This design comes from an exercise in tuning for small area on the open sky130 flow, not from production work.
RTL that was checked went through simulation tests only; none was proved equivalent to the original.
Some runs may be left out. An edit can pass the tests and still lose a function that they never use.
The RTL of runs 5 and 7 was laid out without a check of its function.
Power figures rest on the tool's default switching activity, not on a simulated workload.

### flow/flow/run.sh
#!/bin/bash
# Standard layout, with a leaner clock tree (no dummy loads, larger sink
# clusters) and the smallest buffer on the ports.
set -euo pipefail
export CTS_ARGS="-sink_clustering_enable -repair_clock_nets -dont_use_dummy_load -buf_list sky130_fd_sc_hd__clkbuf_16 -sink_clustering_size 20 -sink_clustering_max_diameter 150"
export BUFFER_PORTS_ARGS="-buffer_cell sky130_fd_sc_hd__buf_1"
bash standard.sh > standard.log 2>&1
### flow/standard.sh
#!/bin/bash
# synth_recipe.tcl (not shown) runs the flow's synth.tcl, then flattens the netlist and writes it again
# the make line also repeats each setting of config.mk as NAME=value (left out here)
make -C /OpenROAD-flow-scripts/flow DESIGN_CONFIG=/design/flow/config.mk WORK_HOME=/design/flow/orfs CLKGATE_MAP_FILE= SYNTH_SCRIPT=/design/flow/synth_recipe.tcl "${@:-finish}"
### flow/config.mk
export PLATFORM = sky130hd
export DESIGN_NAME = comm
export DESIGN_NICKNAME = comm
export VERILOG_FILES = /design/flow/design.v
export SDC_FILE = /design/flow/constraint.sdc
export NUM_CORES = 4
export LEC_CHECK = 0
export CAP_MARGIN = 20
export CORE_MARGIN = 2
export CORE_UTILIZATION = 40
export SLEW_MARGIN = 20
### flow/constraint.sdc
create_clock -name core_clock -period 10.0 [get_ports {clk}]
set_input_delay 2.0000 -clock core_clock [delete_from_list [all_inputs] [get_ports {clk}]]
set_output_delay 2.0000 -clock core_clock [all_outputs]
set_load 0.01 [all_outputs]
### flow/design.v
module comm (
     input  wire          clk,
     input  wire          reset_n,
     input  wire [7:0]    phr_psdu_in,
     input  wire          phr_psdu_in_valid,
     output wire          tx_out,
     output wire          tx_out_valid,
     input  wire          rx_in,
     output wire [7:0]    out,
     output wire [1:0]    out_valid
);
    reg        active;
    reg [7:0]  t;
    reg [4:0]  nreg;    
    reg [1:0]  g;       
    reg [8:0]  pn;
    reg [15:0] crc;
    reg [20:0] ring [0:7];
    wire       dphase = active && (t[7:3] >= 5'd10) && (t[7:3] < nreg);
    wire       sphase = active && (t[7:3] >= 5'd10);
    wire [2:0] bi = t[2:0];
    wire [7:0] r0, r1, r2;
    genvar gi;
    generate for (gi = 0; gi < 8; gi = gi + 1) begin : rd
        assign r0[gi] = ring[gi][(17 + gi) % 21];
        assign r1[gi] = ring[gi][3 + gi];
        assign r2[gi] = ring[gi][10 + gi];
    end endgenerate
    wire dbit = g[1] ? r2[bi] : g[0] ? r1[bi] : r0[bi];
    localparam [15:0] SFD = 16'hF398;
    wire       hbit = (t[7:6] == 2'b00) ? t[0] : SFD[t[3:0]];
    wire       sbit = (dphase ? dbit : ~crc[0]) ^ pn[0];
    assign tx_out_valid = active;
    assign tx_out       = active && (sphase ? sbit : hbit);
    integer k;
    always @(posedge clk) begin
        for (k = 0; k < 8; k = k + 1)
            ring[k] <= {ring[k][19:0], phr_psdu_in_valid ? phr_psdu_in[k] : ring[k][20]};
    end
    always @(posedge clk or negedge reset_n) begin
        if (~reset_n)
            active <= 1'b0;
        else if (!active)
            active <= phr_psdu_in_valid;
        else if (t[7:3] == nreg + 5'd1 && t[2:0] == 3'd7)
            active <= 1'b0;
    end
    always @(posedge clk) begin
        if (!active) begin
            t    <= 8'd0;
            nreg <= phr_psdu_in_valid ? 5'd11 : 5'd10;
        end else begin
            t <= t + 8'd1;
            if (phr_psdu_in_valid)
                nreg <= nreg + 5'd1;
        end
        if (!sphase)
            g <= 2'd0;
        else if (t[2:0] == 3'd7)
            g <= (g == 2'd2) ? 2'd0 : g + 2'd1;
    end
    wire crc_fb = dphase ? (crc[0] ^ dbit) : 1'b0;
    always @(posedge clk) begin
        pn  <= {sphase ? pn[0] ^ pn[5] : 1'b1, pn[8:1]};
        crc <= {dphase ? crc_fb : !sphase, crc[15:12], crc[11] ^ crc_fb, crc[10:5], crc[4] ^ crc_fb, crc[3:1]};
    end
    reg  [6:0] kmp;
    reg        dsr;         
    reg  [2:0] ibc;         
    reg  [1:0] st;
    reg  [7:0] cnt;
    reg  [1:0] pc;          
    reg  [8:0] pf;
    reg  [7:0] ib;          
    localparam [15:0] SFD_BITS = 16'hF398;
    reg [6:0] kmp_fb;
    always @(*) begin
        if (!kmp[6])
            kmp_fb = {6'd0, kmp[0]};
        else case (kmp[3:0])
            4'd1:                    kmp_fb = 7'd64;
            4'd2, 4'd6, 4'd11:       kmp_fb = 7'd2;
            4'd4, 4'd8, 4'd13:       kmp_fb = 7'd3;
            4'd0, 4'd5, 4'd10:       kmp_fb = 7'd0;
            default:                 kmp_fb = 7'd1;
        endcase
    end
    wire       kmp_exp = kmp[6] ? SFD_BITS[kmp[3:0]] : kmp[0];
    wire [6:0] kmp_nx  = (rx_in == kmp_exp) ? kmp + 7'd1 : kmp_fb;
    wire match = (kmp == 7'd80);
    wire busy  = dsr && (st != 2'd0);           
    wire ds    = dsr ? busy : match;
    wire fire  = (ibc == 3'd0) && busy;
    wire fe    = fire && (st == 2'd3) && pc[0];
    assign out       = fire ? ib : 8'd0;
    assign out_valid = fire ? st : 2'd0;
    always @(posedge clk or negedge reset_n) begin
        if (~reset_n) begin
            kmp <= 7'd0;
            dsr <= 1'b0;
            st  <= 2'd0;
            cnt <= 8'd0;
            pc  <= 2'd0;
        end else begin
            kmp <= (!ds || fe) ? kmp_nx : 7'd0;
            dsr <= ds;
            if (!dsr && match)
                st <= 2'd1;
            if (fire) begin
                case (st)
                    2'd1: begin
                        st  <= (pc == 2'd1) ? 2'd2 : 2'd1;
                        cnt <= (cnt == 8'd0) ? ib : cnt - 8'd1;
                        pc  <= pc - 2'd1;
                    end
                    2'd2: begin
                        st  <= (cnt == 8'd1) ? 2'd3 : 2'd2;
                        cnt <= cnt - 8'd1;
                    end
                    default: begin
                        st  <= pc[0] ? 2'd0 : 2'd3;
                        pc  <= {1'b0, ~pc[0]};
                    end
                endcase
            end
        end
    end
    always @(posedge clk) begin
        ibc <= ds ? ibc + 3'd1 : 3'd0;
        pf  <= ds ? {pf[0] ^ pf[5], pf[8:1]} : 9'h1FF;
        ib  <= {rx_in ^ pf[0], ib[7:1]};
    end
endmodule
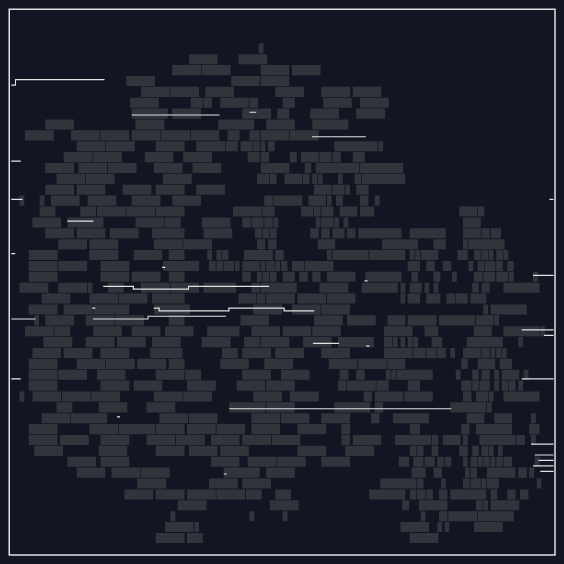
Figure 1: run 1, M3 wires.
Scale: 4 px per micron.
wire length on this layer: 304 microns
longest straight run: 55.2 microns
drt total wl: 10.1 mm
met3 Usage GRT: 0.0239
via count: 3,403

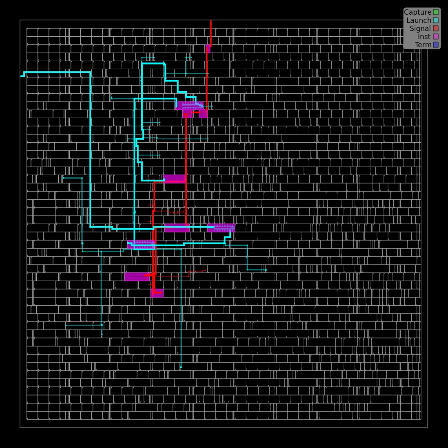
Figure 2: run 1, worst path highlighted.
post-route setup slack: 4.94 ns
Final TNS setup: 0 ns
Period minus WS final: 5.06 ns
Core Util, Final: 0.449
Post-Layout Cell Count: 769

==> run notes, run 1 <==
Biggest consumer registers; wire length on met2 4.37 mm; combinational power roughly 0.00019 W; Crit path arrival time ~3.1 ns; Crit. End Element primary output; CTS tree built; maximum root-to-sink buffer count 3; Initial DRT Pass Iterations 4; DRT iter0 DRCs 96; syn_nets between 500 and 600; met2 Usage GRT 0.175; area post-placement roughly 0.0073 sq mm; GR met1 Demand/Resource 0.160; CTS Buf Count 16; CTS resizes 0; Routed met3 length 304 microns; H-tree Lvls 1; period utilization 0.506; delay-heaviest family, CP multiplexers; unrepaired setup endpoints after global routing false; sequential element share of the synthesized area 0.737; dpl cells 753; Peak VDD IR 0.000161 V; Setup CP Type flop to primary output; DP Worst Slack ~5.4 ns; Critical Path Max Stage Delay 0.60 ns; Post-synth top cells 223 x dfxtp_1, 27 x nor2_1, 21 x dfrtp_1, 21 x ha_1, 19 x inv_1; WHS roughly 0.30 ns; share of cells above drive strength 1 0.0901; critical-path cell list mux2_2 -> mux4_2 -> mux4_2 -> xnor2_1 -> a211oi_1 -> buf_1; Seq cells post-synth about 250; Pwr Total 0.00195 W; required time of the critical path 8.00 ns; Slowest-stage cell, CP dfxtp_1; Syn Inst Count 513; dominant cell by count in the synthesized netlist dfxtp_1; clock network fraction of total power 0.296; Area Overhead vs Synth 10.7%; worst-path fanout max 11; post-synth cell types 41; Pins Over Slew Limit 0; final setup fails 0; max_cap viols 0; Sw Pwr 0.000450 W; cell taking the most area after synthesis dfxtp_1; GR Overflow Total 0; Routability Congestion 0.752; Post-CTS Setup Bufs 0; Reg clk slew, reported paths 0.08 ns; commonest cells after routing, fill and taps aside 223 x dfxtp_1, 27 x nor2_1, 23 x buf_1; Final Hold Vio Count 0; critical path launch point type flop; Sink Count 249; max layer used met4; WL/cell 13.1 microns; top post-synthesis cells by area dfxtp_1 64%, dfrtp_1 7.5%, ha_1 3.8%, mux2_2 2.4%, edfxtp_1 2.2%; status complete, no violations; Pwr Density 253 mW/mm^2; Clock Skew 0.0439 ns; most common cell after layout, fill and taps aside dfxtp_1; async set-reset flop share out of synthesis 0.0843; die area 0.0185 sq mm; first-pass GRT wire length 16.7 mm; final net count 579; Starting Density 0.406; cell mode on critical path mux4_2; synthesized area per cell between 10 and 15 sq um; Via-to-Cell Ratio 4.43; Antenna diodes 0; Main synth FF type dfxtp_1; number of global-route vias before repair 3,375; worst hold path class flop to flop; Worst Path Buf+Inv 1; routed length on met1 5.14 mm; total sequential power ~0.0012 W; largest net degree at the start of global routing 22; Clock Tree Root clkbuf_16; DP Wirelength 6.56 mm; switching share of power 0.230; relative slew slack 0.499; number of synthesized flops with an enable pin 5; mapped cell area about 0.007 sq mm; Synth Warn # 2; clk latency of the worst-skew pair 0.48 ns; DRC errors left 0; Final ANT Viol Nets 0; Gate power share 0.096; Leak 3.17 nW; cts hold-fix bufs 0; worst slew pin tran 0.752 ns; Max Clock Freq 198 MHz; core area 0.0172 sq mm; P_int 0.00150 W; final instance area ~0.0077 sq mm; sequential share of power 0.608; clk pwr approximately 0.00058 W; Top Usage Layer GRT met2; initial antenna violation count 0; total track usage 0.113; area share of the largest cell type after synthesis 0.640
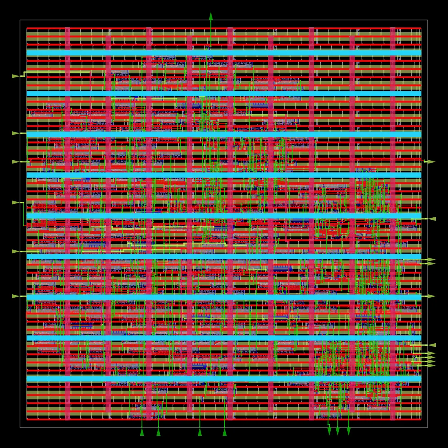
Figure 3: run 1, finished layout with every layer on.
Die X: 136 microns
Cell Rows: 48

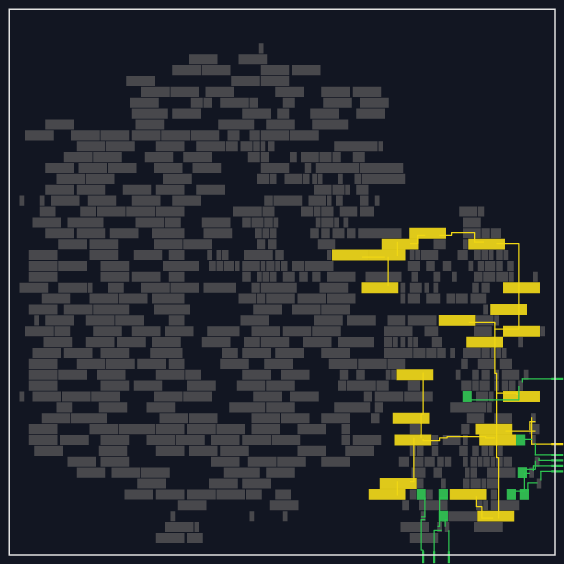
Figure 4: run 1, port wiring.
Scale: 4 px per micron.
| color | port | bits | direction | end cells | buffers | wire |
|---|---|---|---|---|---|---|
| green | `out` | 8 | output | 8 | 8 | 105 microns |
| yellow | `reset_n` | 1 | input | 21 | 2 | 215 microns |
I/O Pins: 24
I/O Buffers: 23

-- run 1: cell families after synthesis --
logic type	Yosys count	share of synthesized area
mux	24	0.0464
simple gates	119	0.0911
compound gates	43	0.0362
fa+ha+maj	21	0.0377
flops	249	0.737
buf+inv	29	0.0167
xor+xnor	28	0.0352
-- run 1: registers in the layout, summed over array words and instances, names as in the netlist --
| signal | count |
|---|---|
| ring | 168 |
| crc | 16 |
| pf | 9 |
| pn | 9 |
| cnt | 8 |
| ib | 8 |
| t | 8 |
| kmp | 7 |
| nreg | 5 |
| ibc | 3 |
| g | 2 |
| pc | 2 |
| st | 2 |
| active | 1 |
| dsr | 1 |
-- run 1: area by class of cell --
type                    instances  area, sq um
fillers                      1580         9460
flip-flops and latches        249         5140
multi-input cells             235         1730
clock buffers                  16          400
well taps                     225          282
repair buffers                 25          101
inverters                      19         71.3
-- run 1: worst paths after layout --
check	from	endpoint	slack (ns)	cells past startpoint
max	g[0]	tx_out	4.94	6
min	ring[7][18]	ring[7][19]	0.30	0
max reg2reg	g[0]	crc[15]	7.37	6
min reg2reg	ring[7][18]	ring[7][19]	0.30	0
max in group asynchronous	reset_n	cnt[4]	8.26	2
min in group asynchronous	reset_n	kmp[0]	1.52	2
==> run 2: changes to the inputs <==
==> flow/flow/run.sh (replaced) <==
#!/bin/bash
# Standard layout, with a leaner clock tree (no dummy loads, larger sink
# clusters) and the smallest buffer on the ports.
set -euo pipefail
export CTS_ARGS="-sink_clustering_enable -repair_clock_nets -dont_use_dummy_load -buf_list sky130_fd_sc_hd__clkbuf_16 -sink_clustering_buffer sky130_fd_sc_hd__clkbuf_8 -sink_clustering_size 16 -sink_clustering_max_diameter 80"
export BUFFER_PORTS_ARGS="-buffer_cell sky130_fd_sc_hd__buf_1"
bash standard.sh > standard.log 2>&1
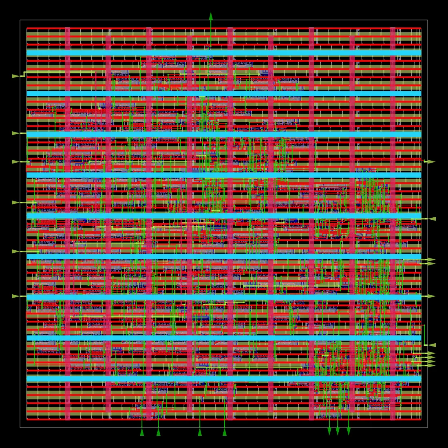
Figure 5: run 2, finished layout with every layer on.
die area: 0.0185 sq mm
final instance area: 0.00761 sq mm
Post-Layout Cell Count: 772
Die H: 136 microns
drt total wl: 9.95 mm

==> run 2 against run 1 <==
Still clean on timing, DRC and antenna. Sequential power hardly changed. Clock skew is 0.0030 ns lower. Synthesized cell count unchanged. Design area shrank 1.4%. Critical path depth did not move. Worst setup slack improved by 0.020 ns. Clock power decreased by 17%. Largest cell class unchanged.
==> run notes, run 2 <==
status complete, no violations (unchanged); Setup CP Type flop to primary output (unchanged); maximum root-to-sink buffer count 3 (unchanged); cell taking the most area after synthesis dfxtp_1 (unchanged); Post-Synth XOR/XNOR Area 0.0352 (unchanged); dominant cell by count in the synthesized netlist dfxtp_1 (unchanged); Antenna diodes 0 (unchanged); async set-reset flop share out of synthesis 0.0843 (unchanged); area share of the largest cell type after synthesis 0.640 (unchanged); core area 0.0172 sq mm (unchanged); Clock Skew 0.0409 ns (was 0.0439 ns); fraction of synthesized area in multiplexers 0.0464 (unchanged); CTS Buf Count 19 (was 16); top post-synthesis cells by area dfxtp_1 64%, dfrtp_1 7.5%, ha_1 3.8%, mux2_2 2.4%, edfxtp_1 2.2% (unchanged); Seq cells post-synth 249 (unchanged); Pwr Density 243 mW/mm^2 (was 253 mW/mm^2); critical-path cell list mux2_2 -> mux4_2 -> mux4_2 -> xnor2_1 -> a211oi_1 -> buf_1 (unchanged); max FFs per register 168 (unchanged); Die X 136 microns (unchanged); Largest regs ring: 168 flops, crc: 16 flops (unchanged); CTS tree built (unchanged); cts hold-fix bufs 0 (unchanged); Clock Tree Root clkbuf_16 (unchanged); FF/Latch Area 0.00514 sq mm (unchanged); most common cell after layout, fill and taps aside dfxtp_1 (unchanged); area of the multi-input gates 0.00173 sq mm (unchanged); syn_nets 546 (unchanged); Slowest-stage cell, CP dfxtp_1 (unchanged); Pwr Total 0.00185 W (was 0.00195 W); Synth Warn # 2 (unchanged); Max Clock Freq 198 MHz (about the same); Critical Path Max Stage Delay 0.61 ns (was 0.60 ns); Syn Inst Count 513 (unchanged); first-pass GRT wire length 16.8 mm (was 16.7 mm); Final ANT Viol Nets 0 (unchanged); via count 3,445 (was 3,403); fill count 1,587 (was 1,580); clock network fraction of total power 0.257 (was 0.296); Peak VDD IR 0.000127 V (was 0.000161 V); clk pwr 0.000477 W (was 0.000578 W); DRC errors left 0 (unchanged); Post-synth top cells 223 x dfxtp_1, 27 x nor2_1, 21 x dfrtp_1, 21 x ha_1, 19 x inv_1 (unchanged); Synth Area in Adders 0.0377 (unchanged); Crit. End Element primary output (unchanged); Compound-Gate Fraction of Synth Area 0.0362 (unchanged); main combinational cell family by area after synthesis simple AND/OR/NAND/NOR gates (unchanged); DP Wirelength 6.56 mm (unchanged); Final TNS setup 0 ns (unchanged); Pins Over Slew Limit 0 (unchanged); P_int 0.00142 W (was 0.00150 W); Routability Congestion 0.752 (unchanged); relative slew slack 0.495 (was 0.499); CTS resizes 0 (unchanged); Gate power share 0.102 (was 0.096); worst-path fanout max 11 (unchanged); worst hold path class flop to flop (unchanged); Main synth FF type dfxtp_1 (unchanged); WL/cell 12.9 microns (was 13.1 microns); synthesized area per cell 13.6 sq um (unchanged); sequential share of power 0.641 (was 0.608); final net count 582 (was 579); Hold Crit Endpoint crc[12] (was ring[7][19]); r2r endpoint crc[15] (unchanged); Reg2Reg Setup Slack 7.37 ns (about the same); final setup fails 0 (unchanged); cells on worst reg2reg path 6 (unchanged); Worst Hold Launch crc[13] (was ring[7][18]); commonest cells after routing, fill and taps aside 223 x dfxtp_1, 27 x nor2_1, 23 x buf_1 (unchanged); Cell Rows 48 (unchanged); I/O Pins 24 (unchanged); WHS 0.304 ns (was 0.297 ns); number of global-route vias before repair 3,446 (was 3,375); Period minus WS final 5.04 ns (was 5.06 ns); required time of the critical path 8.00 ns (about the same); combinational power 0.000188 W (about the same); DRT iter0 DRCs 99 (was 96); Core Util, Final 0.443 (was 0.449); Initial DRT Pass Iterations 4 (unchanged); Cells on Worst Hold Path 0 (unchanged); largest reg by FF count ring (unchanged); total sequential power 0.00119 W (about the same); critical path launch point type flop (unchanged); Starting Density 0.406 (unchanged); Sink Count 249 (unchanged); number of synthesized flops with an enable pin 5 (unchanged); cell mode on critical path mux4_2 (unchanged); Area Overhead vs Synth 9.15% (was 10.7%); delay-heaviest family, CP multiplexers (unchanged); unrepaired setup endpoints after global routing false (unchanged); max_cap viols 0 (unchanged); post-synthesis simple-gate area fraction 0.0911 (unchanged); H-tree Lvls 1 (unchanged); Crit path arrival time 3.04 ns (was 3.06 ns); Sw Pwr 0.000435 W (was 0.000450 W); Leak 3.12 nW (was 3.17 nW); Reg clk slew, reported paths 0.10 ns (was 0.08 ns); worst slew pin tran 0.757 ns (was 0.752 ns); post-synth cell types 41 (unchanged); Worst Path Buf+Inv 1 (unchanged); mapped cell area 0.00698 sq mm (unchanged); Biggest consumer registers (unchanged)
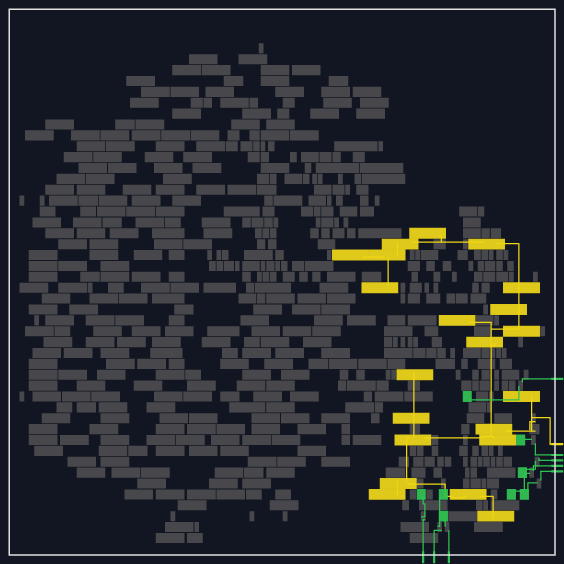
Figure 6: run 2, port wiring.
Scale: 4 px per micron.
| color | port | bits | direction | end cells | buffers | wire |
|---|---|---|---|---|---|---|
| green | `out` | 8 | output | 8 | 8 | 106 microns |
| yellow | `reset_n` | 1 | input | 21 | 2 | 214 microns |

run 2: metrics by stage:
stage	setup slack (ns)	area (sq um)
CTS	4.85	7610
finish	4.96	7610
detailed placement	5.36	7310
global route	4.79	7610
floorplan	5.77	6980
global placement	5.39	7310
run 2: layout make-up:
cell class / instances / share of cell area
multi-input cells: 235 / 0.227
well taps: 225 / 0.0370
flip-flops and latches: 249 / 0.675
inverters: 19 / 0.00937
repair buffers: 25 / 0.0133
clock buffers: 19 / 0.0388
run 2: routing by layer:
metal / up-vias / wire (microns) / global-route usage
met1: 1631 / 4950 / 0.159
met2: 44 / 4420 / 0.176
li1: 1751 / - / -
met4: 0 / 206 / 0.0417
met3: 19 / 372 / 0.0231
met5: - / 0 / 0
run 2: worst max path at each step:
stage          cells past startpoint  endpoint  startpoint
2_1_floorplan                      6    tx_out        g[0]
5_1_grt                            6    tx_out        g[0]
3_3_place_gp                       6    tx_out        g[0]
3_5_place_dp                       6    tx_out        g[0]
4_1_cts                            6    tx_out        g[0]
6_report                           6    tx_out        g[0]
==> run 3: changes to the inputs <==
--- a/flow/config.mk
+++ b/flow/config.mk
@@ -8,4 +8,4 @@
 export CAP_MARGIN = 20
 export CORE_MARGIN = 2
-export CORE_UTILIZATION = 40
+export CORE_UTILIZATION = 65
 export SLEW_MARGIN = 20
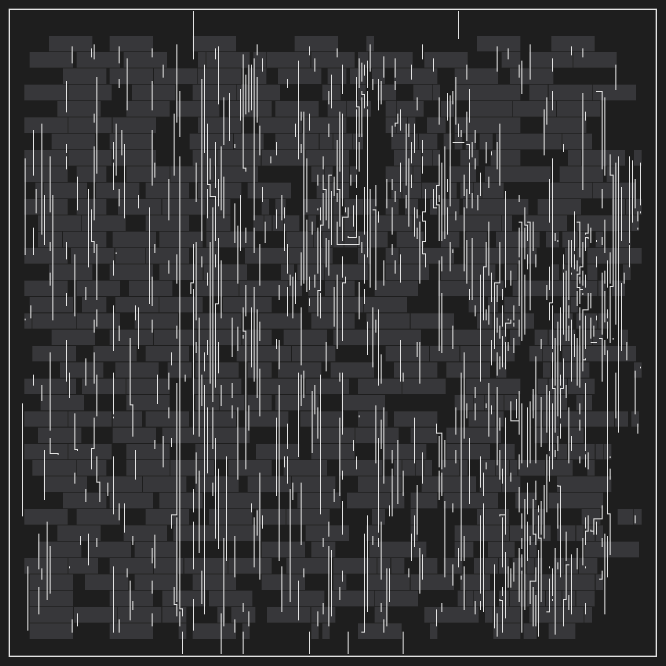
Figure 7: run 3, signal wires on met2.
Scale: 6 px per micron.
wire length on this layer: 4,400 microns
main direction: vertical
met2 Usage GRT: 0.285
drt total wl: 9.73 mm
via count: 3,435

==> run 3 against run 2 <==
Flip-flop and latch count unchanged. Global-route usage increased by 6.6 points. Routed wire length decreased by 2.3%. Combinational power about the same. Count of clock-buffer cells in the layout unchanged. Clock power decreased by 1%. Clock skew decreased by 0.014 ns. Synthesized cell count unchanged. Maximum frequency increased by 1.0%. Largest power group unchanged.
==> run notes, run 3 <==
Worst Hold Launch ring[6][15] (was crc[13]); Crit path arrival time 2.99 ns (was 3.04 ns); mapped cell area 0.00698 sq mm (unchanged); Die H 108 microns (was 136 microns); wire length on met2 4.40 mm (was 4.42 mm); Die X 108 microns (was 136 microns); syn_nets 546 (unchanged); I/O Buffers 23 (unchanged); Post-CTS Setup Bufs 0 (unchanged); cell mode on critical path mux4_2 (unchanged); initial antenna violation count 0 (unchanged); fill count 734 (was 1,587); I/O Pins 24 (unchanged); period utilization 0.499 (was 0.504); Biggest consumer registers (unchanged); DRT iter0 DRCs 191 (was 99); dominant cell by count in the synthesized netlist dfxtp_1 (unchanged); area share of the largest cell type after synthesis 0.640 (unchanged); Core Util, Final 0.724 (was 0.443); DRC errors left 0 (unchanged); worst hold path class flop to flop (unchanged); Post-Layout Cell Count 683 (was 772); Cell Rows 37 (was 48); status complete, no violations (unchanged); Sw Pwr 0.000431 W (was 0.000435 W); clock network fraction of total power 0.255 (was 0.257); commonest cells after routing, fill and taps aside 223 x dfxtp_1, 27 x nor2_1, 23 x buf_1 (unchanged); top post-synthesis cells by area dfxtp_1 64%, dfrtp_1 7.5%, ha_1 3.8%, mux2_2 2.4%, edfxtp_1 2.2% (unchanged); unrepaired setup endpoints after global routing false (unchanged); CTS resizes 0 (unchanged); number of global-route vias before repair 3,419 (was 3,446); most common cell after layout, fill and taps aside dfxtp_1 (unchanged); largest net degree at the start of global routing 22 (unchanged); Max Clock Freq 200 MHz (was 198 MHz); Clock Skew 0.0273 ns (was 0.0409 ns); total sequential power 0.00119 W (about the same); Via-to-Cell Ratio 5.03 (was 4.46); Leak 3.12 nW (unchanged); worst slew pin tran 0.719 ns (was 0.757 ns); clk latency of the worst-skew pair 0.45 ns (was 0.46 ns); Critical Path Max Stage Delay 0.60 ns (was 0.61 ns); largest reg by FF count ring (unchanged); relative slew slack 0.521 (was 0.495); Slowest-stage cell, CP dfxtp_1 (unchanged); max layer used met4 (unchanged); critical-path cell list mux2_2 -> mux4_2 -> mux4_2 -> xnor2_1 -> a211oi_1 -> buf_1 (unchanged); Routed met3 length 427 microns (was 372 microns); routed length on met1 4.74 mm (was 4.95 mm); sequential element share of the synthesized area 0.737 (unchanged); post-synth cell types 41 (unchanged); Period minus WS final 4.99 ns (was 5.04 ns); FF/Latch Area 0.00514 sq mm (unchanged); Synth Warn # 2 (unchanged); Setup CP Type flop to primary output (unchanged); share of cells above drive strength 1 0.0951 (unchanged); required time of the critical path 8.00 ns (about the same); first-pass GRT wire length 16.4 mm (was 16.8 mm); met3 Usage GRT 0.0339 (was 0.0231); Clock Tree Root clkbuf_16 (unchanged); Largest regs ring: 168 flops, crc: 16 flops (unchanged); CTS tree built (unchanged); Initial DRT Pass Iterations 4 (unchanged); Gate power share 0.101 (was 0.102); Main synth FF type dfxtp_1 (unchanged); final net count 582 (unchanged)
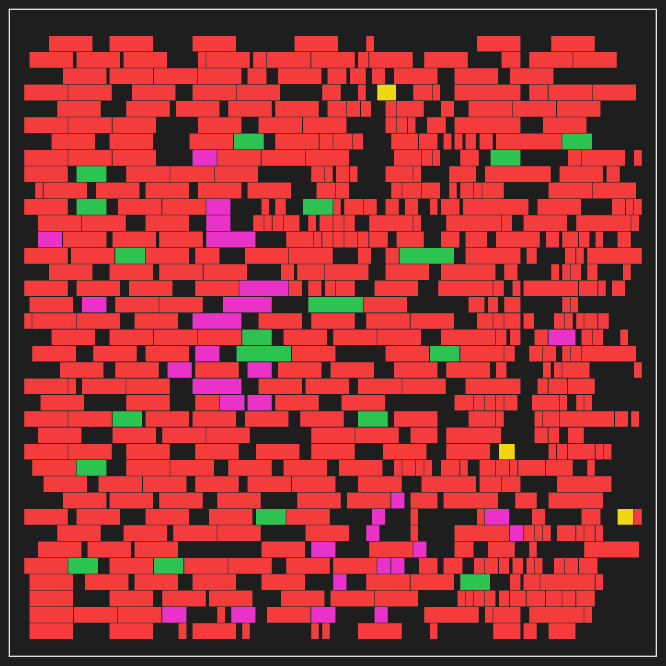
Figure 8: run 3, cell sizes after repair.
Scale: 6 px per micron.
| color | size | cells | most used |
|---|---|---|---|
| red | x1 and smaller | 495 | dfxtp_1 |
| yellow | x3 and x4 | 3 | buf_4 |
| magenta | x2 | 30 | mux2_2 |
| green | x6 and larger | 19 | clkbuf_8 |
Area Overhead vs Synth: 7.55%
post-route setup slack: 5.01 ns
final instance area: 0.00750 sq mm

==> run 3: cell counts after synthesis <==
No cell type changed its count.
==> run 3: path summary, 6_finish.rpt <==
check	to	slack [ns]	cells after the start
setup / recovery	tx_out	5.01	6
hold / removal	ring[6][16]	0.30	0
setup reg to reg	crc[15]	7.37	6
hold reg to reg	ring[6][16]	0.30	0
max in group asynchronous	cnt[5]	8.27	2
min in group asynchronous	kmp[4]	1.50	2
==> run 3: layout make-up <==
class,count,area share
timing repair buffer,25,0.0135
tap,136,0.0227
clock buffer,19,0.0394
inverter,19,0.00950
multi-input combinational,235,0.230
sequential,249,0.685
==> run 3: kinds of logic after synthesis <==
kind of cell,synth area share
AO/OA/AOI/OAI,0.0362
XOR/XNOR,0.0352
adder cells (fa/ha/maj),0.0377
buffers and inverters,0.0167
flip-flops,0.737
multiplexers,0.0464
AND/OR/NAND/NOR,0.0911
==> run 3: metrics by stage <==
stage	total power, W	area (sq um)
floorplan	0.00134	6980
global placement	0.00139	7200
detailed placement	0.00140	7200
CTS	0.00187	7500
global route	0.00194	7500
finish	0.00185	7500
==> run 4: changes to the inputs <==
==> flow/flow/run.sh (replaced) <==
#!/bin/bash
# Standard layout (standard.sh, standard synthesis unchanged) with:
# - a leaner clock tree: no dummy loads, clkbuf_8 sink clusters of up to 16
#   flip-flops, clkbuf_8 root;
# - the smallest buffer (buf_1) on every input and output port.
# The make output goes to standard.log; ORFS keeps each step's log in orfs/logs.
set -euo pipefail
export CTS_ARGS="-sink_clustering_enable -repair_clock_nets -dont_use_dummy_load -buf_list sky130_fd_sc_hd__clkbuf_16 -root_buf sky130_fd_sc_hd__clkbuf_8 -sink_clustering_buffer sky130_fd_sc_hd__clkbuf_8 -sink_clustering_size 16 -sink_clustering_max_diameter 80"
export BUFFER_PORTS_ARGS="-buffer_cell sky130_fd_sc_hd__buf_1"
bash standard.sh > standard.log 2>&1
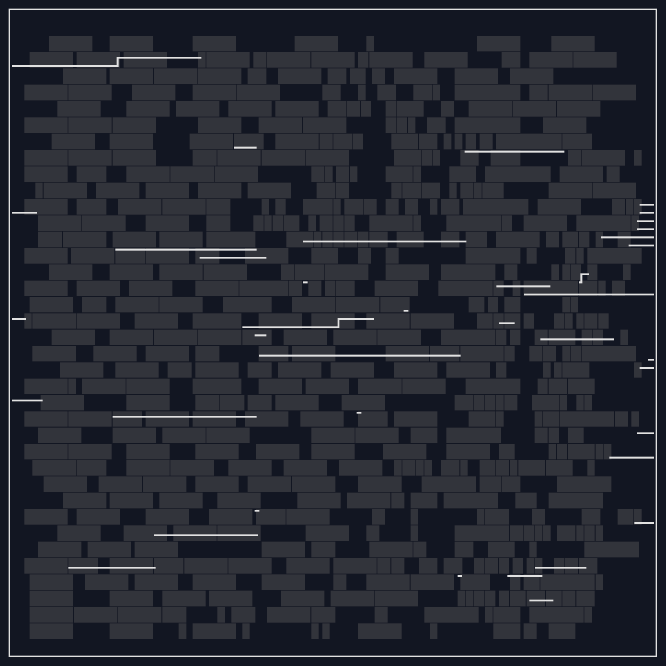
Figure 9: run 4, M3 wires.
Scale: 6 px per micron.
via count: 3,439
met3 Usage GRT: 0.0285
drt total wl: 9.72 mm

==> run 4 against run 3 <==
First-iteration DRC count fell by 10%. Maximum frequency fell by 0.68%. Clock skew barely moved. Hold slack barely moved. Register-to-register slack barely moved. Power fell by 1.6%. Count of clock-buffer cells in the layout did not move. Worst setup slack got worse by 0.034 ns. Core utilization fell by 0.33 points. Largest cell class unchanged. Largest power group unchanged. Highest routed layer unchanged.
==> run notes, run 4 <==
Slowest-stage cell, CP dfxtp_1 (unchanged); Final ANT Viol Nets 0 (unchanged); Largest regs ring: 168 flops, crc: 16 flops (unchanged); Pwr Total 0.00182 W (was 0.00185 W); core area 0.0104 sq mm (unchanged); critical path launch point type flop (unchanged); Peak VDD IR 0.000176 V (was 0.000177 V); Post-CTS Setup Bufs 0 (unchanged); Synth Warn # 2 (unchanged); Routed met3 length 339 microns (was 427 microns); cts hold-fix bufs 0 (unchanged); clk latency of the worst-skew pair 0.49 ns (was 0.45 ns); required time of the critical path 8.00 ns (about the same); Worst Hold Launch ring[6][15] (unchanged); Cell Rows 37 (unchanged); Crit. End Element primary output (unchanged); critical-path cell list mux2_2 -> mux4_2 -> mux4_2 -> xnor2_1 -> a211oi_1 -> buf_1 (unchanged); CTS tree built (unchanged); sequential element share of the synthesized area 0.737 (unchanged); worst-path fanout max 11 (unchanged); period utilization 0.502 (was 0.499); routed length on met1 4.81 mm (was 4.74 mm); final setup fails 0 (unchanged); max FFs per register 168 (unchanged); Initial DRT Pass Iterations 4 (unchanged); delay-heaviest family, CP multiplexers (unchanged); top post-synthesis cells by area dfxtp_1 64%, dfrtp_1 7.5%, ha_1 3.8%, mux2_2 2.4%, edfxtp_1 2.2% (unchanged); CTS Buf Count 19 (unchanged); status complete, no violations (unchanged); Worst Path Buf+Inv 1 (unchanged); Sink Count 249 (unchanged); wire length on met2 4.39 mm (was 4.40 mm); DP Wirelength 6.46 mm (unchanged); Post-synth top cells 223 x dfxtp_1, 27 x nor2_1, 21 x dfrtp_1, 21 x ha_1, 19 x inv_1 (unchanged); Leak 3.11 nW (was 3.12 nW); Setup crit end tx_out (unchanged); RR Startpoint g[0] (unchanged); Final Hold Vio Count 0 (unchanged); Reg2Reg Setup Slack 7.37 ns (about the same); post-route setup slack 4.98 ns (was 5.01 ns); initial antenna violation count 0 (unchanged); Setup CP Type flop to primary output (unchanged); unrepaired setup endpoints after global routing false (unchanged); DRT iter0 DRCs 171 (was 191); Top Usage Layer GRT met2 (unchanged); largest net degree at the start of global routing 22 (unchanged); synthesized area per cell 13.6 sq um (unchanged); Seq cells post-synth 249 (unchanged); met2 Usage GRT 0.284 (was 0.285); Reg clk slew, reported paths 0.10 ns (was 0.09 ns); total track usage 0.178 (was 0.180); Antenna diodes 0 (unchanged); number of synthesized flops with an enable pin 5 (unchanged); Area Overhead vs Synth 7.07% (was 7.55%); Pins Over Slew Limit 0 (unchanged); Cells on Worst Hold Path 0 (unchanged); Max Clock Freq 199 MHz (was 200 MHz); Final TNS setup 0 ns (unchanged); fill count 738 (was 734); dominant cell by count in the synthesized netlist dfxtp_1 (unchanged); H-tree Lvls 1 (unchanged); worst hold path class flop to flop (unchanged); die area 0.0116 sq mm (unchanged); Pwr Density 244 mW/mm^2 (was 246 mW/mm^2); async set-reset flop share out of synthesis 0.0843 (unchanged); Clock Tree Root clkbuf_8 (was clkbuf_16); Die H 108 microns (unchanged); Clock Skew 0.0269 ns (was 0.0273 ns); GR met1 Demand/Resource 0.256 (was 0.257); max layer used met4 (unchanged); I/O Pins 24 (unchanged); cells on worst reg2reg path 6 (unchanged); mapped cell area 0.00698 sq mm (unchanged); WL/cell 14.2 microns (about the same); Core Util, Final 0.720 (was 0.724); WHS 0.296 ns (about the same); Syn Inst Count 513 (unchanged); commonest cells after routing, fill and taps aside 223 x dfxtp_1, 27 x nor2_1, 23 x buf_1 (unchanged); number of cells on the critical path 6 (unchanged); post-synth cell types 41 (unchanged); maximum root-to-sink buffer count 3 (unchanged); r2r endpoint crc[15] (unchanged); Period minus WS final 5.02 ns (was 4.99 ns); Hold Crit Endpoint ring[6][16] (unchanged); relative slew slack 0.510 (was 0.521); worst slew pin tran 0.734 ns (was 0.719 ns); Routability Congestion 0.811 (unchanged); I/O Buffers 23 (unchanged); Main synth FF type dfxtp_1 (unchanged)
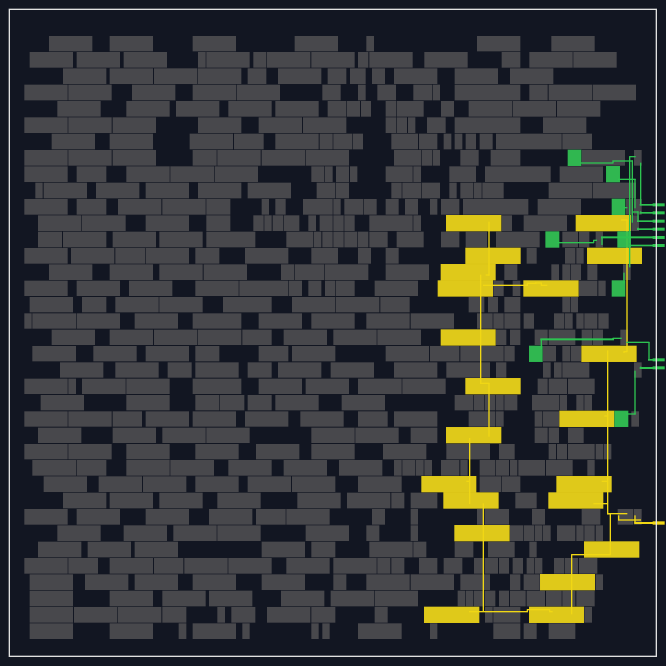
Figure 10: run 4, port wiring.
Scale: 6 px per micron.

## run 4: cells by family after synthesis
group	share of synthesized area
AO/OA/AOI/OAI	0.0362
XOR/XNOR	0.0352
adder cells (fa/ha/maj)	0.0377
buffers and inverters	0.0167
flip-flops	0.737
multiplexers	0.0464
AND/OR/NAND/NOR	0.0911
## run 4: area by class of cell
class,count,area [sq um],area share
Clock buffer,19,262,0.0350
Timing Repair Buffer,25,101,0.0136
Multi-Input combinational cell,235,1730,0.231
Inverter,19,71.3,0.00955
Sequential cell,249,5140,0.688
Tap cell,136,170,0.0228
## run 4: report_power, final
group	switching (W)	internal, W	leakage (nW)	total (W)
sequential	0.0000748	0.00112	2.20	0.00119
clock	0.000269	0.000171	0.137	0.000440
combinational	0.0000843	0.000103	0.773	0.000188
total	0.000428	0.00139	3.11	0.00182
## run 4: per-stage QoR
step	instance area (sq um)	cells
after floorplan	6980	513
after global placement	7200	664
after detailed placement	7200	664
after CTS	7460	683
after global routing	7470	683
final	7470	683
==> run 5: changes to the inputs <==
--- a/flow/design.v
+++ b/flow/design.v
@@ -68,7 +68,6 @@
     reg        dsr;         
     reg  [2:0] ibc;         
-    reg  [1:0] st;
+    reg  [2:0] st;
     reg  [7:0] cnt;
-    reg  [1:0] pc;          
     reg  [8:0] pf;
     reg  [7:0] ib;          
@@ -89,39 +88,27 @@
     wire [6:0] kmp_nx  = (rx_in == kmp_exp) ? kmp + 7'd1 : kmp_fb;
     wire match = (kmp == 7'd80);
-    wire busy  = dsr && (st != 2'd0);           
+    wire busy  = dsr && (st != 3'd0);           
     wire ds    = dsr ? busy : match;
     wire fire  = (ibc == 3'd0) && busy;
-    wire fe    = fire && (st == 2'd3) && pc[0];
+    wire fe    = fire && (st == 3'd7);
+    wire hdr   = (st != 3'd0) && (st <= 3'd4);
+    wire pay   = (st == 3'd5);
     assign out       = fire ? ib : 8'd0;
-    assign out_valid = fire ? st : 2'd0;
+    assign out_valid = fire ? {st[2] && !hdr, !pay} : 2'd0;
     always @(posedge clk or negedge reset_n) begin
         if (~reset_n) begin
             kmp <= 7'd0;
             dsr <= 1'b0;
-            st  <= 2'd0;
+            st  <= 3'd0;
             cnt <= 8'd0;
-            pc  <= 2'd0;
         end else begin
             kmp <= (!ds || fe) ? kmp_nx : 7'd0;
             dsr <= ds;
-            if (!dsr && match)
-                st <= 2'd1;
-            if (fire) begin
-                case (st)
-                    2'd1: begin
-                        st  <= (pc == 2'd1) ? 2'd2 : 2'd1;
-                        cnt <= (cnt == 8'd0) ? ib : cnt - 8'd1;
-                        pc  <= pc - 2'd1;
-                    end
-                    2'd2: begin
-                        st  <= (cnt == 8'd1) ? 2'd3 : 2'd2;
-                        cnt <= cnt - 8'd1;
-                    end
-                    default: begin
-                        st  <= pc[0] ? 2'd0 : 2'd3;
-                        pc  <= {1'b0, ~pc[0]};
-                    end
-                endcase
-            end
+            if ((!dsr && match) || (fire && !(pay && cnt != 8'd1)))
+                st <= st + 3'd1;
+            if (fire && hdr)
+                cnt <= (cnt == 8'd0) ? ib : cnt - 8'd1;
+            else if (fire && pay)
+                cnt <= cnt - 8'd1;
         end
     end
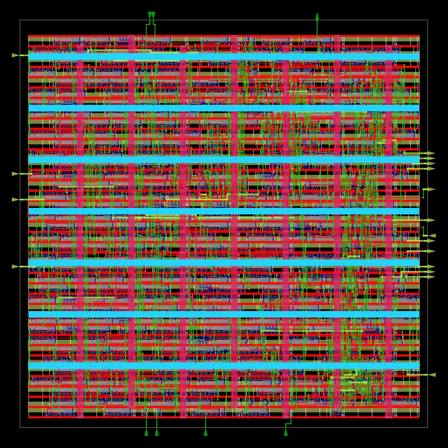
Figure 11: run 5, finished layout with every layer on.
drt total wl: 9.96 mm
Post-Layout Cell Count: 685
die area: 0.0116 sq mm
Die X: 108 microns

==> run 5 against run 4 <==
Still clean. Register-to-register slack worse by 0.45 ns. Global-route usage up 0.45 points. Clock power up 0.9%.
==> run notes, run 5 <==
Reg2Reg Setup Slack 6.92 ns (was 7.37 ns); Initial DRT Pass Iterations 4 (unchanged); met2 Usage GRT 0.305 (was 0.284); Crit. End Element primary output (unchanged); I/O Pins 24 (unchanged); Cells on Worst Hold Path 0 (unchanged); worst slew pin tran 0.915 ns (was 0.734 ns); worst-path fanout max 11 (unchanged); via count 3,464 (was 3,439); DP Wirelength 6.66 mm (was 6.46 mm); GR Overflow Total 0 (unchanged); Clock Tree Root clkbuf_8 (unchanged); dominant cell by count in the synthesized netlist dfxtp_1 (unchanged); RR Startpoint st[0] (was g[0]); number of synthesized flops with an enable pin 5 (unchanged); Final Hold Vio Count 0 (unchanged); first-pass GRT wire length 16.5 mm (was 16.3 mm); Largest regs ring: 168 flops, crc: 16 flops (unchanged); Starting Density 0.673 (about the same); WL/cell 14.5 microns (was 14.2 microns); delay-heaviest family, CP multiplexers (unchanged); top post-synthesis cells by area dfxtp_1 64%, dfrtp_1 7.2%, ha_1 4.1%, mux2_2 2.4%, edfxtp_1 2.2% (was dfxtp_1 64%, dfrtp_1 7.5%, ha_1 3.8%, mux2_2 2.4%, edfxtp_1 2.2%); Routability Congestion 0.788 (was 0.811); relative slew slack 0.385 (was 0.510); max FFs per register 168 (unchanged); final instance area 0.00746 sq mm (was 0.00747 sq mm); sequential share of power 0.653 (was 0.655); P_int 0.00139 W (about the same); Sink Count 248 (was 249); status complete, no violations (unchanged); cell taking the most area after synthesis dfxtp_1 (unchanged); Critical Path Max Stage Delay 0.58 ns (was 0.60 ns); Slowest-stage cell, CP dfxtp_1 (unchanged); Max Clock Freq 199 MHz (about the same); clk latency of the worst-skew pair 0.50 ns (was 0.49 ns); initial antenna violation count 0 (unchanged); critical-path cell list mux2_2 -> mux4_2 -> mux4_2 -> xnor2_1 -> a211oi_1 -> buf_1 (unchanged); area post-placement 0.00720 sq mm (about the same); Post-CTS Setup Bufs 0 (unchanged); DRC errors left 0 (unchanged); total track usage 0.182 (was 0.178); CTS resizes 0 (unchanged); final net count 586 (was 582); WHS 0.312 ns (was 0.296 ns); max_cap viols 0 (unchanged); Peak VDD IR 0.000178 V (was 0.000176 V)
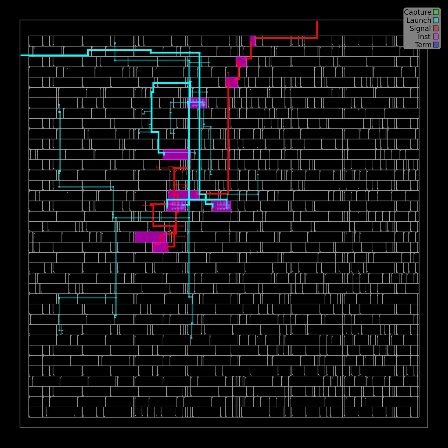
Figure 12: run 5, worst path highlighted.
Core Util, Final: 0.719
post-route setup slack: 4.96 ns
Period minus WS final: 5.04 ns

## run 5: cell types whose count changed in the layout (fill, tap and decap cells not counted), moves of 2 or more
cell	change
or4_1	-2
nor2_1	-6
nand2_1	+6
nor3_1	-4
and2_1	+2
a21oi_1	+10
or3_1	+2
nand3_1	-3
ha_1	+2
a31oi_1	-2
## run 5: how the worst max path moves through the flow
stage,startpoint,end,slack (ns),depth (start not counted)
final,g[0],tx_out,4.96,6
after CTS,g[0],tx_out,4.92,6
after global routing,g[0],tx_out,4.81,6
after floorplan,g[0],tx_out,5.77,6
after global placement,g[0],tx_out,5.48,6
after detailed placement,g[0],tx_out,5.48,6
## run 5: layout make-up
class                           count  area, sq um
Clock buffer                       19          262
Inverter                           20         75.1
Timing Repair Buffer               24         95.1
Multi-Input combinational cell    238         1740
Fill cell                         694         2910
Tap cell                          136          170
Sequential cell                   248         5110
## run 5: routing by layer
metal  part of all wire  vias to the layer above
met2               0.47                       60
met5                  0                        -
met1               0.47                     1622
li1                   -                     1760
met3              0.036                       22
met4              0.025                        0
==> run 6: changes to the inputs <==
--- a/flow/design.v
+++ b/flow/design.v
@@ -11,12 +11,13 @@
 );
     reg        active;
-    reg [7:0]  t;
-    reg [4:0]  nreg;    
-    reg [1:0]  g;       
+    reg [6:0]  t;       
+    reg        sph;     
+    reg [4:0]  nb;      
+    wire [1:0] g = t[4:3];
     reg [8:0]  pn;
     reg [15:0] crc;
     reg [20:0] ring [0:7];
-    wire       dphase = active && (t[7:3] >= 5'd10) && (t[7:3] < nreg);
-    wire       sphase = active && (t[7:3] >= 5'd10);
+    wire       sphase = sph;
+    wire       dphase = sph && (nb > 5'd2);
     wire [2:0] bi = t[2:0];
     wire [7:0] r0, r1, r2;
@@ -29,5 +30,5 @@
     wire dbit = g[1] ? r2[bi] : g[0] ? r1[bi] : r0[bi];
     localparam [15:0] SFD = 16'hF398;
-    wire       hbit = (t[7:6] == 2'b00) ? t[0] : SFD[t[3:0]];
+    wire       hbit = t[6] ? SFD[t[3:0]] : t[0];
     wire       sbit = (dphase ? dbit : ~crc[0]) ^ pn[0];
     assign tx_out_valid = active;
@@ -43,20 +44,27 @@
         else if (!active)
             active <= phr_psdu_in_valid;
-        else if (t[7:3] == nreg + 5'd1 && t[2:0] == 3'd7)
+        else if (sph && nb == 5'd1 && t[2:0] == 3'd7)
             active <= 1'b0;
     end
     always @(posedge clk) begin
         if (!active) begin
-            t    <= 8'd0;
-            nreg <= phr_psdu_in_valid ? 5'd11 : 5'd10;
+            t   <= 7'd0;
+            sph <= 1'b0;
+            nb  <= phr_psdu_in_valid ? 5'd3 : 5'd2;
         end else begin
-            t <= t + 8'd1;
+            if (!sph)
+                t <= (t == 7'd79) ? 7'd0 : t + 7'd1;
+            else begin
+                t[2:0] <= t[2:0] + 3'd1;
+                if (t[2:0] == 3'd7)
+                    t[4:3] <= (t[4:3] == 2'd2) ? 2'd0 : t[4:3] + 2'd1;
+            end
+            if (t == 7'd79)
+                sph <= 1'b1;
             if (phr_psdu_in_valid)
-                nreg <= nreg + 5'd1;
+                nb <= nb + 5'd1;
+            else if (sph && t[2:0] == 3'd7)
+                nb <= nb - 5'd1;
         end
-        if (!sphase)
-            g <= 2'd0;
-        else if (t[2:0] == 3'd7)
-            g <= (g == 2'd2) ? 2'd0 : g + 2'd1;
     end
     wire crc_fb = dphase ? (crc[0] ^ dbit) : 1'b0;
@@ -101,5 +109,4 @@
             dsr <= 1'b0;
             st  <= 3'd0;
-            cnt <= 8'd0;
         end else begin
             kmp <= (!ds || fe) ? kmp_nx : 7'd0;
@@ -107,13 +114,13 @@
             if ((!dsr && match) || (fire && !(pay && cnt != 8'd1)))
                 st <= st + 3'd1;
-            if (fire && hdr)
-                cnt <= (cnt == 8'd0) ? ib : cnt - 8'd1;
-            else if (fire && pay)
-                cnt <= cnt - 8'd1;
         end
     end
     always @(posedge clk) begin
+        if (fire && (hdr || pay))
+            cnt <= (st == 3'd1 || (hdr && cnt == 8'd0)) ? ib : cnt - 8'd1;
+    end
+    always @(posedge clk) begin
         ibc <= ds ? ibc + 3'd1 : 3'd0;
-        pf  <= ds ? {pf[0] ^ pf[5], pf[8:1]} : 9'h1FF;
+        pf  <= {ds ? pf[0] ^ pf[5] : 1'b1, pf[8:1]};
         ib  <= {rx_in ^ pf[0], ib[7:1]};
     end
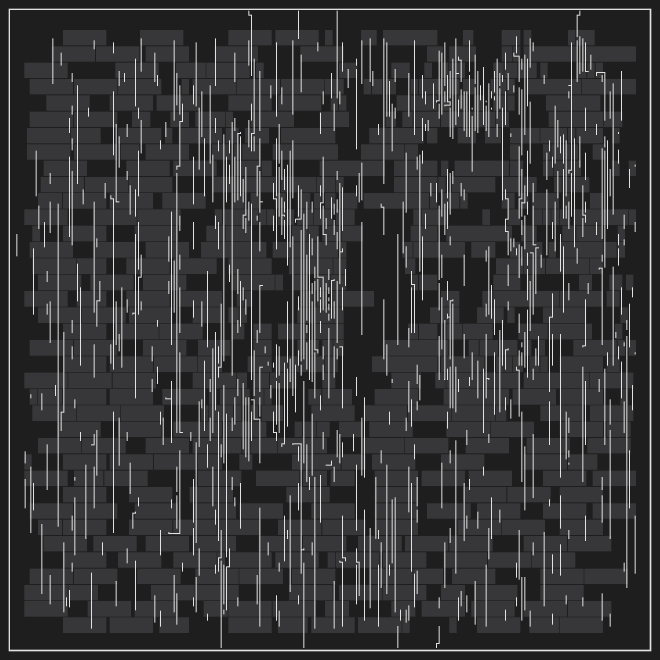
Figure 13: run 6, signal wires on met2.
Scale: 6 px per micron.
drt total wl: 9.73 mm
via count: 3,346
met2 Usage GRT: 0.291

==> run 6 against run 5 <==
Still clean. Core utilization shrank 0.68 points. Combinational power grew 14%. Power grew 2.7%. Die area shrank 1.8%. First-iteration DRC count grew 41%. Clock skew grew 0.0013 ns. Synthesized area shrank 1.8%. Largest cell class unchanged. Design area shrank 1.8%. Maximum frequency grew 2.7%. Routed wire length shrank 2.3%.
==> run notes, run 6 <==
Post-synth top cells 221 x dfxtp_1, 29 x nor2_1, 21 x ha_1 (was 223 x dfxtp_1, 24 x a21oi_1, 23 x ha_1); syn_nets 524 (was 552); Pwr Density 255 mW/mm^2 (was 243 mW/mm^2); I/O Pins 24 (unchanged); sequential share of power 0.652 (was 0.653); largest net degree at the start of global routing 18 (was 21); clk pwr 0.000437 W (was 0.000444 W); dominant cell by count in the synthesized netlist dfxtp_1 (unchanged); max_cap viols 0 (unchanged); Pins Over Slew Limit 0 (unchanged); Final Hold Vio Count 0 (unchanged); most common cell after layout, fill and taps aside dfxtp_1 (unchanged); Die H 107 microns (was 108 microns); max FFs per register 168 (unchanged); Final TNS setup 0 ns (unchanged); Reg clk slew, reported paths 0.09 ns (about the same); Biggest consumer registers (unchanged); CTS Buf Count 19 (unchanged); Peak VDD IR 0.000208 V (was 0.000178 V); r2r endpoint kmp[4] (was cnt[5]); relative slew slack 0.292 (was 0.385); Cells on Worst Hold Path 0 (unchanged); worst hold path class flop to flop (unchanged); mapped cell area 0.00685 sq mm (was 0.00697 sq mm); area share of the largest cell type after synthesis 0.646 (was 0.640); Max Clock Freq 204 MHz (was 199 MHz); CTS tree built (unchanged); Cell Rows 37 (unchanged); WL/cell 14.7 microns (was 14.5 microns); status complete, no violations (unchanged); Syn Inst Count 491 (was 517); switching share of power 0.242 (was 0.237); Post-CTS Setup Bufs 0 (unchanged); required time of the critical path 8.00 ns (about the same); Sw Pwr 0.000451 W (was 0.000430 W); Starting Density 0.666 (was 0.673); dpl cells 641 (was 666); share of cells above drive strength 1 0.0838 (was 0.0947); largest reg by FF count ring (unchanged); cell taking the most area after synthesis dfxtp_1 (unchanged); fill count 740 (was 694); number of global-route vias before repair 3,344 (was 3,424); worst-path fanout max 15 (was 11); Hold Crit Endpoint ring[2][9] (was ring[7][1]); async set-reset flop share out of synthesis 0.0488 (was 0.0806); area post-placement 0.00706 sq mm (was 0.00720 sq mm); Synth Warn # 2 (unchanged); cells on worst reg2reg path 8 (unchanged); combinational power 0.000212 W (was 0.000186 W); worst slew pin tran 1.06 ns (was 0.915 ns); I/O Buffers 23 (unchanged); Initial DRT Pass Iterations 4 (unchanged); RR Startpoint st[0] (unchanged); top post-synthesis cells by area dfxtp_1 65%, edfxtp_1 5.7%, dfrtp_1 4.4%, ha_1 3.8%, mux2_2 2.3% (was dfxtp_1 64%, dfrtp_1 7.2%, ha_1 4.1%, mux2_2 2.4%, edfxtp_1 2.2%); first-pass GRT wire length 16.3 mm (was 16.5 mm); die area 0.0114 sq mm (was 0.0116 sq mm); commonest cells after routing, fill and taps aside 221 x dfxtp_1, 29 x nor2_1, 23 x buf_1 (was 223 x dfxtp_1, 24 x a21oi_1, 23 x ha_1); Clock Tree Root clkbuf_8 (unchanged); GR Overflow Total 0 (unchanged); Via-to-Cell Ratio 5.06 (about the same); Gate power share 0.114 (was 0.102); Antenna diodes 0 (unchanged); period utilization 0.491 (was 0.504); Sink Count 246 (was 248); WHS 0.282 ns (was 0.312 ns); maximum root-to-sink buffer count 3 (unchanged); DRT iter0 DRCs 179 (was 127); Reg2Reg Setup Slack 7.42 ns (was 6.92 ns); area of the multi-input gates 0.00161 sq mm (was 0.00174 sq mm); DP Wirelength 6.51 mm (was 6.66 mm)
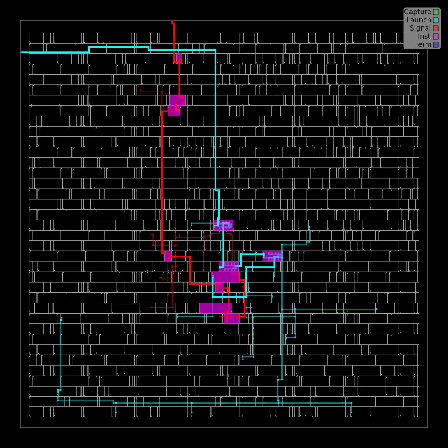
Figure 14: run 6, worst path highlighted.
Core Util, Final: 0.712
Period minus WS final: 4.91 ns
post-route setup slack: 5.09 ns
Post-Layout Cell Count: 661

==> run 6: cells by family (layout without fill, tap and decap cells) <==
group,after synthesis,after routing,synth area share
flops,246,246,0.747
simple gates,102,102,0.0777
compound gates,42,42,0.0367
buf+inv,29,63,0.0183
mux,26,26,0.0497
xor+xnor,25,25,0.0320
fa+ha+maj,21,21,0.0384
==> run 6: worst max-delay path, cell delays in order, from the launching register on <==
cell and delay [ns]:
dfxtp_1 0.67, mux2_2 0.39, mux4_2 0.44, o22ai_1 0.22
nor3_1 0.15, xor2_1 0.16, o221a_2 0.25, buf_1 0.13
==> run 6: area by class of cell <==
type | instances | share of cell area
inverters | 19 | 0.00974
well taps | 136 | 0.0232
multi-input cells | 216 | 0.219
clock buffers | 19 | 0.0357
flip-flops and latches | 246 | 0.699
repair buffers | 25 | 0.0135
==> run 6: layer usage <==
| layer | wire [microns] | GRT usage | vias up |
|---|---|---|---|
| met2 | 4350 | 0.291 | 53 |
| met1 | 4870 | 0.260 | 1594 |
| met5 | 0 | 0 | - |
| met4 | 148 | 0.0417 | 0 |
| li1 | - | - | 1687 |
| met3 | 362 | 0.0334 | 12 |
==> run 7: changes to the inputs <==
--- a/flow/design.v
+++ b/flow/design.v
@@ -74,5 +74,4 @@
     end
     reg  [6:0] kmp;
-    reg        dsr;         
     reg  [2:0] ibc;         
     reg  [2:0] st;
@@ -96,6 +95,6 @@
     wire [6:0] kmp_nx  = (rx_in == kmp_exp) ? kmp + 7'd1 : kmp_fb;
     wire match = (kmp == 7'd80);
-    wire busy  = dsr && (st != 3'd0);           
-    wire ds    = dsr ? busy : match;
+    wire busy  = (st != 3'd0);
+    wire ds    = busy || match;
     wire fire  = (ibc == 3'd0) && busy;
     wire fe    = fire && (st == 3'd7);
@@ -107,10 +106,8 @@
         if (~reset_n) begin
             kmp <= 7'd0;
-            dsr <= 1'b0;
             st  <= 3'd0;
         end else begin
             kmp <= (!ds || fe) ? kmp_nx : 7'd0;
-            dsr <= ds;
-            if ((!dsr && match) || (fire && !(pay && cnt != 8'd1)))
+            if (match || (fire && !(pay && cnt != 8'd1)))
                 st <= st + 3'd1;
         end
==> flow/flow/run.sh (replaced) <==
#!/bin/bash
# Standard layout (standard.sh, standard synthesis unchanged) with:
# - a leaner clock tree: no dummy loads, clkbuf_8 sink clusters of up to 16
#   flip-flops, clkbuf_4 root and tree levels;
# - the smallest buffer (buf_1) on every input and output port.
# The make output goes to standard.log; ORFS keeps each step's log in orfs/logs.
set -euo pipefail
export CTS_ARGS="-sink_clustering_enable -repair_clock_nets -dont_use_dummy_load -buf_list sky130_fd_sc_hd__clkbuf_4 -root_buf sky130_fd_sc_hd__clkbuf_4 -sink_clustering_buffer sky130_fd_sc_hd__clkbuf_8 -sink_clustering_size 16 -sink_clustering_max_diameter 80"
export BUFFER_PORTS_ARGS="-buffer_cell sky130_fd_sc_hd__buf_1"
bash standard.sh > standard.log 2>&1
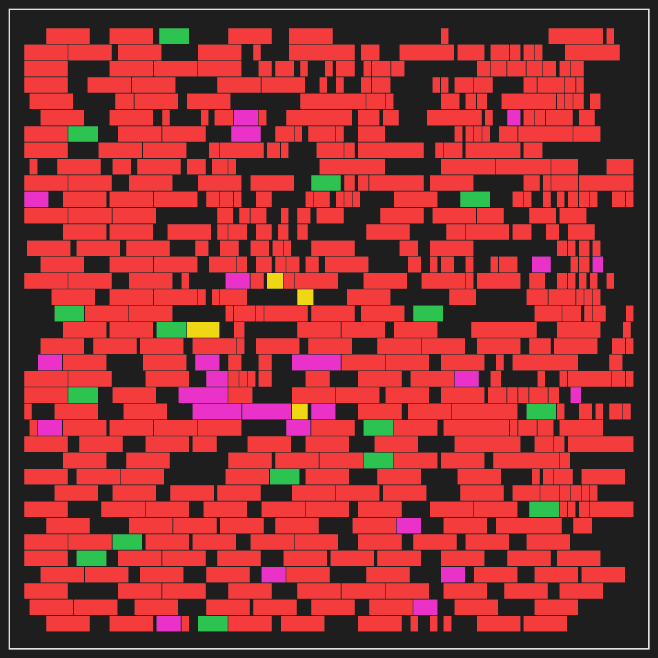
Figure 15: run 7, cell sizes after repair.
Scale: 6 px per micron.
| color | size | cells | most used |
|---|---|---|---|
| green | x6 and larger | 16 | clkbuf_8 |
| yellow | x3 and x4 | 4 | clkbuf_4 |
| red | x1 and smaller | 477 | dfxtp_1 |
| magenta | x2 | 24 | mux2_2 |
Area Overhead vs Synth: 6.62%
final instance area: 0.00726 sq mm
Signal buffers: 24
post-route setup slack: 5.03 ns

==> run 7 against run 6 <==
Count of clock-buffer cells in the layout stayed put. Power is 15% higher. Maximum frequency is 1.3% lower. Synthesized area is 0.53% lower. Worst setup slack worse by 0.063 ns. Die area is 0.51% lower. Clock power is 4% lower. Register-to-register slack better by 0.13 ns. Combinational power is about 90% higher. Global-route usage is 0.85 points lower. Flip-flop and latch count is 1 lower. Critical endpoint unchanged.
==> run notes, run 7 <==
switching share of power 0.278 (was 0.242); H-tree Lvls 1 (unchanged); dominant cell by count in the synthesized netlist dfxtp_1 (unchanged); number of cells on the critical path 7 (unchanged); I/O Pins 24 (unchanged); fraction of synthesized area in multiplexers 0.0498 (was 0.0497); Reg clk slew, reported paths 0.09 ns (about the same); Compound-Gate Fraction of Synth Area 0.0353 (was 0.0367); DP Wirelength 6.09 mm (was 6.51 mm); clock network fraction of total power 0.195 (was 0.235); period utilization 0.497 (was 0.491); Critical Path Max Stage Delay 0.72 ns (was 0.67 ns); Final Hold Vio Count 0 (unchanged); Largest regs ring: 168 flops, crc: 16 flops (unchanged); relative slew slack 0.523 (was 0.292); die area 0.0113 sq mm (was 0.0114 sq mm); Leak 2.98 nW (was 3.02 nW); final net count 556 (was 560); synthesized area per cell 14.0 sq um (was 13.9 sq um); Post-CTS Setup Bufs 0 (unchanged); largest reg by FF count ring (unchanged); status complete, no violations (unchanged); Crit path arrival time 2.97 ns (was 2.91 ns); Sw Pwr 0.000597 W (was 0.000451 W); GR Overflow Total 0 (unchanged); Main synth FF type dfxtp_1 (unchanged); worst slew pin tran 0.714 ns (was 1.06 ns); Cells on Worst Hold Path 0 (unchanged); post-synth cell types 44 (was 47); Syn Inst Count 488 (was 491); clk latency of the worst-skew pair 0.57 ns (was 0.49 ns); Max Clock Freq 201 MHz (was 204 MHz); async set-reset flop share out of synthesis 0.0449 (was 0.0488); Synth Area in Adders 0.0386 (was 0.0384); Routability Congestion 0.816 (was 0.871); Cell Rows 37 (unchanged); required time of the critical path 8.00 ns (about the same); main combinational cell family by area after synthesis simple AND/OR/NAND/NOR gates (unchanged); area share of the largest cell type after synthesis 0.650 (was 0.646); share of cells above drive strength 1 0.0845 (was 0.0838); worst hold path class flop to flop (unchanged); Pwr Total 0.00215 W (was 0.00186 W); area of the multi-input gates 0.00160 sq mm (was 0.00161 sq mm)
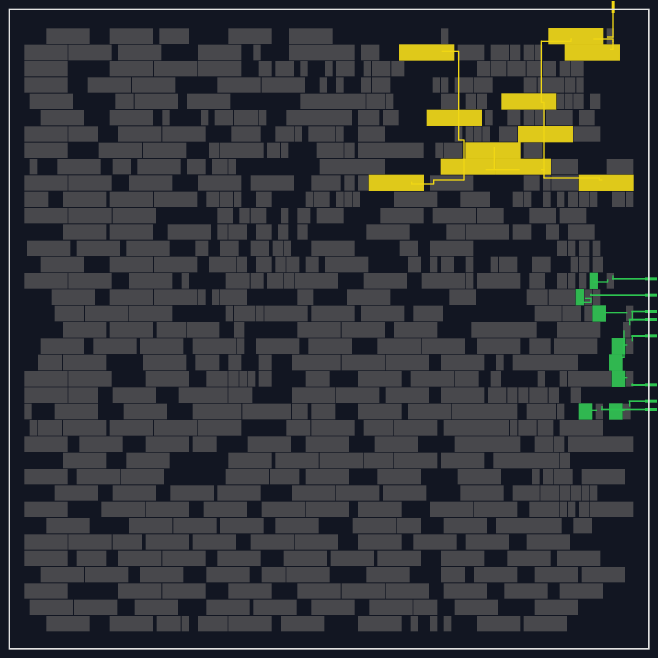
Figure 16: run 7, port wiring.
Scale: 6 px per micron.
| color | port | bits | direction | end cells | buffers | wire |
|---|---|---|---|---|---|---|
| yellow | `reset_n` | 1 | input | 11 | 1 | 93.8 microns |
| green | `out` | 8 | output | 8 | 8 | 55.9 microns |

[run 7: layout make-up]
cell class,instances,area share
multi-input cells,215,0.220
clock buffers,19,0.0334
inverters,18,0.00931
well taps,136,0.0234
flip-flops and latches,245,0.701
repair buffers,24,0.0128
[run 7: worst paths after layout]
check	slack, ns	from	end
hold reg to reg	0.28	ring[3][4]	ring[3][5]
setup reg to reg	7.55	t[3]	crc[15]
max in group asynchronous	8.20	reset_n	st[0]
setup / recovery	5.03	t[3]	tx_out
hold / removal	0.28	ring[3][4]	ring[3][5]
min in group asynchronous	1.41	reset_n	kmp[1]
[run 7: power groups by stage]
| stage | Sequential (W) | Combinational (W) | Clock, W |
|---|---|---|---|
| after global routing | 0.00135 | 0.000459 | 0.000474 |
| after global placement | 0.00134 | 0.000389 | 0 |
| final | 0.00133 | 0.000402 | 0.000419 |
| after detailed placement | 0.00135 | 0.000403 | 0 |
| after CTS | 0.00133 | 0.000408 | 0.000437 |
| after floorplan | 0.00129 | 0.000350 | 0 |
[run 7: metal layers]
layer,vias up,wire [microns]
met5,-,0
met4,0,165
met3,17,302
met2,43,4200
met1,1507,4640
li1,1665,-
==> run 8: changes to the inputs <==
--- a/flow/design.v
+++ b/flow/design.v
@@ -19,5 +19,6 @@
     reg [20:0] ring [0:7];
     wire       sphase = sph;
-    wire       dphase = sph && (nb > 5'd2);
+    wire       crc_ph = (nb[4:2] == 3'b111) && (nb[1] != nb[0]);    
+    wire       dphase = sph && !crc_ph;
     wire [2:0] bi = t[2:0];
     wire [7:0] r0, r1, r2;
@@ -44,5 +45,5 @@
         else if (!active)
             active <= phr_psdu_in_valid;
-        else if (sph && nb == 5'd1 && t[2:0] == 3'd7)
+        else if (sph && nb == 5'd29 && t[2:0] == 3'd7)
             active <= 1'b0;
     end
@@ -51,5 +52,5 @@
             t   <= 7'd0;
             sph <= 1'b0;
-            nb  <= phr_psdu_in_valid ? 5'd3 : 5'd2;
+            nb  <= 5'd31;
         end else begin
             if (!sph)
@@ -63,5 +64,5 @@
                 sph <= 1'b1;
             if (phr_psdu_in_valid)
-                nb <= nb + 5'd1;
+                nb <= t[4:0];            
             else if (sph && t[2:0] == 3'd7)
                 nb <= nb - 5'd1;
@@ -114,5 +115,5 @@
     end
     always @(posedge clk) begin
-        if (fire && (hdr || pay))
+        if (fire)
             cnt <= (st == 3'd1 || (hdr && cnt == 8'd0)) ? ib : cnt - 8'd1;
     end
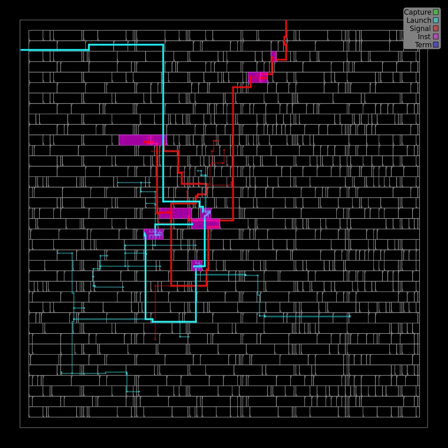
Figure 17: run 8, worst path highlighted.
Period minus WS final: 5.25 ns
post-route setup slack: 4.75 ns
Core Util, Final: 0.708
Post-Layout Cell Count: 659

==> run 8 against run 7 <==
Largest power group unchanged. Global-route usage up 0.22 points. Critical path depth down 1. First-iteration DRC count up 19%. Final cell count up 0.30%. Still clean on timing, DRC and antenna. Critical endpoint unchanged. Largest cell class unchanged. Highest routed layer unchanged. Count of clock-buffer cells in the layout unchanged.
==> run notes, run 8 <==
status complete, no violations (unchanged); required time of the critical path 8.00 ns (about the same); Biggest consumer registers (unchanged); Cell Rows 37 (unchanged); number of synthesized flops with an enable pin 8 (was 13); Final Hold Vio Count 0 (unchanged); multi-input logic portion of the cell area 0.221 (was 0.220); core area 0.0102 sq mm (unchanged); wire length on met2 4.30 mm (was 4.20 mm); TAP cells 136 (unchanged); Top Usage Layer GRT met2 (unchanged); critical-path cell list mux2_2 -> mux4_2 -> mux4_2 -> xnor2_1 -> a21oi_1 -> buf_1 (was mux2_2 -> mux4_2 -> o22ai_1 -> nor3_1 -> xor2_1 -> o221a_2 -> buf_1); Reg2Reg Setup Slack 7.23 ns (was 7.55 ns); worst hold path class flop to flop (unchanged); Initial DRT Pass Iterations 5 (was 4); Routability Congestion 0.825 (was 0.816); top post-synthesis cells by area dfxtp_1 67%, dfrtp_1 4.1%, edfxtp_1 3.5%, ha_1 3.5%, mux2_2 2.2% (was dfxtp_1 65%, edfxtp_1 5.7%, dfrtp_1 4.0%, ha_1 3.9%, mux2_2 2.1%); fraction of synthesized area in multiplexers 0.0560 (was 0.0498); cell mode on critical path mux4_2; Setup crit end tx_out (unchanged); combinational power 0.000431 W (was 0.000402 W); switching share of power 0.282 (was 0.278); max_cap viols 0 (unchanged); Multi-In Gates 212 (was 215); Max Clock Freq 191 MHz (was 201 MHz); clk latency of the worst-skew pair 0.58 ns (was 0.57 ns); FF/Latch Area 0.00504 sq mm (was 0.00509 sq mm); Sw Pwr 0.000619 W (was 0.000597 W); max layer used met4 (unchanged); CTS Buf Count 19 (unchanged); Non-clk invs 22 (was 18); total sequential power 0.00134 W (was 0.00133 W); GR Overflow Total 0 (unchanged); Die H 106 microns (about the same); Via-to-Cell Ratio 5.00 (was 4.92); DRC errors left 0 (unchanged); die area 0.0112 sq mm (was 0.0113 sq mm); clock network fraction of total power 0.192 (was 0.195); WL/cell 14.3 microns (was 14.2 microns); worst slew pin tran 0.751 ns (was 0.714 ns); area share of the largest cell type after synthesis 0.668 (was 0.650); Final TNS setup 0 ns (unchanged); clk pwr 0.000421 W (was 0.000419 W)
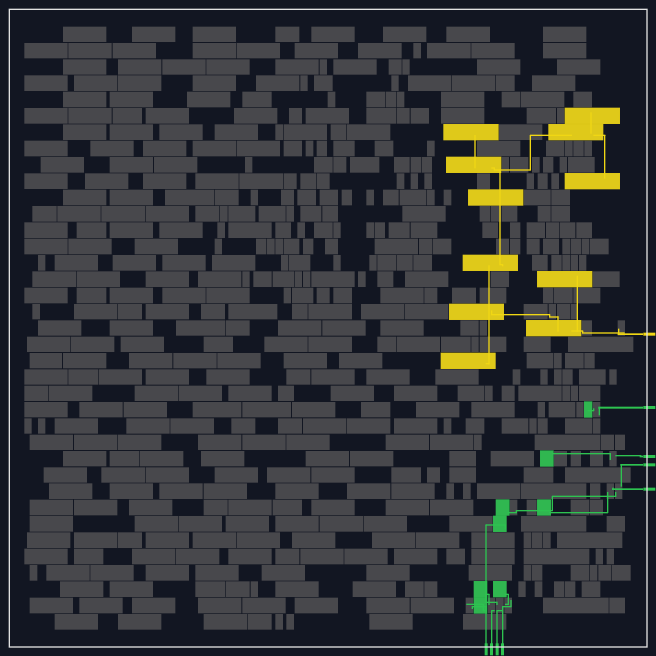
Figure 18: run 8, port wiring.
Scale: 6 px per micron.

==> run 8: cell count changes after synthesis, sizes merged, moves of 3 or more <==
cell and change:
a211oi -3, a21oi -5, and2 -9, and3 +7, buf -3, clkbuf +4
dfxtp +5, edfxtp -5, inv +4, nand2 +5, nor3 -5, o211ai +4
xnor2 +3, xor2 -5
==> run 8: metrics by stage <==
| step | hold slack, ns | utilization | total power, W | cells | setup slack (ns) |
|---|---|---|---|---|---|
| 2_1_floorplan | 0.310 | - | 0.00167 | 490 | 5.92 |
| 3_3_place_gp | 0.310 | 0.682 | 0.00177 | 638 | 5.38 |
| 3_5_place_dp | 0.312 | 0.682 | 0.00179 | 638 | 5.36 |
| 4_1_cts | 0.280 | 0.706 | 0.00221 | 657 | 4.71 |
| 5_1_grt | 0.273 | 0.708 | 0.00233 | 659 | 4.61 |
| 6_report | 0.274 | 0.708 | 0.00219 | 659 | 4.75 |
==> run 8: worst reg2reg max path, delay by kind of cell, from the launching register on <==
family | cells | cell delay, ns
flip-flops | 1 | 0.77
XOR/XNOR | 1 | 0.18
multiplexers | 4 | 1.73
==> run 9: changes to the inputs <==
--- a/flow/design.v
+++ b/flow/design.v
@@ -115,5 +115,5 @@
     end
     always @(posedge clk) begin
-        if (fire)
+        if (fire && (hdr || pay))
             cnt <= (st == 3'd1 || (hdr && cnt == 8'd0)) ? ib : cnt - 8'd1;
     end
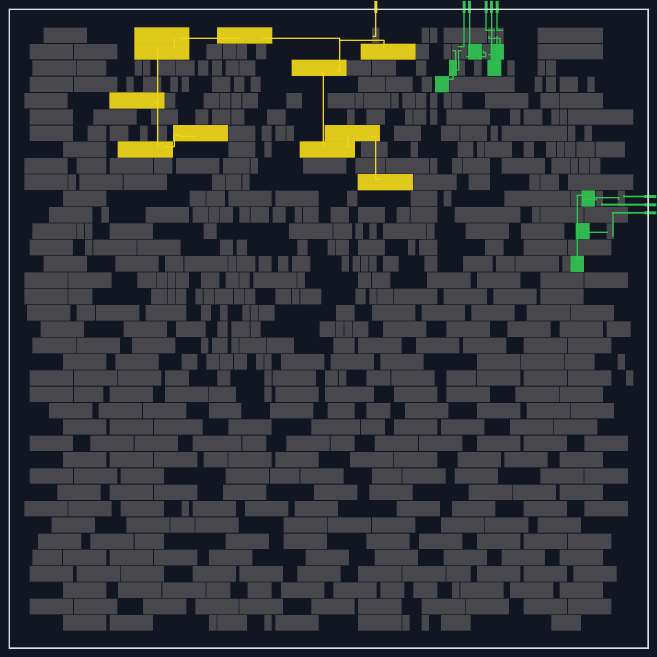
Figure 19: run 9, port wiring.
Scale: 6 px per micron.

==> run 9 against run 8 <==
Power shrank 1.2%. Worst setup slack gained 0.24 ns. Maximum frequency grew 4.7%. Flip-flop and latch count did not move. Clock power about the same. Synthesized area increased by 0.35%. Sequential share of layout area is 0.096 points higher. First-iteration DRC count shrank 23%. Design area decreased by 0.14%. Combinational power is 3% lower.
==> run notes, run 9 <==
Pins Over Slew Limit 0 (unchanged); Post-Layout Cell Count 662 (was 659); FF/Latch Area 0.00504 sq mm (unchanged); Leak 2.99 nW (was 3.02 nW); clk latency of the worst-skew pair 0.58 ns (about the same); core area 0.0102 sq mm (unchanged); die area 0.0113 sq mm (was 0.0112 sq mm); via count 3,344 (was 3,293); Pwr Density 300 mW/mm^2 (was 303 mW/mm^2); Post-synth top cells 226 x dfxtp_1, 31 x nor2_1, 20 x nand2_1 (was 226 x dfxtp_1, 30 x nor2_1, 22 x inv_1); Antenna diodes 0 (unchanged); Hold Crit Endpoint ring[1][11] (was ring[5][8]); top post-synthesis cells by area dfxtp_1 67%, dfrtp_1 4.1%, edfxtp_1 3.5%, ha_1 3.5%, mux2_2 2.3% (was dfxtp_1 67%, dfrtp_1 4.1%, edfxtp_1 3.5%, ha_1 3.5%, mux2_2 2.2%); Critical Path Max Stage Delay 0.71 ns (was 0.77 ns); Largest regs ring: 168 flops, crc: 16 flops (unchanged); status complete, no violations (unchanged); required time of the critical path 8.00 ns (about the same); area post-placement 0.00699 sq mm (was 0.00698 sq mm); DRC errors left 0 (unchanged); Max Clock Freq 200 MHz (was 191 MHz); Synth Warn # 2 (unchanged); relative slew slack 0.271 (was 0.493); Via-to-Cell Ratio 5.05 (was 5.00); Signal buffers 24 (was 25); H-tree Lvls 1 (unchanged); CTS resizes 0 (unchanged); initial antenna violation count 0 (unchanged); Die H 106 microns (about the same); largest class flip-flops and latches (unchanged); max FFs per register 168 (unchanged); final setup fails 0 (unchanged); FFs & Latches 245 (unchanged); CLK BUF 19 (unchanged); share of cells above drive strength 1 0.0856 (was 0.0784); cell taking the most area after synthesis dfxtp_1 (unchanged); number of synthesized flops with an enable pin 8 (unchanged); delay-heaviest family, CP multiplexers (unchanged); final instance area 0.00723 sq mm (was 0.00724 sq mm); I/O Buffers 23 (unchanged); DP Worst Slack 5.60 ns (was 5.36 ns); Final ANT Viol Nets 0 (unchanged); DP Wirelength 6.20 mm (was 6.22 mm); critical path launch point type flop (unchanged); cts hold-fix bufs 0 (unchanged); WL/cell 14.4 microns (was 14.3 microns); Clock buf/inv share 0.0336 (was 0.0335); worst hold path class flop to flop (unchanged); synthesized area per cell 13.7 sq um (was 13.8 sq um); Initial DRT Pass Iterations 4 (was 5); Clock Tree Root clkbuf_4 (unchanged); area of the multi-input gates 0.00162 sq mm (was 0.00160 sq mm); Reg clk slew, reported paths 0.09 ns (about the same); Routability Congestion 0.752 (was 0.825); Worst Hold Launch ring[1][10] (was ring[5][7]); Multi-In Gates 221 (was 212); I/O Pins 24 (unchanged); Cell Rows 37 (unchanged); Slowest-stage cell, CP dfxtp_1 (unchanged); Syn Inst Count 496 (was 490); period utilization 0.501 (was 0.525); buffering overhead 0.0130 (was 0.0147); Crit. End Element primary output (unchanged); final net count 559 (was 556); fill count 730 (was 720); fraction of standard cell area that is sequential 0.697 (was 0.696)
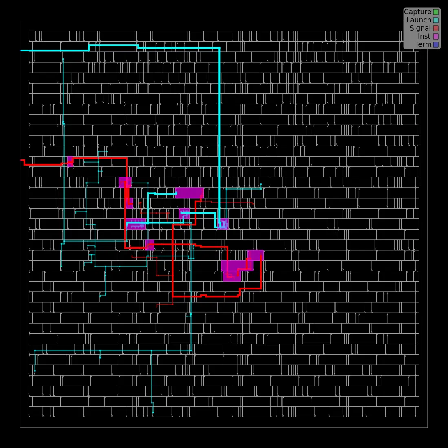
Figure 20: run 9, worst path highlighted.
post-route setup slack: 4.99 ns
Period minus WS final: 5.01 ns
Core Util, Final: 0.707

[run 9: routing by layer]
layer,up-vias,global-route usage,part of all wire
li1,1689,-,-
met1,1595,0.260,0.51
met2,45,0.266,0.44
met3,15,0.0356,0.033
met4,0,0.0526,0.021
met5,-,0,0
[run 9: worst max path at each step]
stage	start	endpoint	slack [ns]	cells past startpoint
final	t[3]	tx_out	4.99	7
after global routing	t[3]	tx_out	4.77	7
after CTS	t[3]	tx_out	4.94	7
after detailed placement	t[3]	tx_out	5.60	7
after global placement	t[3]	tx_out	5.67	7
after floorplan	t[3]	tx_out	6.12	8
[run 9: kinds of logic (layout without fill, tap and decap cells)]
| group | after synthesis | in the layout | share of synthesized area |
|---|---|---|---|
| XOR/XNOR | 26 | 26 | 0.0335 |
| AO/OA/AOI/OAI | 46 | 46 | 0.0455 |
| flip-flops | 245 | 245 | 0.742 |
| adder cells (fa/ha/maj) | 19 | 19 | 0.0350 |
| AND/OR/NAND/NOR | 105 | 105 | 0.0763 |
| buffers and inverters | 30 | 60 | 0.0197 |
| multiplexers | 25 | 25 | 0.0481 |
[run 9: power by group]
part	internal (W)	switching (W)
logic	0.000204	0.000215
registers	0.00119	0.000134
clock network	0.000156	0.000267
total	0.00155	0.000616
==> run 10: changes to the inputs <==
==> flow/flow/run.sh (replaced) <==
#!/bin/bash
# Layout flow: standard.sh, with
# - a leaner clock tree: no dummy loads, clkbuf_8 sink clusters of up to 16
#   flip-flops, clkbuf_4 root and tree levels;
# - the smallest buffer (buf_1) on every input and output port.
# Each step's output goes to a log file in this folder (ORFS also keeps each
# step's log in orfs/logs).
set -euo pipefail
work="$PWD"
res="$work/orfs/results/$FLOW_PLATFORM/comm/base"
export CTS_ARGS="-sink_clustering_enable -repair_clock_nets -dont_use_dummy_load -buf_list sky130_fd_sc_hd__clkbuf_4 -root_buf sky130_fd_sc_hd__clkbuf_4 -sink_clustering_buffer sky130_fd_sc_hd__clkbuf_8 -sink_clustering_size 16 -sink_clustering_max_diameter 80"
export BUFFER_PORTS_ARGS="-buffer_cell sky130_fd_sc_hd__buf_1"
export AREA_ABC_SCRIPT="$work/flow/abc_area.script"
export FLOW_SYNTH_TCL="$work/synth_recipe.tcl"

flops() { grep -E '^ *sky130_fd_sc_hd__[a-z0-9_]*(df|dl)[a-z0-9_]* ' "$1" | awk '{sub(/_[0-9]+$/, "", $1); print $1, $2}' | sort; }

# 1. Standard synthesis, kept for reference.
bash standard.sh synth > synth_standard.log 2>&1
cp "$res/1_2_yosys.v" "$work/standard_1_2_yosys.v"

# 2. Area-oriented synthesis: the same make command with synth_area.tcl.
sed -e "s#SYNTH_SCRIPT=[^ ]*#SYNTH_SCRIPT=$work/flow/synth_area.tcl#" standard.sh > area_synth.sh
rm -f "$res"/1_2_yosys.v "$res"/1_2_yosys.sdc "$res"/1_synth.odb "$res"/1_synth.sdc
if bash area_synth.sh synth > synth_area.log 2>&1 \
   && [[ -s "$res/1_2_yosys.v" ]] \
   && [[ "$(flops "$work/standard_1_2_yosys.v")" == "$(flops "$res/1_2_yosys.v")" ]]; then
  echo "area synthesis used" > synth_choice.log
else
  echo "area synthesis failed or changed the flip-flops: standard synthesis used" > synth_choice.log
  rm -f "$res"/1_2_yosys.v "$res"/1_2_yosys.sdc "$res"/1_synth.odb "$res"/1_synth.sdc
  bash standard.sh synth > synth_standard2.log 2>&1
fi

# 3. The rest of the standard layout.
bash standard.sh > standard.log 2>&1
==> flow/flow/abc_area.script (new file) <==
strash
dch -f
amap
topo
==> flow/flow/synth_area.tcl (new file) <==
# The standard synthesis (synth_recipe.tcl, unchanged), except that the
# technology mapping of the combinational logic uses an area-oriented ABC
# script. Flip-flops are mapped before ABC runs, so their names and cell types
# are those of the standard synthesis.
proc abc {args} {
  set i [lsearch -exact $args -script]
  if {$i >= 0} {
    lset args [expr {$i + 1}] $::env(AREA_ABC_SCRIPT)
  }
  yosys abc {*}$args
}
source $::env(FLOW_SYNTH_TCL)
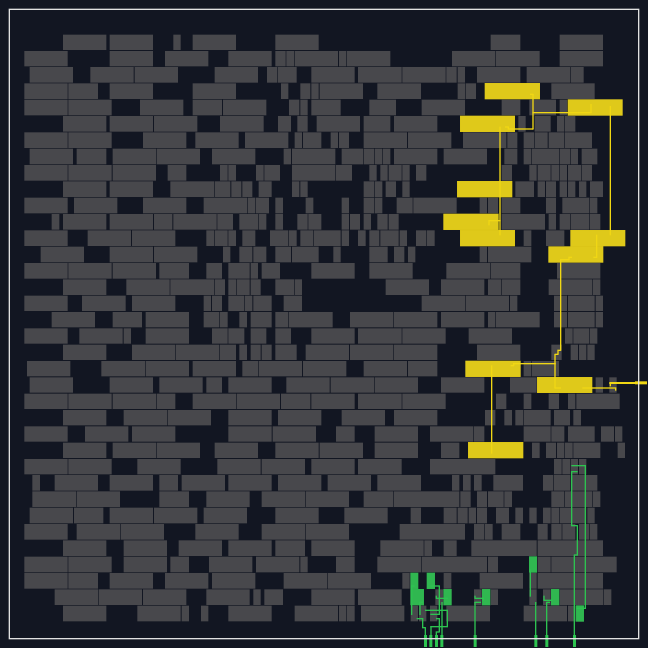
Figure 21: run 10, port wiring.
Scale: 6 px per micron.
| color | port | bits | direction | end cells | buffers | wire |
|---|---|---|---|---|---|---|
| yellow | `reset_n` | 1 | input | 11 | 1 | 127 microns |
| green | `out` | 8 | output | 8 | 8 | 126 microns |

==> run 10 against run 9 <==
Die area down 2.9%. Combinational power down about 20%. Critical path depth up 5. Highest routed layer unchanged. Sequential power about the same. Largest power group unchanged. Synthesized area down 3.0%. Hold slack better by 0.0023 ns. Count of clock-buffer cells in the layout unchanged. Critical endpoint unchanged. Non-clock buffer count down 1. Clock power about the same. Via count up 7.3%. First-iteration DRC count up 53%. Design area down 2.0%.
==> run notes, run 10 <==
initial antenna violation count 0 (unchanged); Via-to-Cell Ratio 5.22 (was 5.05); Routability Congestion 0.884 (was 0.752); Clock Skew 0.0428 ns (was 0.0450 ns); CTS resizes 0 (unchanged); Routed met3 length 394 microns (was 311 microns); most common cell after layout, fill and taps aside dfxtp_1 (unchanged); area post-placement 0.00684 sq mm (was 0.00699 sq mm); Final ANT Viol Nets 0 (unchanged); final net count 588 (was 559); Antenna diodes 0 (unchanged); Main synth FF type dfxtp_1 (unchanged); Setup CP Type flop to primary output (unchanged); clk latency of the worst-skew pair 0.59 ns (was 0.58 ns); share of cells above drive strength 1 0.0342 (was 0.0856); sequential element share of the synthesized area 0.765 (was 0.742); die area 0.0110 sq mm (was 0.0113 sq mm); syn_nets 544 (was 527); DRT iter0 DRCs 205 (was 134); maximum root-to-sink buffer count 3 (unchanged); mapped cell area 0.00659 sq mm (was 0.00679 sq mm); Pwr Total 0.00205 W (was 0.00217 W); status complete, no violations (unchanged); worst-path fanout max 16 (was 15); core area 0.00982 sq mm (was 0.0102 sq mm); DP Wirelength 6.79 mm (was 6.20 mm); Post-synth top cells 226 x dfxtp_1, 46 x clkinv_1, 46 x nor2_1 (was 226 x dfxtp_1, 31 x nor2_1, 20 x nand2_1); Clock Tree Root clkbuf_4 (unchanged); first-pass GRT wire length 16.8 mm (was 15.7 mm); WHS 0.273 ns (was 0.271 ns); fraction of synthesized area in multiplexers 0 (was 0.0481); wire length on met2 4.89 mm (was 4.19 mm); Die H 105 microns (was 106 microns); required time of the critical path 8.00 ns (about the same); max_cap viols 0 (unchanged); P_int 0.00148 W (was 0.00155 W); RR Startpoint kmp[0] (was st[0]); Syn Inst Count 513 (was 496); cts hold-fix bufs 0 (unchanged); Final Hold Vio Count 0 (unchanged); DRC errors left 0 (unchanged); Sw Pwr 0.000570 W (was 0.000616 W); fill count 710 (was 730); relative slew slack 0.515 (was 0.271); final instance area 0.00708 sq mm (was 0.00723 sq mm); I/O Buffers 23 (unchanged)
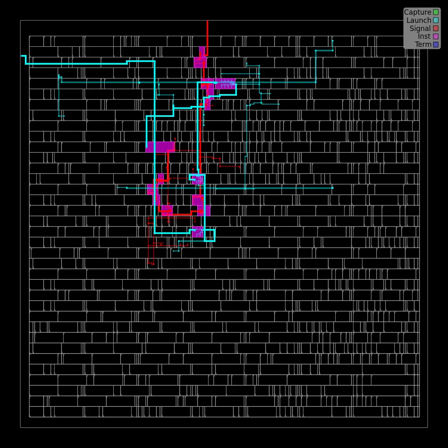
Figure 22: run 10, worst path highlighted.
Post-Layout Cell Count: 688
post-route setup slack: 4.79 ns
Period minus WS final: 5.21 ns
Core Util, Final: 0.721

## run 10: metal layers
metal	up-vias	GRT usage
li1	1836	-
met1	1679	0.251
met2	58	0.322
met3	15	0.0343
met4	0	0.0524
met5	-	0
## run 10: how the worst min path moves through the flow
| stage | end | cells after the start | slack (ns) |
|---|---|---|---|
| finish | ring[4][6] | 0 | 0.27 |
| global route | ring[7][17] | 0 | 0.28 |
| CTS | ring[4][6] | 0 | 0.27 |
| detailed placement | ring[1][11] | 0 | 0.31 |
| global placement | ring[4][12] | 0 | 0.31 |
| floorplan | crc[0] | 0 | 0.31 |
## run 10: layout make-up
type                            count  area share
Multi-Input combinational cell    222       0.194
Timing Repair Buffer               23      0.0122
Tap cell                          133      0.0235
Clock buffer                       19      0.0343
Inverter                           46      0.0244
Sequential cell                   245       0.712
## run 10: power by group through the flow
| stage | registers, W | logic [W] | clock network [W] |
|---|---|---|---|
| finish | 0.00129 | 0.000335 | 0.000421 |
| global route | 0.00131 | 0.000387 | 0.000469 |
| CTS | 0.00129 | 0.000337 | 0.000434 |
| detailed placement | 0.00131 | 0.000336 | 0 |
| global placement | 0.00130 | 0.000325 | 0 |
| floorplan | 0.00127 | 0.000263 | 0 |
==> run 11: changes to the inputs <==
--- a/flow/flow/run.sh
+++ b/flow/flow/run.sh
@@ -20,6 +20,7 @@
 cp "$res/1_2_yosys.v" "$work/standard_1_2_yosys.v"
 
-# 2. Area-oriented synthesis: the same make command with synth_area.tcl.
-sed -e "s#SYNTH_SCRIPT=[^ ]*#SYNTH_SCRIPT=$work/flow/synth_area.tcl#" standard.sh > area_synth.sh
+# 2. Area-oriented synthesis: the same make command with synth_area.tcl and
+#    no adder map.
+sed -e "s#SYNTH_SCRIPT=[^ ]*#SYNTH_SCRIPT=$work/flow/synth_area.tcl ADDER_MAP_FILE=#" standard.sh > area_synth.sh
 rm -f "$res"/1_2_yosys.v "$res"/1_2_yosys.sdc "$res"/1_synth.odb "$res"/1_synth.sdc
 if bash area_synth.sh synth > synth_area.log 2>&1 \
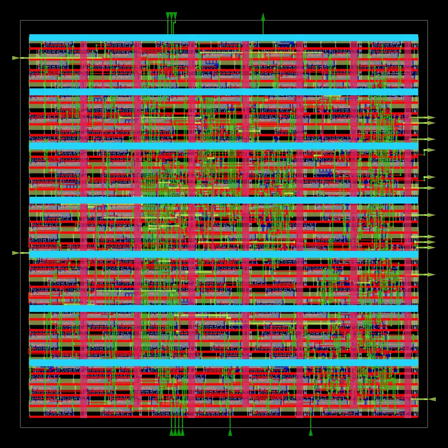
Figure 23: run 11, finished layout with every layer on.
Cell Rows: 35
final instance area: 0.00677 sq mm
Die X: 102 microns
Die H: 102 microns

==> run 11 against run 10 <==
Critical endpoint unchanged. Synthesized cell count fell by 5.3%. Routed wire length fell by 8.0%. Still clean. Highest routed layer unchanged. Largest power group unchanged. Global-route usage is 0.088 points lower. Hold slack gained 0.0062 ns. Worst setup slack worse by 0.023 ns. Clock power about the same. Via count down 6.3%. Count of clock-buffer cells in the layout is the same.
==> run notes, run 11 <==
Crit. End Element primary output (unchanged); cell taking the most area after synthesis dfxtp_1 (unchanged); dominant cell by count in the synthesized netlist dfxtp_1 (unchanged); status complete, no violations (unchanged); top post-synthesis cells by area dfxtp_1 72%, dfrtp_1 4.4%, nor2_1 3.9%, edfxtp_1 3.8%, clkinv_1 2.4% (was dfxtp_1 69%, dfrtp_1 4.2%, edfxtp_1 3.6%, ha_1 3.6%, clkinv_1 2.6%); switching share of power 0.268 (was 0.279); max FFs per register 168 (unchanged); worst-path fanout max 16 (unchanged); DRT iter0 DRCs 223 (was 205); cells on worst reg2reg path 6 (was 10); Pins Over Slew Limit 0 (unchanged); critical path launch point type flop (unchanged); Post-synth top cells 226 x dfxtp_1, 65 x nor2_1, 40 x clkinv_1 (was 226 x dfxtp_1, 46 x clkinv_1, 46 x nor2_1); synthesized area per cell 12.9 sq um (was 12.8 sq um); Final ANT Viol Nets 0 (unchanged); CTS Buf Count 19 (unchanged); Sink Count 245 (unchanged); Seq cells post-synth 245 (unchanged); DP Wirelength 6.33 mm (was 6.79 mm); async set-reset flop share out of synthesis 0.0449 (unchanged); critical-path cell list nor2_1 -> a222oi_1 -> o32ai_1 -> nor2_1 -> o21ai_0 -> o32a_1 -> nor2_1 -> a21oi_1 -> nor2_1 -> a21oi_1 -> a211oi_1 -> buf_1 (was clkinv_1 -> a22oi_1 -> o21ai_0 -> a22oi_1 -> o32ai_1 -> o22a_1 -> nor2_1 -> a21oi_1 -> nor2_1 -> a21oi_1 -> a221oi_1 -> buf_1); number of synthesized flops with an enable pin 8 (unchanged); Setup crit end tx_out (unchanged); multi-input logic portion of the cell area 0.161 (was 0.194); GR Overflow Total 0 (unchanged); CLK BUF 19 (unchanged); I/O Buffers 23 (unchanged); Via-to-Cell Ratio 5.12 (was 5.22); Area Overhead vs Synth 7.82% (was 7.52%); Signal buffers 23 (unchanged); Reg2Reg Setup Slack 7.41 ns (was 7.25 ns); DRC errors left 0 (unchanged); initial antenna violation count 0 (unchanged); Clock buf/inv share 0.0359 (was 0.0343); number of cells on the critical path 12 (unchanged); Starting Density 0.676 (was 0.671); mapped cell area 0.00628 sq mm (was 0.00659 sq mm); Clock Skew 0.0444 ns (was 0.0428 ns); Antenna diodes 0 (unchanged); required time of the critical path 8.00 ns (about the same); Largest regs ring: 168 flops, crc: 16 flops (unchanged); WL/cell 14.1 microns (was 14.7 microns); buffering overhead 0.0128 (was 0.0122); via count 3,363 (was 3,588); share of cells above drive strength 1 0.0360 (was 0.0342); Synth Warn # 2 (unchanged); clock network fraction of total power 0.216 (was 0.206); FF/Latch Area 0.00504 sq mm (unchanged); Worst Hold Launch ring[3][1] (was ring[4][5]); Gate power share 0.148 (was 0.164); Slowest-stage cell, CP dfxtp_1 (unchanged); Crit path arrival time 3.23 ns (was 3.21 ns); syn_nets 498 (was 544); largest reg by FF count ring (unchanged); first-pass GRT wire length 15.3 mm (was 16.8 mm); fill count 631 (was 710); sequential share of power 0.636 (was 0.630); fraction of standard cell area that is sequential 0.745 (was 0.712); Biggest consumer registers (unchanged); TAP cells 129 (was 133); Cells on Worst Hold Path 0 (unchanged); Main synth FF type dfxtp_1 (unchanged); most common cell after layout, fill and taps aside dfxtp_1 (unchanged); Final Hold Vio Count 0 (unchanged); CTS resizes 0 (unchanged); die area 0.0105 sq mm (was 0.0110 sq mm); CTS tree built (unchanged); Syn Inst Count 486 (was 513); clk latency of the worst-skew pair 0.57 ns (was 0.59 ns); drt total wl 9.28 mm (was 10.1 mm); P_int 0.00142 W (was 0.00148 W); total track usage 0.189 (was 0.190)
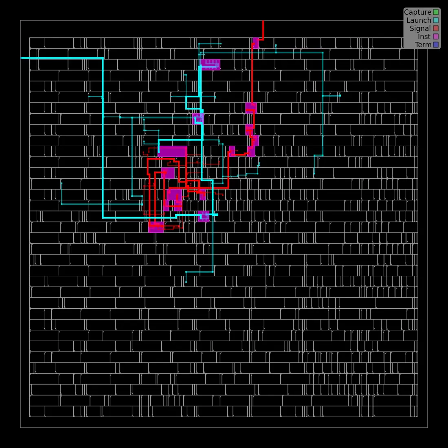
Figure 24: run 11, worst path highlighted.
Core Util, Final: 0.729
post-route setup slack: 4.77 ns
Post-Layout Cell Count: 657
Period minus WS final: 5.23 ns

-- run 11: cell types whose count changed in the layout (fill, tap and decap cells not counted), sizes merged, moves of 5 or more --
cell,previous run,this run
a211oi,7,2
a222oi,0,8
a22oi,7,1
clkinv,46,40
ha,19,0
nand3,9,4
nor2,46,65
-- run 11: metrics by stage --
stage / setup WS (ns) / cell area, sq um / util / instances / hold slack (ns)
after floorplan: 5.86 / 6280 / - / 486 / 0.310
after global placement: 5.60 / 6520 / 0.703 / 638 / 0.310
after detailed placement: 5.42 / 6520 / 0.703 / 638 / 0.312
after CTS: 4.75 / 6770 / 0.729 / 657 / 0.287
after global routing: 4.46 / 6770 / 0.729 / 657 / 0.286
final: 4.77 / 6770 / 0.729 / 657 / 0.279
-- run 11: cell families (layout without fill, tap and decap cells) --
logic type,count (synthesis),count (layout),share of synthesized area
compound gates,89,89,0.0975
simple gates,111,111,0.0742
buf+inv,40,82,0.0239
xor+xnor,1,1,0.00140
flops,245,245,0.803
-- run 11: metal layers --
metal	share of wire	up-vias	wire (microns)	global-route usage
met4	0.023	0	217	0.0738
li1	-	1733	-	-
met1	0.47	1552	4380	0.251
met3	0.035	19	321	0.0321
met2	0.47	59	4360	0.312
met5	0	-	0	0
==> run 12: changes to the inputs <==
--- a/flow/design.v
+++ b/flow/design.v
@@ -115,5 +115,5 @@
     end
     always @(posedge clk) begin
-        if (fire && (hdr || pay))
+        if (fire)
             cnt <= (st == 3'd1 || (hdr && cnt == 8'd0)) ? ib : cnt - 8'd1;
     end
--- a/flow/flow/run.sh
+++ b/flow/flow/run.sh
@@ -1,5 +1,5 @@
 #!/bin/bash
 # Layout flow: standard.sh, with
-# - a leaner clock tree: no dummy loads, clkbuf_8 sink clusters of up to 16
+# - a leaner clock tree: no dummy loads, clkbuf_8 sink clusters of up to 18
 #   flip-flops, clkbuf_4 root and tree levels;
 # - the smallest buffer (buf_1) on every input and output port.
@@ -9,5 +9,5 @@
 work="$PWD"
 res="$work/orfs/results/$FLOW_PLATFORM/comm/base"
-export CTS_ARGS="-sink_clustering_enable -repair_clock_nets -dont_use_dummy_load -buf_list sky130_fd_sc_hd__clkbuf_4 -root_buf sky130_fd_sc_hd__clkbuf_4 -sink_clustering_buffer sky130_fd_sc_hd__clkbuf_8 -sink_clustering_size 16 -sink_clustering_max_diameter 80"
+export CTS_ARGS="-sink_clustering_enable -repair_clock_nets -dont_use_dummy_load -buf_list sky130_fd_sc_hd__clkbuf_4 -root_buf sky130_fd_sc_hd__clkbuf_4 -sink_clustering_buffer sky130_fd_sc_hd__clkbuf_8 -sink_clustering_size 20 -sink_clustering_max_diameter 80"
 export BUFFER_PORTS_ARGS="-buffer_cell sky130_fd_sc_hd__buf_1"
 export AREA_ABC_SCRIPT="$work/flow/abc_area.script"
--- a/flow/config.mk
+++ b/flow/config.mk
@@ -8,4 +8,4 @@
 export CAP_MARGIN = 20
 export CORE_MARGIN = 2
-export CORE_UTILIZATION = 65
+export CORE_UTILIZATION = 80
 export SLEW_MARGIN = 20
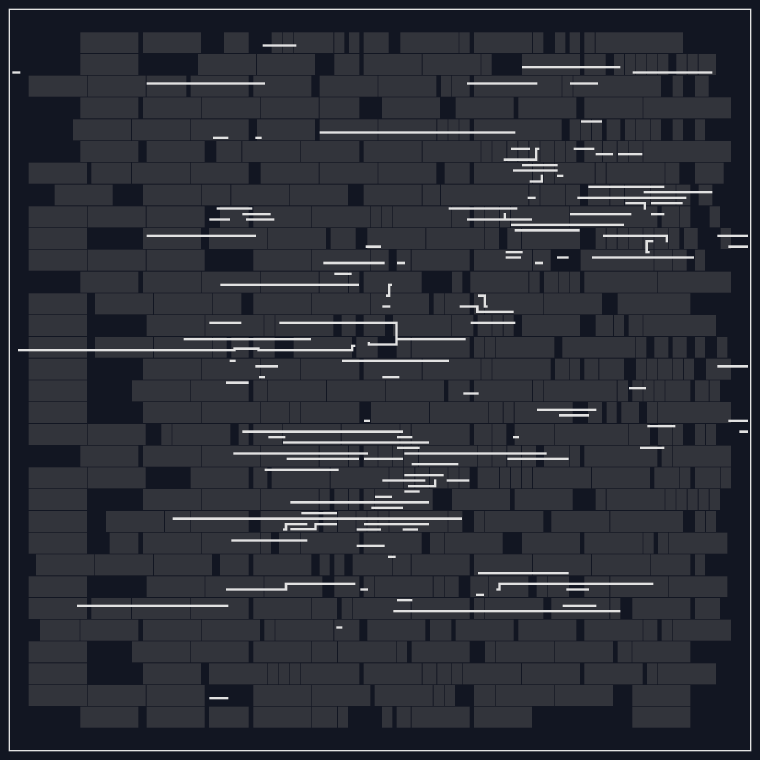
Figure 25: run 12, M3 wires.
Scale: 8 px per micron.
share of all routed wire: 5.9%
nets with wire on the layer: 80
wire length on this layer: 771 microns
via count: 3,732
drt total wl: 13.0 mm
met3 Usage GRT: 0.0570

==> run 12 against run 11 <==
Core utilization is 15 points higher. Count of clock-buffer cells in the layout is 3 lower. Combinational power is 14% lower. Still clean. Maximum frequency is 9.8% lower. First-iteration DRC count is 52% higher. Final cell count is 4.9% lower. Critical path type unchanged. Flip-flop and latch count stayed put. Non-clock buffer count is 1 higher. Critical endpoint unchanged. Synthesized area is 0.20% lower.
==> run notes, run 12 <==
Die H 92.5 microns (was 102 microns); GR Overflow Total 0 (unchanged); Biggest consumer registers (unchanged); Die X 92.5 microns (was 102 microns); cts hold-fix bufs 0 (unchanged); total sequential power 0.00124 W (about the same); dpl cells 609 (was 638); dominant cell by count in the synthesized netlist dfxtp_1 (unchanged); commonest cells after routing, fill and taps aside 226 x dfxtp_1, 61 x nor2_1, 42 x clkinv_1 (was 226 x dfxtp_1, 65 x nor2_1, 40 x clkinv_1); cell mode on critical path nor2_1 (unchanged); final net count 537 (was 542); post-synth cell types 30 (was 31); max layer used met4 (unchanged); wire length on met2 6.56 mm (was 4.36 mm); I/O Buffers 23 (unchanged); critical path launch point type flop (unchanged); delay-heaviest family, CP compound AO/OA/AOI/OAI gates (unchanged); CTS resizes 0 (unchanged); async set-reset flop share out of synthesis 0.0449 (unchanged); sequential element share of the synthesized area 0.805 (was 0.803); Pwr Total 0.00188 W (was 0.00195 W); initial antenna violation count 0 (unchanged); Syn Inst Count 483 (was 486); Synth Warn # 2 (unchanged); Routability Congestion 0.856 (was 0.858); cell taking the most area after synthesis dfxtp_1 (unchanged); clock network fraction of total power 0.213 (was 0.216); Clock Tree Root clkbuf_4 (unchanged); Core Util, Final 0.874 (was 0.729); clk pwr 0.000401 W (was 0.000420 W); area share of the largest cell type after synthesis 0.722 (was 0.721); first-pass GRT wire length 20.3 mm (was 15.3 mm); core area 0.00765 sq mm (was 0.00928 sq mm); routed length on met1 5.21 mm (was 4.38 mm); Pwr Density 282 mW/mm^2 (was 287 mW/mm^2); most common cell after layout, fill and taps aside dfxtp_1 (unchanged); H-tree Lvls 1 (unchanged); final instance area 0.00669 sq mm (was 0.00677 sq mm); Main synth FF type dfxtp_1 (unchanged); mapped cell area 0.00626 sq mm (was 0.00628 sq mm); Setup CP Type flop to primary output (unchanged); Slowest-stage cell, CP nor2_1 (was dfxtp_1); worst hold path class flop to flop (unchanged); max_cap viols 0 (unchanged); synthesized area per cell 13.0 sq um (was 12.9 sq um); Post-synth top cells 226 x dfxtp_1, 61 x nor2_1, 42 x clkinv_1 (was 226 x dfxtp_1, 65 x nor2_1, 40 x clkinv_1); worst slew pin tran 0.761 ns (was 0.970 ns); worst-path fanout max 16 (unchanged); area of the multi-input gates 0.00107 sq mm (was 0.00109 sq mm); die area 0.00855 sq mm (was 0.0105 sq mm); I/O Pins 24 (unchanged); Leak 2.65 nW (was 2.67 nW); Reg clk slew, reported paths 0.11 ns (was 0.09 ns); Final Hold Vio Count 0 (unchanged); share of cells above drive strength 1 0.0325 (was 0.0360); Max Clock Freq 173 MHz (was 191 MHz); Final ANT Viol Nets 0 (unchanged); Antenna diodes 0 (unchanged); Post-Layout Cell Count 625 (was 657); Peak VDD IR 0.000258 V (was 0.000212 V); Largest regs ring: 168 flops, crc: 16 flops (unchanged); largest reg by FF count ring (unchanged); required time of the critical path 8.00 ns (about the same); critical-path cell list nor2_1 -> a222oi_1 -> o32ai_1 -> nor2_1 -> o21ai_0 -> o32a_1 -> nor2_1 -> a21oi_1 -> a21oi_1 -> a211oi_1 -> buf_1 (was nor2_1 -> a222oi_1 -> o32ai_1 -> nor2_1 -> o21ai_0 -> o32a_1 -> nor2_1 -> a21oi_1 -> nor2_1 -> a21oi_1 -> a211oi_1 -> buf_1); Crit. End Element primary output (unchanged); Initial DRT Pass Iterations 6 (was 4); DP Worst Slack 5.10 ns (was 5.42 ns); CTS Buf Count 16 (was 19); unrepaired setup endpoints after global routing false (unchanged); WHS 0.257 ns (was 0.279 ns); fill count 291 (was 631); Critical Path Max Stage Delay 0.70 ns (was 0.65 ns); P_int 0.00136 W (was 0.00142 W); top post-synthesis cells by area dfxtp_1 72%, dfrtp_1 4.4%, edfxtp_1 3.8%, nor2_1 3.7%, clkinv_1 2.5% (was dfxtp_1 72%, dfrtp_1 4.4%, nor2_1 3.9%, edfxtp_1 3.8%, clkinv_1 2.4%); sequential share of power 0.656 (was 0.636); period utilization 0.579 (was 0.523); WL/cell 20.9 microns (was 14.1 microns); DP Wirelength 7.88 mm (was 6.33 mm); relative slew slack 0.491 (was 0.346); Crit path arrival time 3.79 ns (was 3.23 ns); Gate power share 0.131 (was 0.148); Sink Count 245 (unchanged); Routed met3 length 771 microns (was 321 microns); Period minus WS final 5.79 ns (was 5.23 ns); DRT iter0 DRCs 339 (was 223); switching share of power 0.276 (was 0.268); Worst Path Buf+Inv 1 (unchanged); Area Overhead vs Synth 6.75% (was 7.82%); CTS tree built (unchanged); Starting Density 0.819 (was 0.676); largest net degree at the start of global routing 21 (was 17); total track usage 0.315 (was 0.189); Clock Skew 0.0728 ns (was 0.0444 ns); Pins Over Slew Limit 0 (unchanged); syn_nets 495 (was 498); DRC errors left 0 (unchanged); status complete, no violations (unchanged); clk latency of the worst-skew pair 0.60 ns (was 0.57 ns); Seq cells post-synth 245 (unchanged); maximum root-to-sink buffer count 3 (unchanged); final setup fails 0 (unchanged); Sw Pwr 0.000520 W (was 0.000521 W); Via-to-Cell Ratio 5.97 (was 5.12); max FFs per register 168 (unchanged)
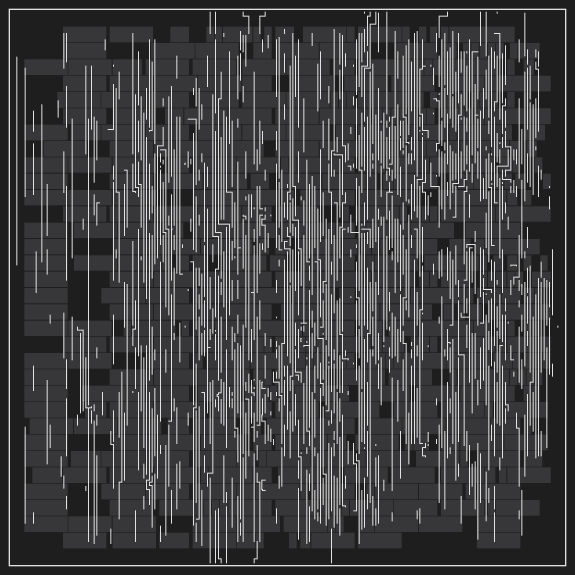
Figure 26: run 12, signal wires on met2.
Scale: 6 px per micron.
wire length on this layer: 6,560 microns
main direction: vertical
met2 Usage GRT: 0.555

-- run 12: cell families after synthesis --
group / count (synthesis) / share of synthesized area
xor gates and xnor gates: 1 / 0.00140
DFF: 245 / 0.805
and+or+nand+nor: 103 / 0.0685
AOI/OAI and AO/OA: 92 / 0.100
buffers and inverters: 42 / 0.0252
-- run 12: metal layers --
metal,vias to the layer above,global-route usage
li1,1714,-
met1,1775,0.385
met4,0,0.123
met5,-,0
met3,50,0.0570
met2,193,0.555
-- run 12: area by class of cell --
class / instances / area share
clock buffer: 16 / 0.0301
multi-input combinational: 196 / 0.159
timing repair buffer: 24 / 0.0140
tap: 102 / 0.0191
inverter: 42 / 0.0236
sequential: 245 / 0.754
-- run 12: worst paths after layout --
check / depth (start not counted) / slack, ns / endpoint / from
max: 11 / 4.21 / tx_out / t[4]
min: 0 / 0.26 / ring[3][11] / ring[3][10]
max reg2reg: 10 / 6.88 / crc[3] / t[4]
min reg2reg: 0 / 0.26 / ring[3][11] / ring[3][10]
max in group asynchronous: 1 / 8.20 / kmp[3] / reset_n
min in group asynchronous: 1 / 1.42 / st[2] / reset_n
==> run 13: changes to the inputs <==
--- a/flow/config.mk
+++ b/flow/config.mk
@@ -8,4 +8,4 @@
 export CAP_MARGIN = 20
 export CORE_MARGIN = 2
-export CORE_UTILIZATION = 80
+export CORE_UTILIZATION = 65
 export SLEW_MARGIN = 20
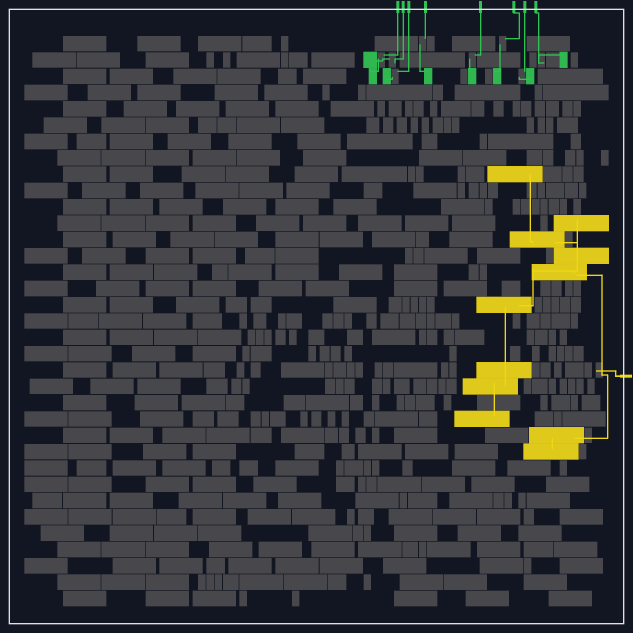
Figure 27: run 13, port wiring.
Scale: 6 px per micron.
| color | port | bits | direction | end cells | buffers | wire |
|---|---|---|---|---|---|---|
| green | `out` | 8 | output | 8 | 8 | 98.6 microns |
| yellow | `reset_n` | 1 | input | 11 | 1 | 103 microns |

==> run 13 against run 12 <==
Critical endpoint unchanged. First-iteration DRC count fell by 47%. Via count is 11% lower. Worst setup slack improved by 0.58 ns. Flip-flop and latch count unchanged. Sequential power is essentially flat. Synthesized area did not move.
==> run notes, run 13 <==
status complete, no violations (unchanged); Leak 2.65 nW (about the same); final instance area 0.00673 sq mm (was 0.00669 sq mm); critical-path cell list nor2_1 -> a222oi_1 -> o22ai_1 -> o32a_1 -> nor2_1 -> a21oi_1 -> nor2_1 -> a21oi_1 -> a211oi_1 -> buf_1 (was nor2_1 -> a222oi_1 -> o32ai_1 -> nor2_1 -> o21ai_0 -> o32a_1 -> nor2_1 -> a21oi_1 -> a21oi_1 -> a211oi_1 -> buf_1); multi-input logic portion of the cell area 0.158 (was 0.159); Final ANT Viol Nets 0 (unchanged); Post-Layout Cell Count 653 (was 625); Crit. End Element primary output (unchanged); FF/Latch Area 0.00504 sq mm (unchanged); unrepaired setup endpoints after global routing false (unchanged); WHS 0.260 ns (was 0.257 ns); largest reg by FF count ring (unchanged); Synth Warn # 2 (unchanged); period utilization 0.521 (was 0.579); async set-reset flop share out of synthesis 0.0449 (unchanged); Seq cells post-synth 245 (unchanged); Cell Rows 35 (was 32); Non-clk invs 42 (unchanged); I/O Buffers 23 (unchanged); Period minus WS final 5.21 ns (was 5.79 ns); Die X 102 microns (was 92.5 microns); Cells on Worst Hold Path 0 (unchanged); worst-path fanout max 16 (unchanged); Syn Inst Count 483 (unchanged); TAP cells 129 (was 102); dominant cell by count in the synthesized netlist dfxtp_1 (unchanged); Post-synth top cells 226 x dfxtp_1, 61 x nor2_1, 42 x clkinv_1 (unchanged); area post-placement 0.00653 sq mm (was 0.00648 sq mm); final net count 538 (was 537); Core Util, Final 0.725 (was 0.874); final setup fails 0 (unchanged); Final Hold Vio Count 0 (unchanged); CTS resizes 0 (unchanged); Sw Pwr 0.000463 W (was 0.000520 W); Sink Count 245 (unchanged); DRC errors left 0 (unchanged); relative slew slack 0.595 (was 0.491); first-pass GRT wire length 15.1 mm (was 20.3 mm); Pins Over Slew Limit 0 (unchanged); Synth Area in Adders 0 (unchanged); I/O Pins 24 (unchanged); r2r endpoint crc[10] (was crc[3]); FFs & Latches 245 (unchanged); number of global-route vias before repair 3,223 (was 3,881); share of cells above drive strength 1 0.0344 (was 0.0325); Signal buffers 25 (was 24); buffering overhead 0.0151 (was 0.0140); cells on worst reg2reg path 8 (was 10); commonest cells after routing, fill and taps aside 226 x dfxtp_1, 61 x nor2_1, 42 x clkinv_1 (unchanged); most common cell after layout, fill and taps aside dfxtp_1 (unchanged); Post-Synth XOR/XNOR Area 0.00140 (unchanged); Setup CP Type flop to primary output (unchanged); fill count 634 (was 291); Compound-Gate Fraction of Synth Area 0.100 (unchanged); DP Wirelength 6.30 mm (was 7.88 mm); Area Overhead vs Synth 7.41% (was 6.75%); number of synthesized flops with an enable pin 8 (unchanged); Biggest consumer registers (unchanged); largest net degree at the start of global routing 21 (unchanged); DRT iter0 DRCs 179 (was 339); clk latency of the worst-skew pair 0.57 ns (was 0.60 ns); Slowest-stage cell, CP dfxtp_1 (was nor2_1); maximum root-to-sink buffer count 3 (unchanged); clk pwr 0.000389 W (was 0.000401 W); post-synthesis simple-gate area fraction 0.0685 (unchanged); Via-to-Cell Ratio 5.09 (was 5.97); Antenna diodes 0 (unchanged); GR Overflow Total 0 (unchanged); synthesized area per cell 13.0 sq um (unchanged); Clock buf/inv share 0.0299 (was 0.0301); Critical Path Max Stage Delay 0.67 ns (was 0.70 ns); total track usage 0.187 (was 0.315); Reg clk slew, reported paths 0.11 ns (about the same); cell mode on critical path nor2_1 (unchanged); Post-CTS Setup Bufs 0 (unchanged); Pwr Density 272 mW/mm^2 (was 282 mW/mm^2); total sequential power 0.00122 W (was 0.00124 W); Worst Path Buf+Inv 1 (unchanged); Gate power share 0.118 (was 0.131); switching share of power 0.254 (was 0.276); Crit path arrival time 3.21 ns (was 3.79 ns); Largest regs ring: 168 flops, crc: 16 flops (unchanged); max_cap viols 0 (unchanged); initial antenna violation count 0 (unchanged); clock network fraction of total power 0.213 (about the same); die area 0.0104 sq mm (was 0.00855 sq mm); Clock Tree Root clkbuf_4 (unchanged); combinational power 0.000215 W (was 0.000247 W); area share of the largest cell type after synthesis 0.722 (unchanged); P_int 0.00136 W (about the same); area of the multi-input gates 0.00107 sq mm (unchanged)
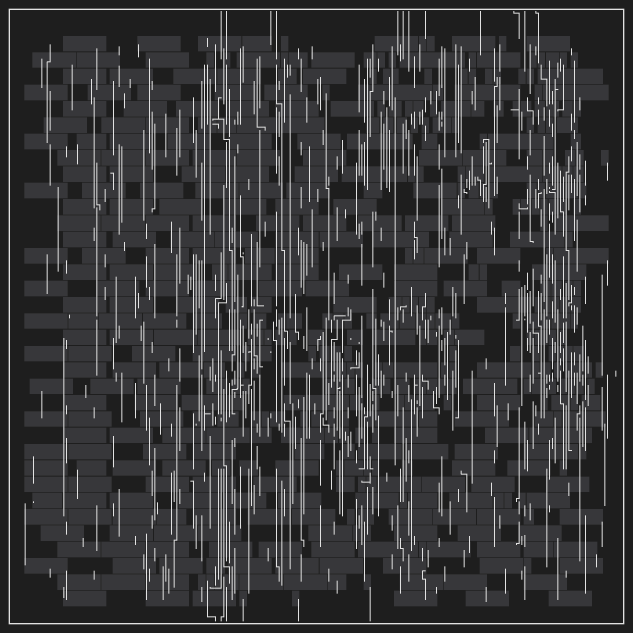
Figure 28: run 13, signal wires on met2.
Scale: 6 px per micron.
drt total wl: 9.32 mm
met2 Usage GRT: 0.307
via count: 3,327

[run 13: cell counts after synthesis]
Identical to the previous run, type by type.
[run 13: how the worst max path moves through the flow]
stage / from / endpoint / slack, ns / cells past startpoint
6_report: t[4] / tx_out / 4.79 / 10
5_1_grt: t[4] / tx_out / 4.52 / 12
4_1_cts: t[4] / tx_out / 4.80 / 10
3_5_place_dp: t[4] / tx_out / 5.40 / 11
3_3_place_gp: t[4] / tx_out / 5.54 / 11
2_1_floorplan: t[4] / tx_out / 5.86 / 9
[run 13: metal layers]
| metal | global-route usage | wire length [microns] | vias to the layer above |
|---|---|---|---|
| met4 | 0.0554 | 143 | 0 |
| met2 | 0.307 | 4370 | 62 |
| met1 | 0.259 | 4520 | 1532 |
| li1 | - | - | 1722 |
| met3 | 0.0315 | 293 | 11 |
| met5 | 0 | 0 | - |
[run 13: per-stage QoR]
step / setup slack (ns) / total power [W]
CTS: 4.80 / 0.00184
finish: 4.79 / 0.00183
global route: 4.52 / 0.00192
global placement: 5.54 / 0.00144
detailed placement: 5.40 / 0.00146
floorplan: 5.86 / 0.00138
==> run 14: changes to the inputs <==
--- a/flow/flow/run.sh
+++ b/flow/flow/run.sh
@@ -9,5 +9,5 @@
 work="$PWD"
 res="$work/orfs/results/$FLOW_PLATFORM/comm/base"
-export CTS_ARGS="-sink_clustering_enable -repair_clock_nets -dont_use_dummy_load -buf_list sky130_fd_sc_hd__clkbuf_4 -root_buf sky130_fd_sc_hd__clkbuf_4 -sink_clustering_buffer sky130_fd_sc_hd__clkbuf_8 -sink_clustering_size 20 -sink_clustering_max_diameter 80"
+export CTS_ARGS="-sink_clustering_enable -repair_clock_nets -dont_use_dummy_load -buf_list sky130_fd_sc_hd__clkbuf_4 -root_buf sky130_fd_sc_hd__clkbuf_4 -sink_clustering_buffer sky130_fd_sc_hd__clkbuf_8 -sink_clustering_size 18 -sink_clustering_max_diameter 80"
 export BUFFER_PORTS_ARGS="-buffer_cell sky130_fd_sc_hd__buf_1"
 export AREA_ABC_SCRIPT="$work/flow/abc_area.script"
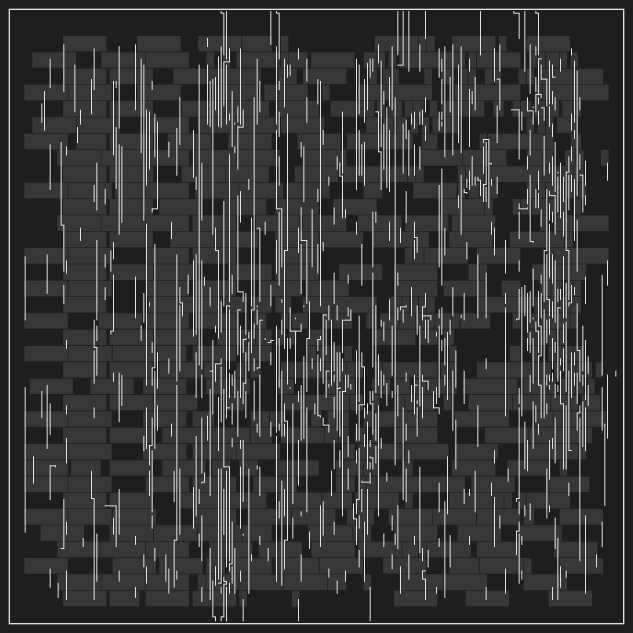
Figure 29: run 14, signal wires on met2.
Scale: 6 px per micron.
nets with wire on the layer: 472
main direction: vertical
wire length on this layer: 4,380 microns
via count: 3,342
met2 Usage GRT: 0.306

==> run 14 against run 13 <==
Still clean. Routed wire length up 1.0%. Non-clock buffer count unchanged. Sequential power barely moved. Hold slack gained 0.033 ns. Via count is 0.45% higher. Global-route usage increased by 0.15 points. Design area is 0.20% higher. Synthesized cell count stayed put. Synthesized area unchanged. Die area unchanged. Critical path type unchanged.
==> run notes, run 14 <==
total track usage 0.189 (was 0.187); sequential element share of the synthesized area 0.805 (unchanged); Initial DRT Pass Iterations 4 (was 5); WHS 0.293 ns (was 0.260 ns); Top Usage Layer GRT met2 (unchanged); Final TNS setup 0 ns (unchanged); Core Util, Final 0.726 (was 0.725); Antenna diodes 0 (unchanged); I/O Pins 24 (unchanged); fill count 613 (was 634); I/O Buffers 23 (unchanged); Crit path arrival time 3.16 ns (was 3.21 ns); Post-CTS Setup Bufs 0 (unchanged); cell mode on critical path nor2_1 (unchanged); cell taking the most area after synthesis dfxtp_1 (unchanged); CTS resizes 0 (unchanged); Synth Warn # 2 (unchanged); Max Clock Freq 194 MHz (was 192 MHz); Slowest-stage cell, CP nor2_1 (was dfxtp_1); die area 0.0104 sq mm (unchanged); mapped cell area 0.00626 sq mm (unchanged); dominant cell by count in the synthesized netlist dfxtp_1 (unchanged); routed length on met1 4.55 mm (was 4.52 mm); Routability Congestion 0.805 (unchanged); DRT iter0 DRCs 146 (was 179); Cell Rows 35 (unchanged); Final ANT Viol Nets 0 (unchanged); Worst Path Buf+Inv 1 (unchanged); Post-synth top cells 226 x dfxtp_1, 61 x nor2_1, 42 x clkinv_1 (unchanged); Pwr Total 0.00184 W (was 0.00183 W); unrepaired setup endpoints after global routing false (unchanged); Reg clk slew, reported paths 0.10 ns (was 0.11 ns); Gate power share 0.117 (was 0.118); Largest regs ring: 168 flops, crc: 16 flops (unchanged); Main synth FF type dfxtp_1 (unchanged); share of cells above drive strength 1 0.0362 (was 0.0344); final instance area 0.00674 sq mm (was 0.00673 sq mm); top post-synthesis cells by area dfxtp_1 72%, dfrtp_1 4.4%, edfxtp_1 3.8%, nor2_1 3.7%, clkinv_1 2.5% (unchanged); clock network fraction of total power 0.218 (was 0.213); DRC errors left 0 (unchanged); critical path launch point type flop (unchanged); Area Overhead vs Synth 7.63% (was 7.41%); FF/Latch Area 0.00504 sq mm (unchanged); Final Hold Vio Count 0 (unchanged); cts hold-fix bufs 0 (unchanged); syn_nets 495 (unchanged); P_int 0.00137 W (was 0.00136 W); final net count 539 (was 538); largest reg by FF count ring (unchanged); status complete, no violations (unchanged); CTS tree built (unchanged); Crit. End Element primary output (unchanged); Period minus WS final 5.16 ns (was 5.21 ns); area of the multi-input gates 0.00107 sq mm (unchanged); initial antenna violation count 0 (unchanged); GR Overflow Total 0 (unchanged); Sink Count 245 (unchanged); wire length on met2 4.38 mm (was 4.37 mm); max FFs per register 168 (unchanged); number of synthesized flops with an enable pin 8 (unchanged); Starting Density 0.675 (unchanged); worst-path fanout max 16 (unchanged); drt total wl 9.42 mm (was 9.32 mm); Pwr Density 273 mW/mm^2 (was 272 mW/mm^2); dpl cells 637 (unchanged); maximum root-to-sink buffer count 3 (unchanged); sequential share of power 0.665 (was 0.669); total sequential power 0.00122 W (about the same); worst hold path class flop to flop (unchanged); largest net degree at the start of global routing 19 (was 21); switching share of power 0.254 (about the same); clk pwr 0.000400 W (was 0.000389 W); most common cell after layout, fill and taps aside dfxtp_1 (unchanged); Clock Tree Root clkbuf_4 (unchanged); required time of the critical path 8.00 ns (about the same); number of global-route vias before repair 3,236 (was 3,223); area post-placement 0.00653 sq mm (unchanged); Setup CP Type flop to primary output (unchanged); Seq cells post-synth 245 (unchanged); max_cap viols 0 (unchanged); core area 0.00928 sq mm (unchanged); GR met1 Demand/Resource 0.266 (was 0.259); DP Wirelength 6.30 mm (unchanged); relative slew slack 0.602 (was 0.595); Leak 2.66 nW (was 2.65 nW); Critical Path Max Stage Delay 0.54 ns (was 0.67 ns); DP Worst Slack 5.40 ns (unchanged); Syn Inst Count 483 (unchanged); Via-to-Cell Ratio 5.11 (was 5.09); worst slew pin tran 0.590 ns (was 0.605 ns); H-tree Lvls 1 (unchanged); commonest cells after routing, fill and taps aside 226 x dfxtp_1, 61 x nor2_1, 42 x clkinv_1 (unchanged); first-pass GRT wire length 15.3 mm (was 15.1 mm); final setup fails 0 (unchanged); met3 Usage GRT 0.0315 (unchanged); delay-heaviest family, CP compound AO/OA/AOI/OAI gates (unchanged); Clock Skew 0.0312 ns (was 0.0566 ns); synthesized area per cell 13.0 sq um (unchanged); WL/cell 14.4 microns (was 14.3 microns); Peak VDD IR 0.000161 V (was 0.000193 V); area share of the largest cell type after synthesis 0.722 (unchanged); clk latency of the worst-skew pair 0.56 ns (was 0.57 ns); async set-reset flop share out of synthesis 0.0449 (unchanged)
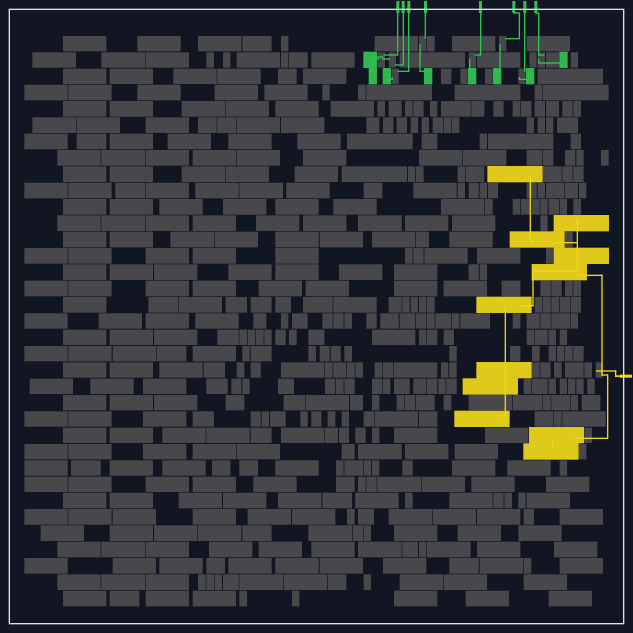
Figure 30: run 14, port wiring.
Scale: 6 px per micron.
| color | port | bits | direction | end cells | buffers | wire |
|---|---|---|---|---|---|---|
| yellow | `reset_n` | 1 | input | 11 | 1 | 104 microns |
| green | `out` | 8 | output | 8 | 8 | 97.2 microns |

run 14: kinds of logic (layout without fill, tap and decap cells):
| kind of cell | count (synthesis) | in the layout | share of synthesized area |
|---|---|---|---|
| AOI/OAI and AO/OA | 92 | 92 | 0.100 |
| DFF | 245 | 245 | 0.805 |
| and+or+nand+nor | 103 | 103 | 0.0685 |
| xor gates and xnor gates | 1 | 1 | 0.00140 |
| buffers and inverters | 42 | 84 | 0.0252 |
run 14: layout make-up:
type / instances / share of cell area
well taps: 129 / 0.0239
repair buffers: 25 / 0.0150
clock buffers: 17 / 0.0319
flip-flops and latches: 245 / 0.748
multi-input cells: 196 / 0.158
inverters: 42 / 0.0234
run 14: worst paths after layout:
kind	cells past startpoint	from	slack (ns)	to
worst max-delay path	11	t[4]	4.84	tx_out
worst min-delay path	0	ring[3][16]	0.29	ring[3][17]
max in group asynchronous	1	reset_n	8.20	kmp[6]
worst max register to register	8	t[4]	7.52	crc[10]
worst min register to register	0	ring[3][16]	0.29	ring[3][17]
min in group asynchronous	1	reset_n	1.41	kmp[3]
==> run 15: changes to the inputs <==
--- a/flow/design.v
+++ b/flow/design.v
@@ -77,5 +77,7 @@
     reg  [2:0] ibc;         
     reg  [2:0] st;
-    reg  [7:0] cnt;
+    reg  [7:0] cnt;         
+    reg        cld;         
+    reg        cbr;         
     reg  [8:0] pf;
     reg  [7:0] ib;          
@@ -110,11 +112,15 @@
         end else begin
             kmp <= (!ds || fe) ? kmp_nx : 7'd0;
-            if (match || (fire && !(pay && cnt != 8'd1)))
+            if (match || (fire && !(pay && cnt != 8'd0)))
                 st <= st + 3'd1;
         end
     end
+    wire       cnt_ld = match ? 1'b1 :
+                        fire  ? ((st == 3'd1 || st == 3'd2 || st == 3'd3) && cnt == 8'd0) : cld;
+    wire       cnt_br = (match || fire) ? 1'b1 : cbr;
     always @(posedge clk) begin
-        if (fire)
-            cnt <= (st == 3'd1 || (hdr && cnt == 8'd0)) ? ib : cnt - 8'd1;
+        cld <= cnt_ld;
+        cbr <= cnt_br && !cnt[0];
+        cnt <= {cnt_ld ? rx_in ^ pf[0] : cnt[0] ^ cnt_br, cnt[7:1]};
     end
     always @(posedge clk) begin
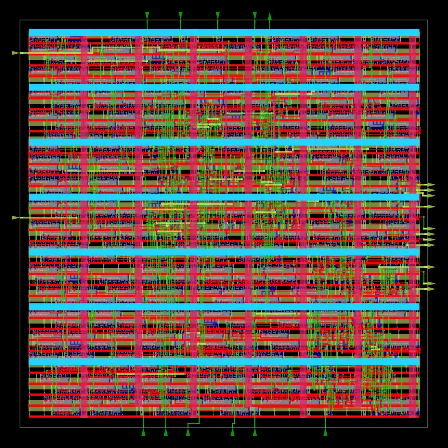
Figure 31: run 15, finished layout with every layer on.
final instance area: 0.00656 sq mm
drt total wl: 8.74 mm
Die X: 101 microns
Core Util, Final: 0.713
Post-Layout Cell Count: 608

==> run 15 against run 14 <==
Flip-flop and latch count up 2. First-iteration DRC count is 6.2% lower. Clock power about the same. Power shrank 2.9%. Count of clock-buffer cells in the layout unchanged. Via count decreased by 6.0%. Global-route usage is 0.51 points lower. Still clean on timing, DRC and antenna. Critical path depth shrank 1. Design area decreased by 2.8%.
==> run notes, run 15 <==
combinational power 0.000166 W (was 0.000215 W); clock network fraction of total power 0.224 (was 0.218); maximum root-to-sink buffer count 3 (unchanged); Via-to-Cell Ratio 5.17 (was 5.11); I/O Pins 24 (unchanged); I/O Buffers 23 (unchanged); sequential share of power 0.683 (was 0.665); Non-clk invs 37 (was 42); Routability Congestion 0.867 (was 0.805); Clock Skew 0.0517 ns (was 0.0312 ns); area post-placement 0.00634 sq mm (was 0.00653 sq mm); GR Overflow Total 0 (unchanged); share of cells above drive strength 1 0.0342 (was 0.0362); Main synth FF type dfxtp_1 (unchanged); Post-synth top cells 236 x dfxtp_1, 49 x nor2_1, 37 x clkinv_1 (was 226 x dfxtp_1, 61 x nor2_1, 42 x clkinv_1); DP Wirelength 5.79 mm (was 6.30 mm); CLK BUF 17 (unchanged); critical path launch point type flop (unchanged); unrepaired setup endpoints after global routing false (unchanged); relative slew slack 0.450 (was 0.602); buffering overhead 0.0132 (was 0.0150); number of global-route vias before repair 3,069 (was 3,236); fraction of standard cell area that is sequential 0.763 (was 0.748); post-synth cell types 31 (was 30); syn_nets 469 (was 495); status complete, no violations (unchanged); Leak 2.61 nW (was 2.66 nW); max_cap viols 0 (unchanged); max FFs per register 168 (unchanged); switching share of power 0.240 (was 0.254); largest net degree at the start of global routing 19 (unchanged); CTS resizes 0 (unchanged); most common cell after layout, fill and taps aside dfxtp_1 (unchanged); dominant cell by count in the synthesized netlist dfxtp_1 (unchanged); final setup fails 0 (unchanged); Peak VDD IR 0.000164 V (was 0.000161 V); cell taking the most area after synthesis dfxtp_1 (unchanged); Syn Inst Count 457 (was 483); Setup CP Type flop to primary output (unchanged); multi-input logic portion of the cell area 0.149 (was 0.158); P_int 0.00136 W (was 0.00137 W); total sequential power 0.00122 W (about the same); fill count 661 (was 613); Biggest consumer registers (unchanged); Setup crit end tx_out (unchanged); final net count 511 (was 539)
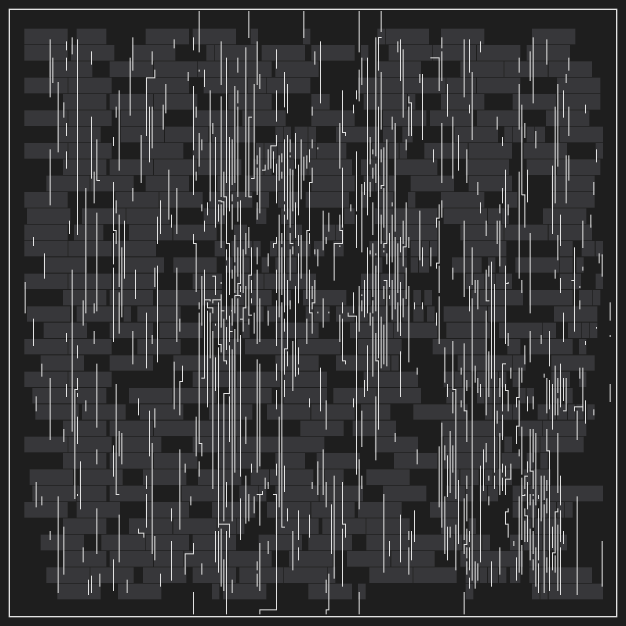
Figure 32: run 15, signal wires on met2.
Scale: 6 px per micron.
main direction: vertical
longest straight run: 46.9 microns
nets with wire on the layer: 431
wire length on this layer: 3,980 microns
via count: 3,143
met2 Usage GRT: 0.297

[run 15: cell types whose count changed after synthesis, moves of 3 or more]
cell,delta
o22ai_1,-4
edfxtp_1,-8
nor2b_1,+7
dfxtp_1,+10
nand3_1,-3
o221ai_1,+3
o211ai_1,-4
clkinv_1,-5
o21ai_0,-5
nand2_1,-3
nor2_1,-12
[run 15: layer usage]
layer | vias to the layer above | track usage | wire length [microns]
met1 | 1432 | 0.254 | 4250
met4 | 0 | 0.0551 | 195
met2 | 59 | 0.297 | 3980
met5 | - | 0 | 0
li1 | 1635 | - | -
met3 | 17 | 0.0361 | 324
[run 15: worst max-delay path, delay by kind of cell, from the launching register on]
kind | cells | cell delay, ns
AO/OA/AOI/OAI | 7 | 1.40
flip-flops | 1 | 0.66
AND/OR/NAND/NOR | 2 | 0.37
buffers and inverters | 1 | 0.18
[run 15: cells by family (layout without fill, tap and decap cells)]
group | count (synthesis) | after routing | synth area share
buf+inv | 37 | 77 | 0.0227
compound gates | 80 | 80 | 0.0935
flops | 247 | 247 | 0.818
simple gates | 93 | 93 | 0.0661

## re-timing with driven ports
In the flow no input, the clock included, has a driving cell. The finished layouts below were timed again as built, in two steps.
Step 1 assumes that a clkbuf_16 drives the clock port and a buf_2 every other input.
Step 2 times the ports against the registers' clock, not the clock port: input delays grow and output delays shrink by t, the midpoint of the rising clock arrivals with the driver on.
a / b / c = ideal / step 1 / step 2; a / b = the first two.
run	shift t [ns]	setup slack, ns	pins driven straight from the clock port
run 1	0.499	4.940 / 4.899 / 5.398	1
run 2	0.486	4.960 / 4.920 / 5.406	1
run 3	0.478	5.011 / 4.973 / 5.451	1
run 4	0.509	4.977 / 4.944 / 5.453	1
run 5	0.514	4.964 / 4.932 / 5.446	1
run 6	0.502	5.094 / 5.061 / 5.563	1
run 7	0.581	5.031 / 4.999 / 5.580	1
run 8	0.595	4.753 / 4.721 / 5.316	1
run 9	0.589	4.989 / 4.957 / 5.546	1
run 10	0.607	4.795 / 4.763 / 5.370	1
run 11	0.583	4.772 / 4.742 / 5.325	1
run 12	0.592	4.206 / 4.180 / 4.772	1
run 13	0.572	4.790 / 4.762 / 5.334	1
run 14	0.578	4.842 / 4.811 / 5.389	1
run 15	0.596	4.839 / 4.808 / 5.404	1
After both steps every run listed still meets setup and hold.
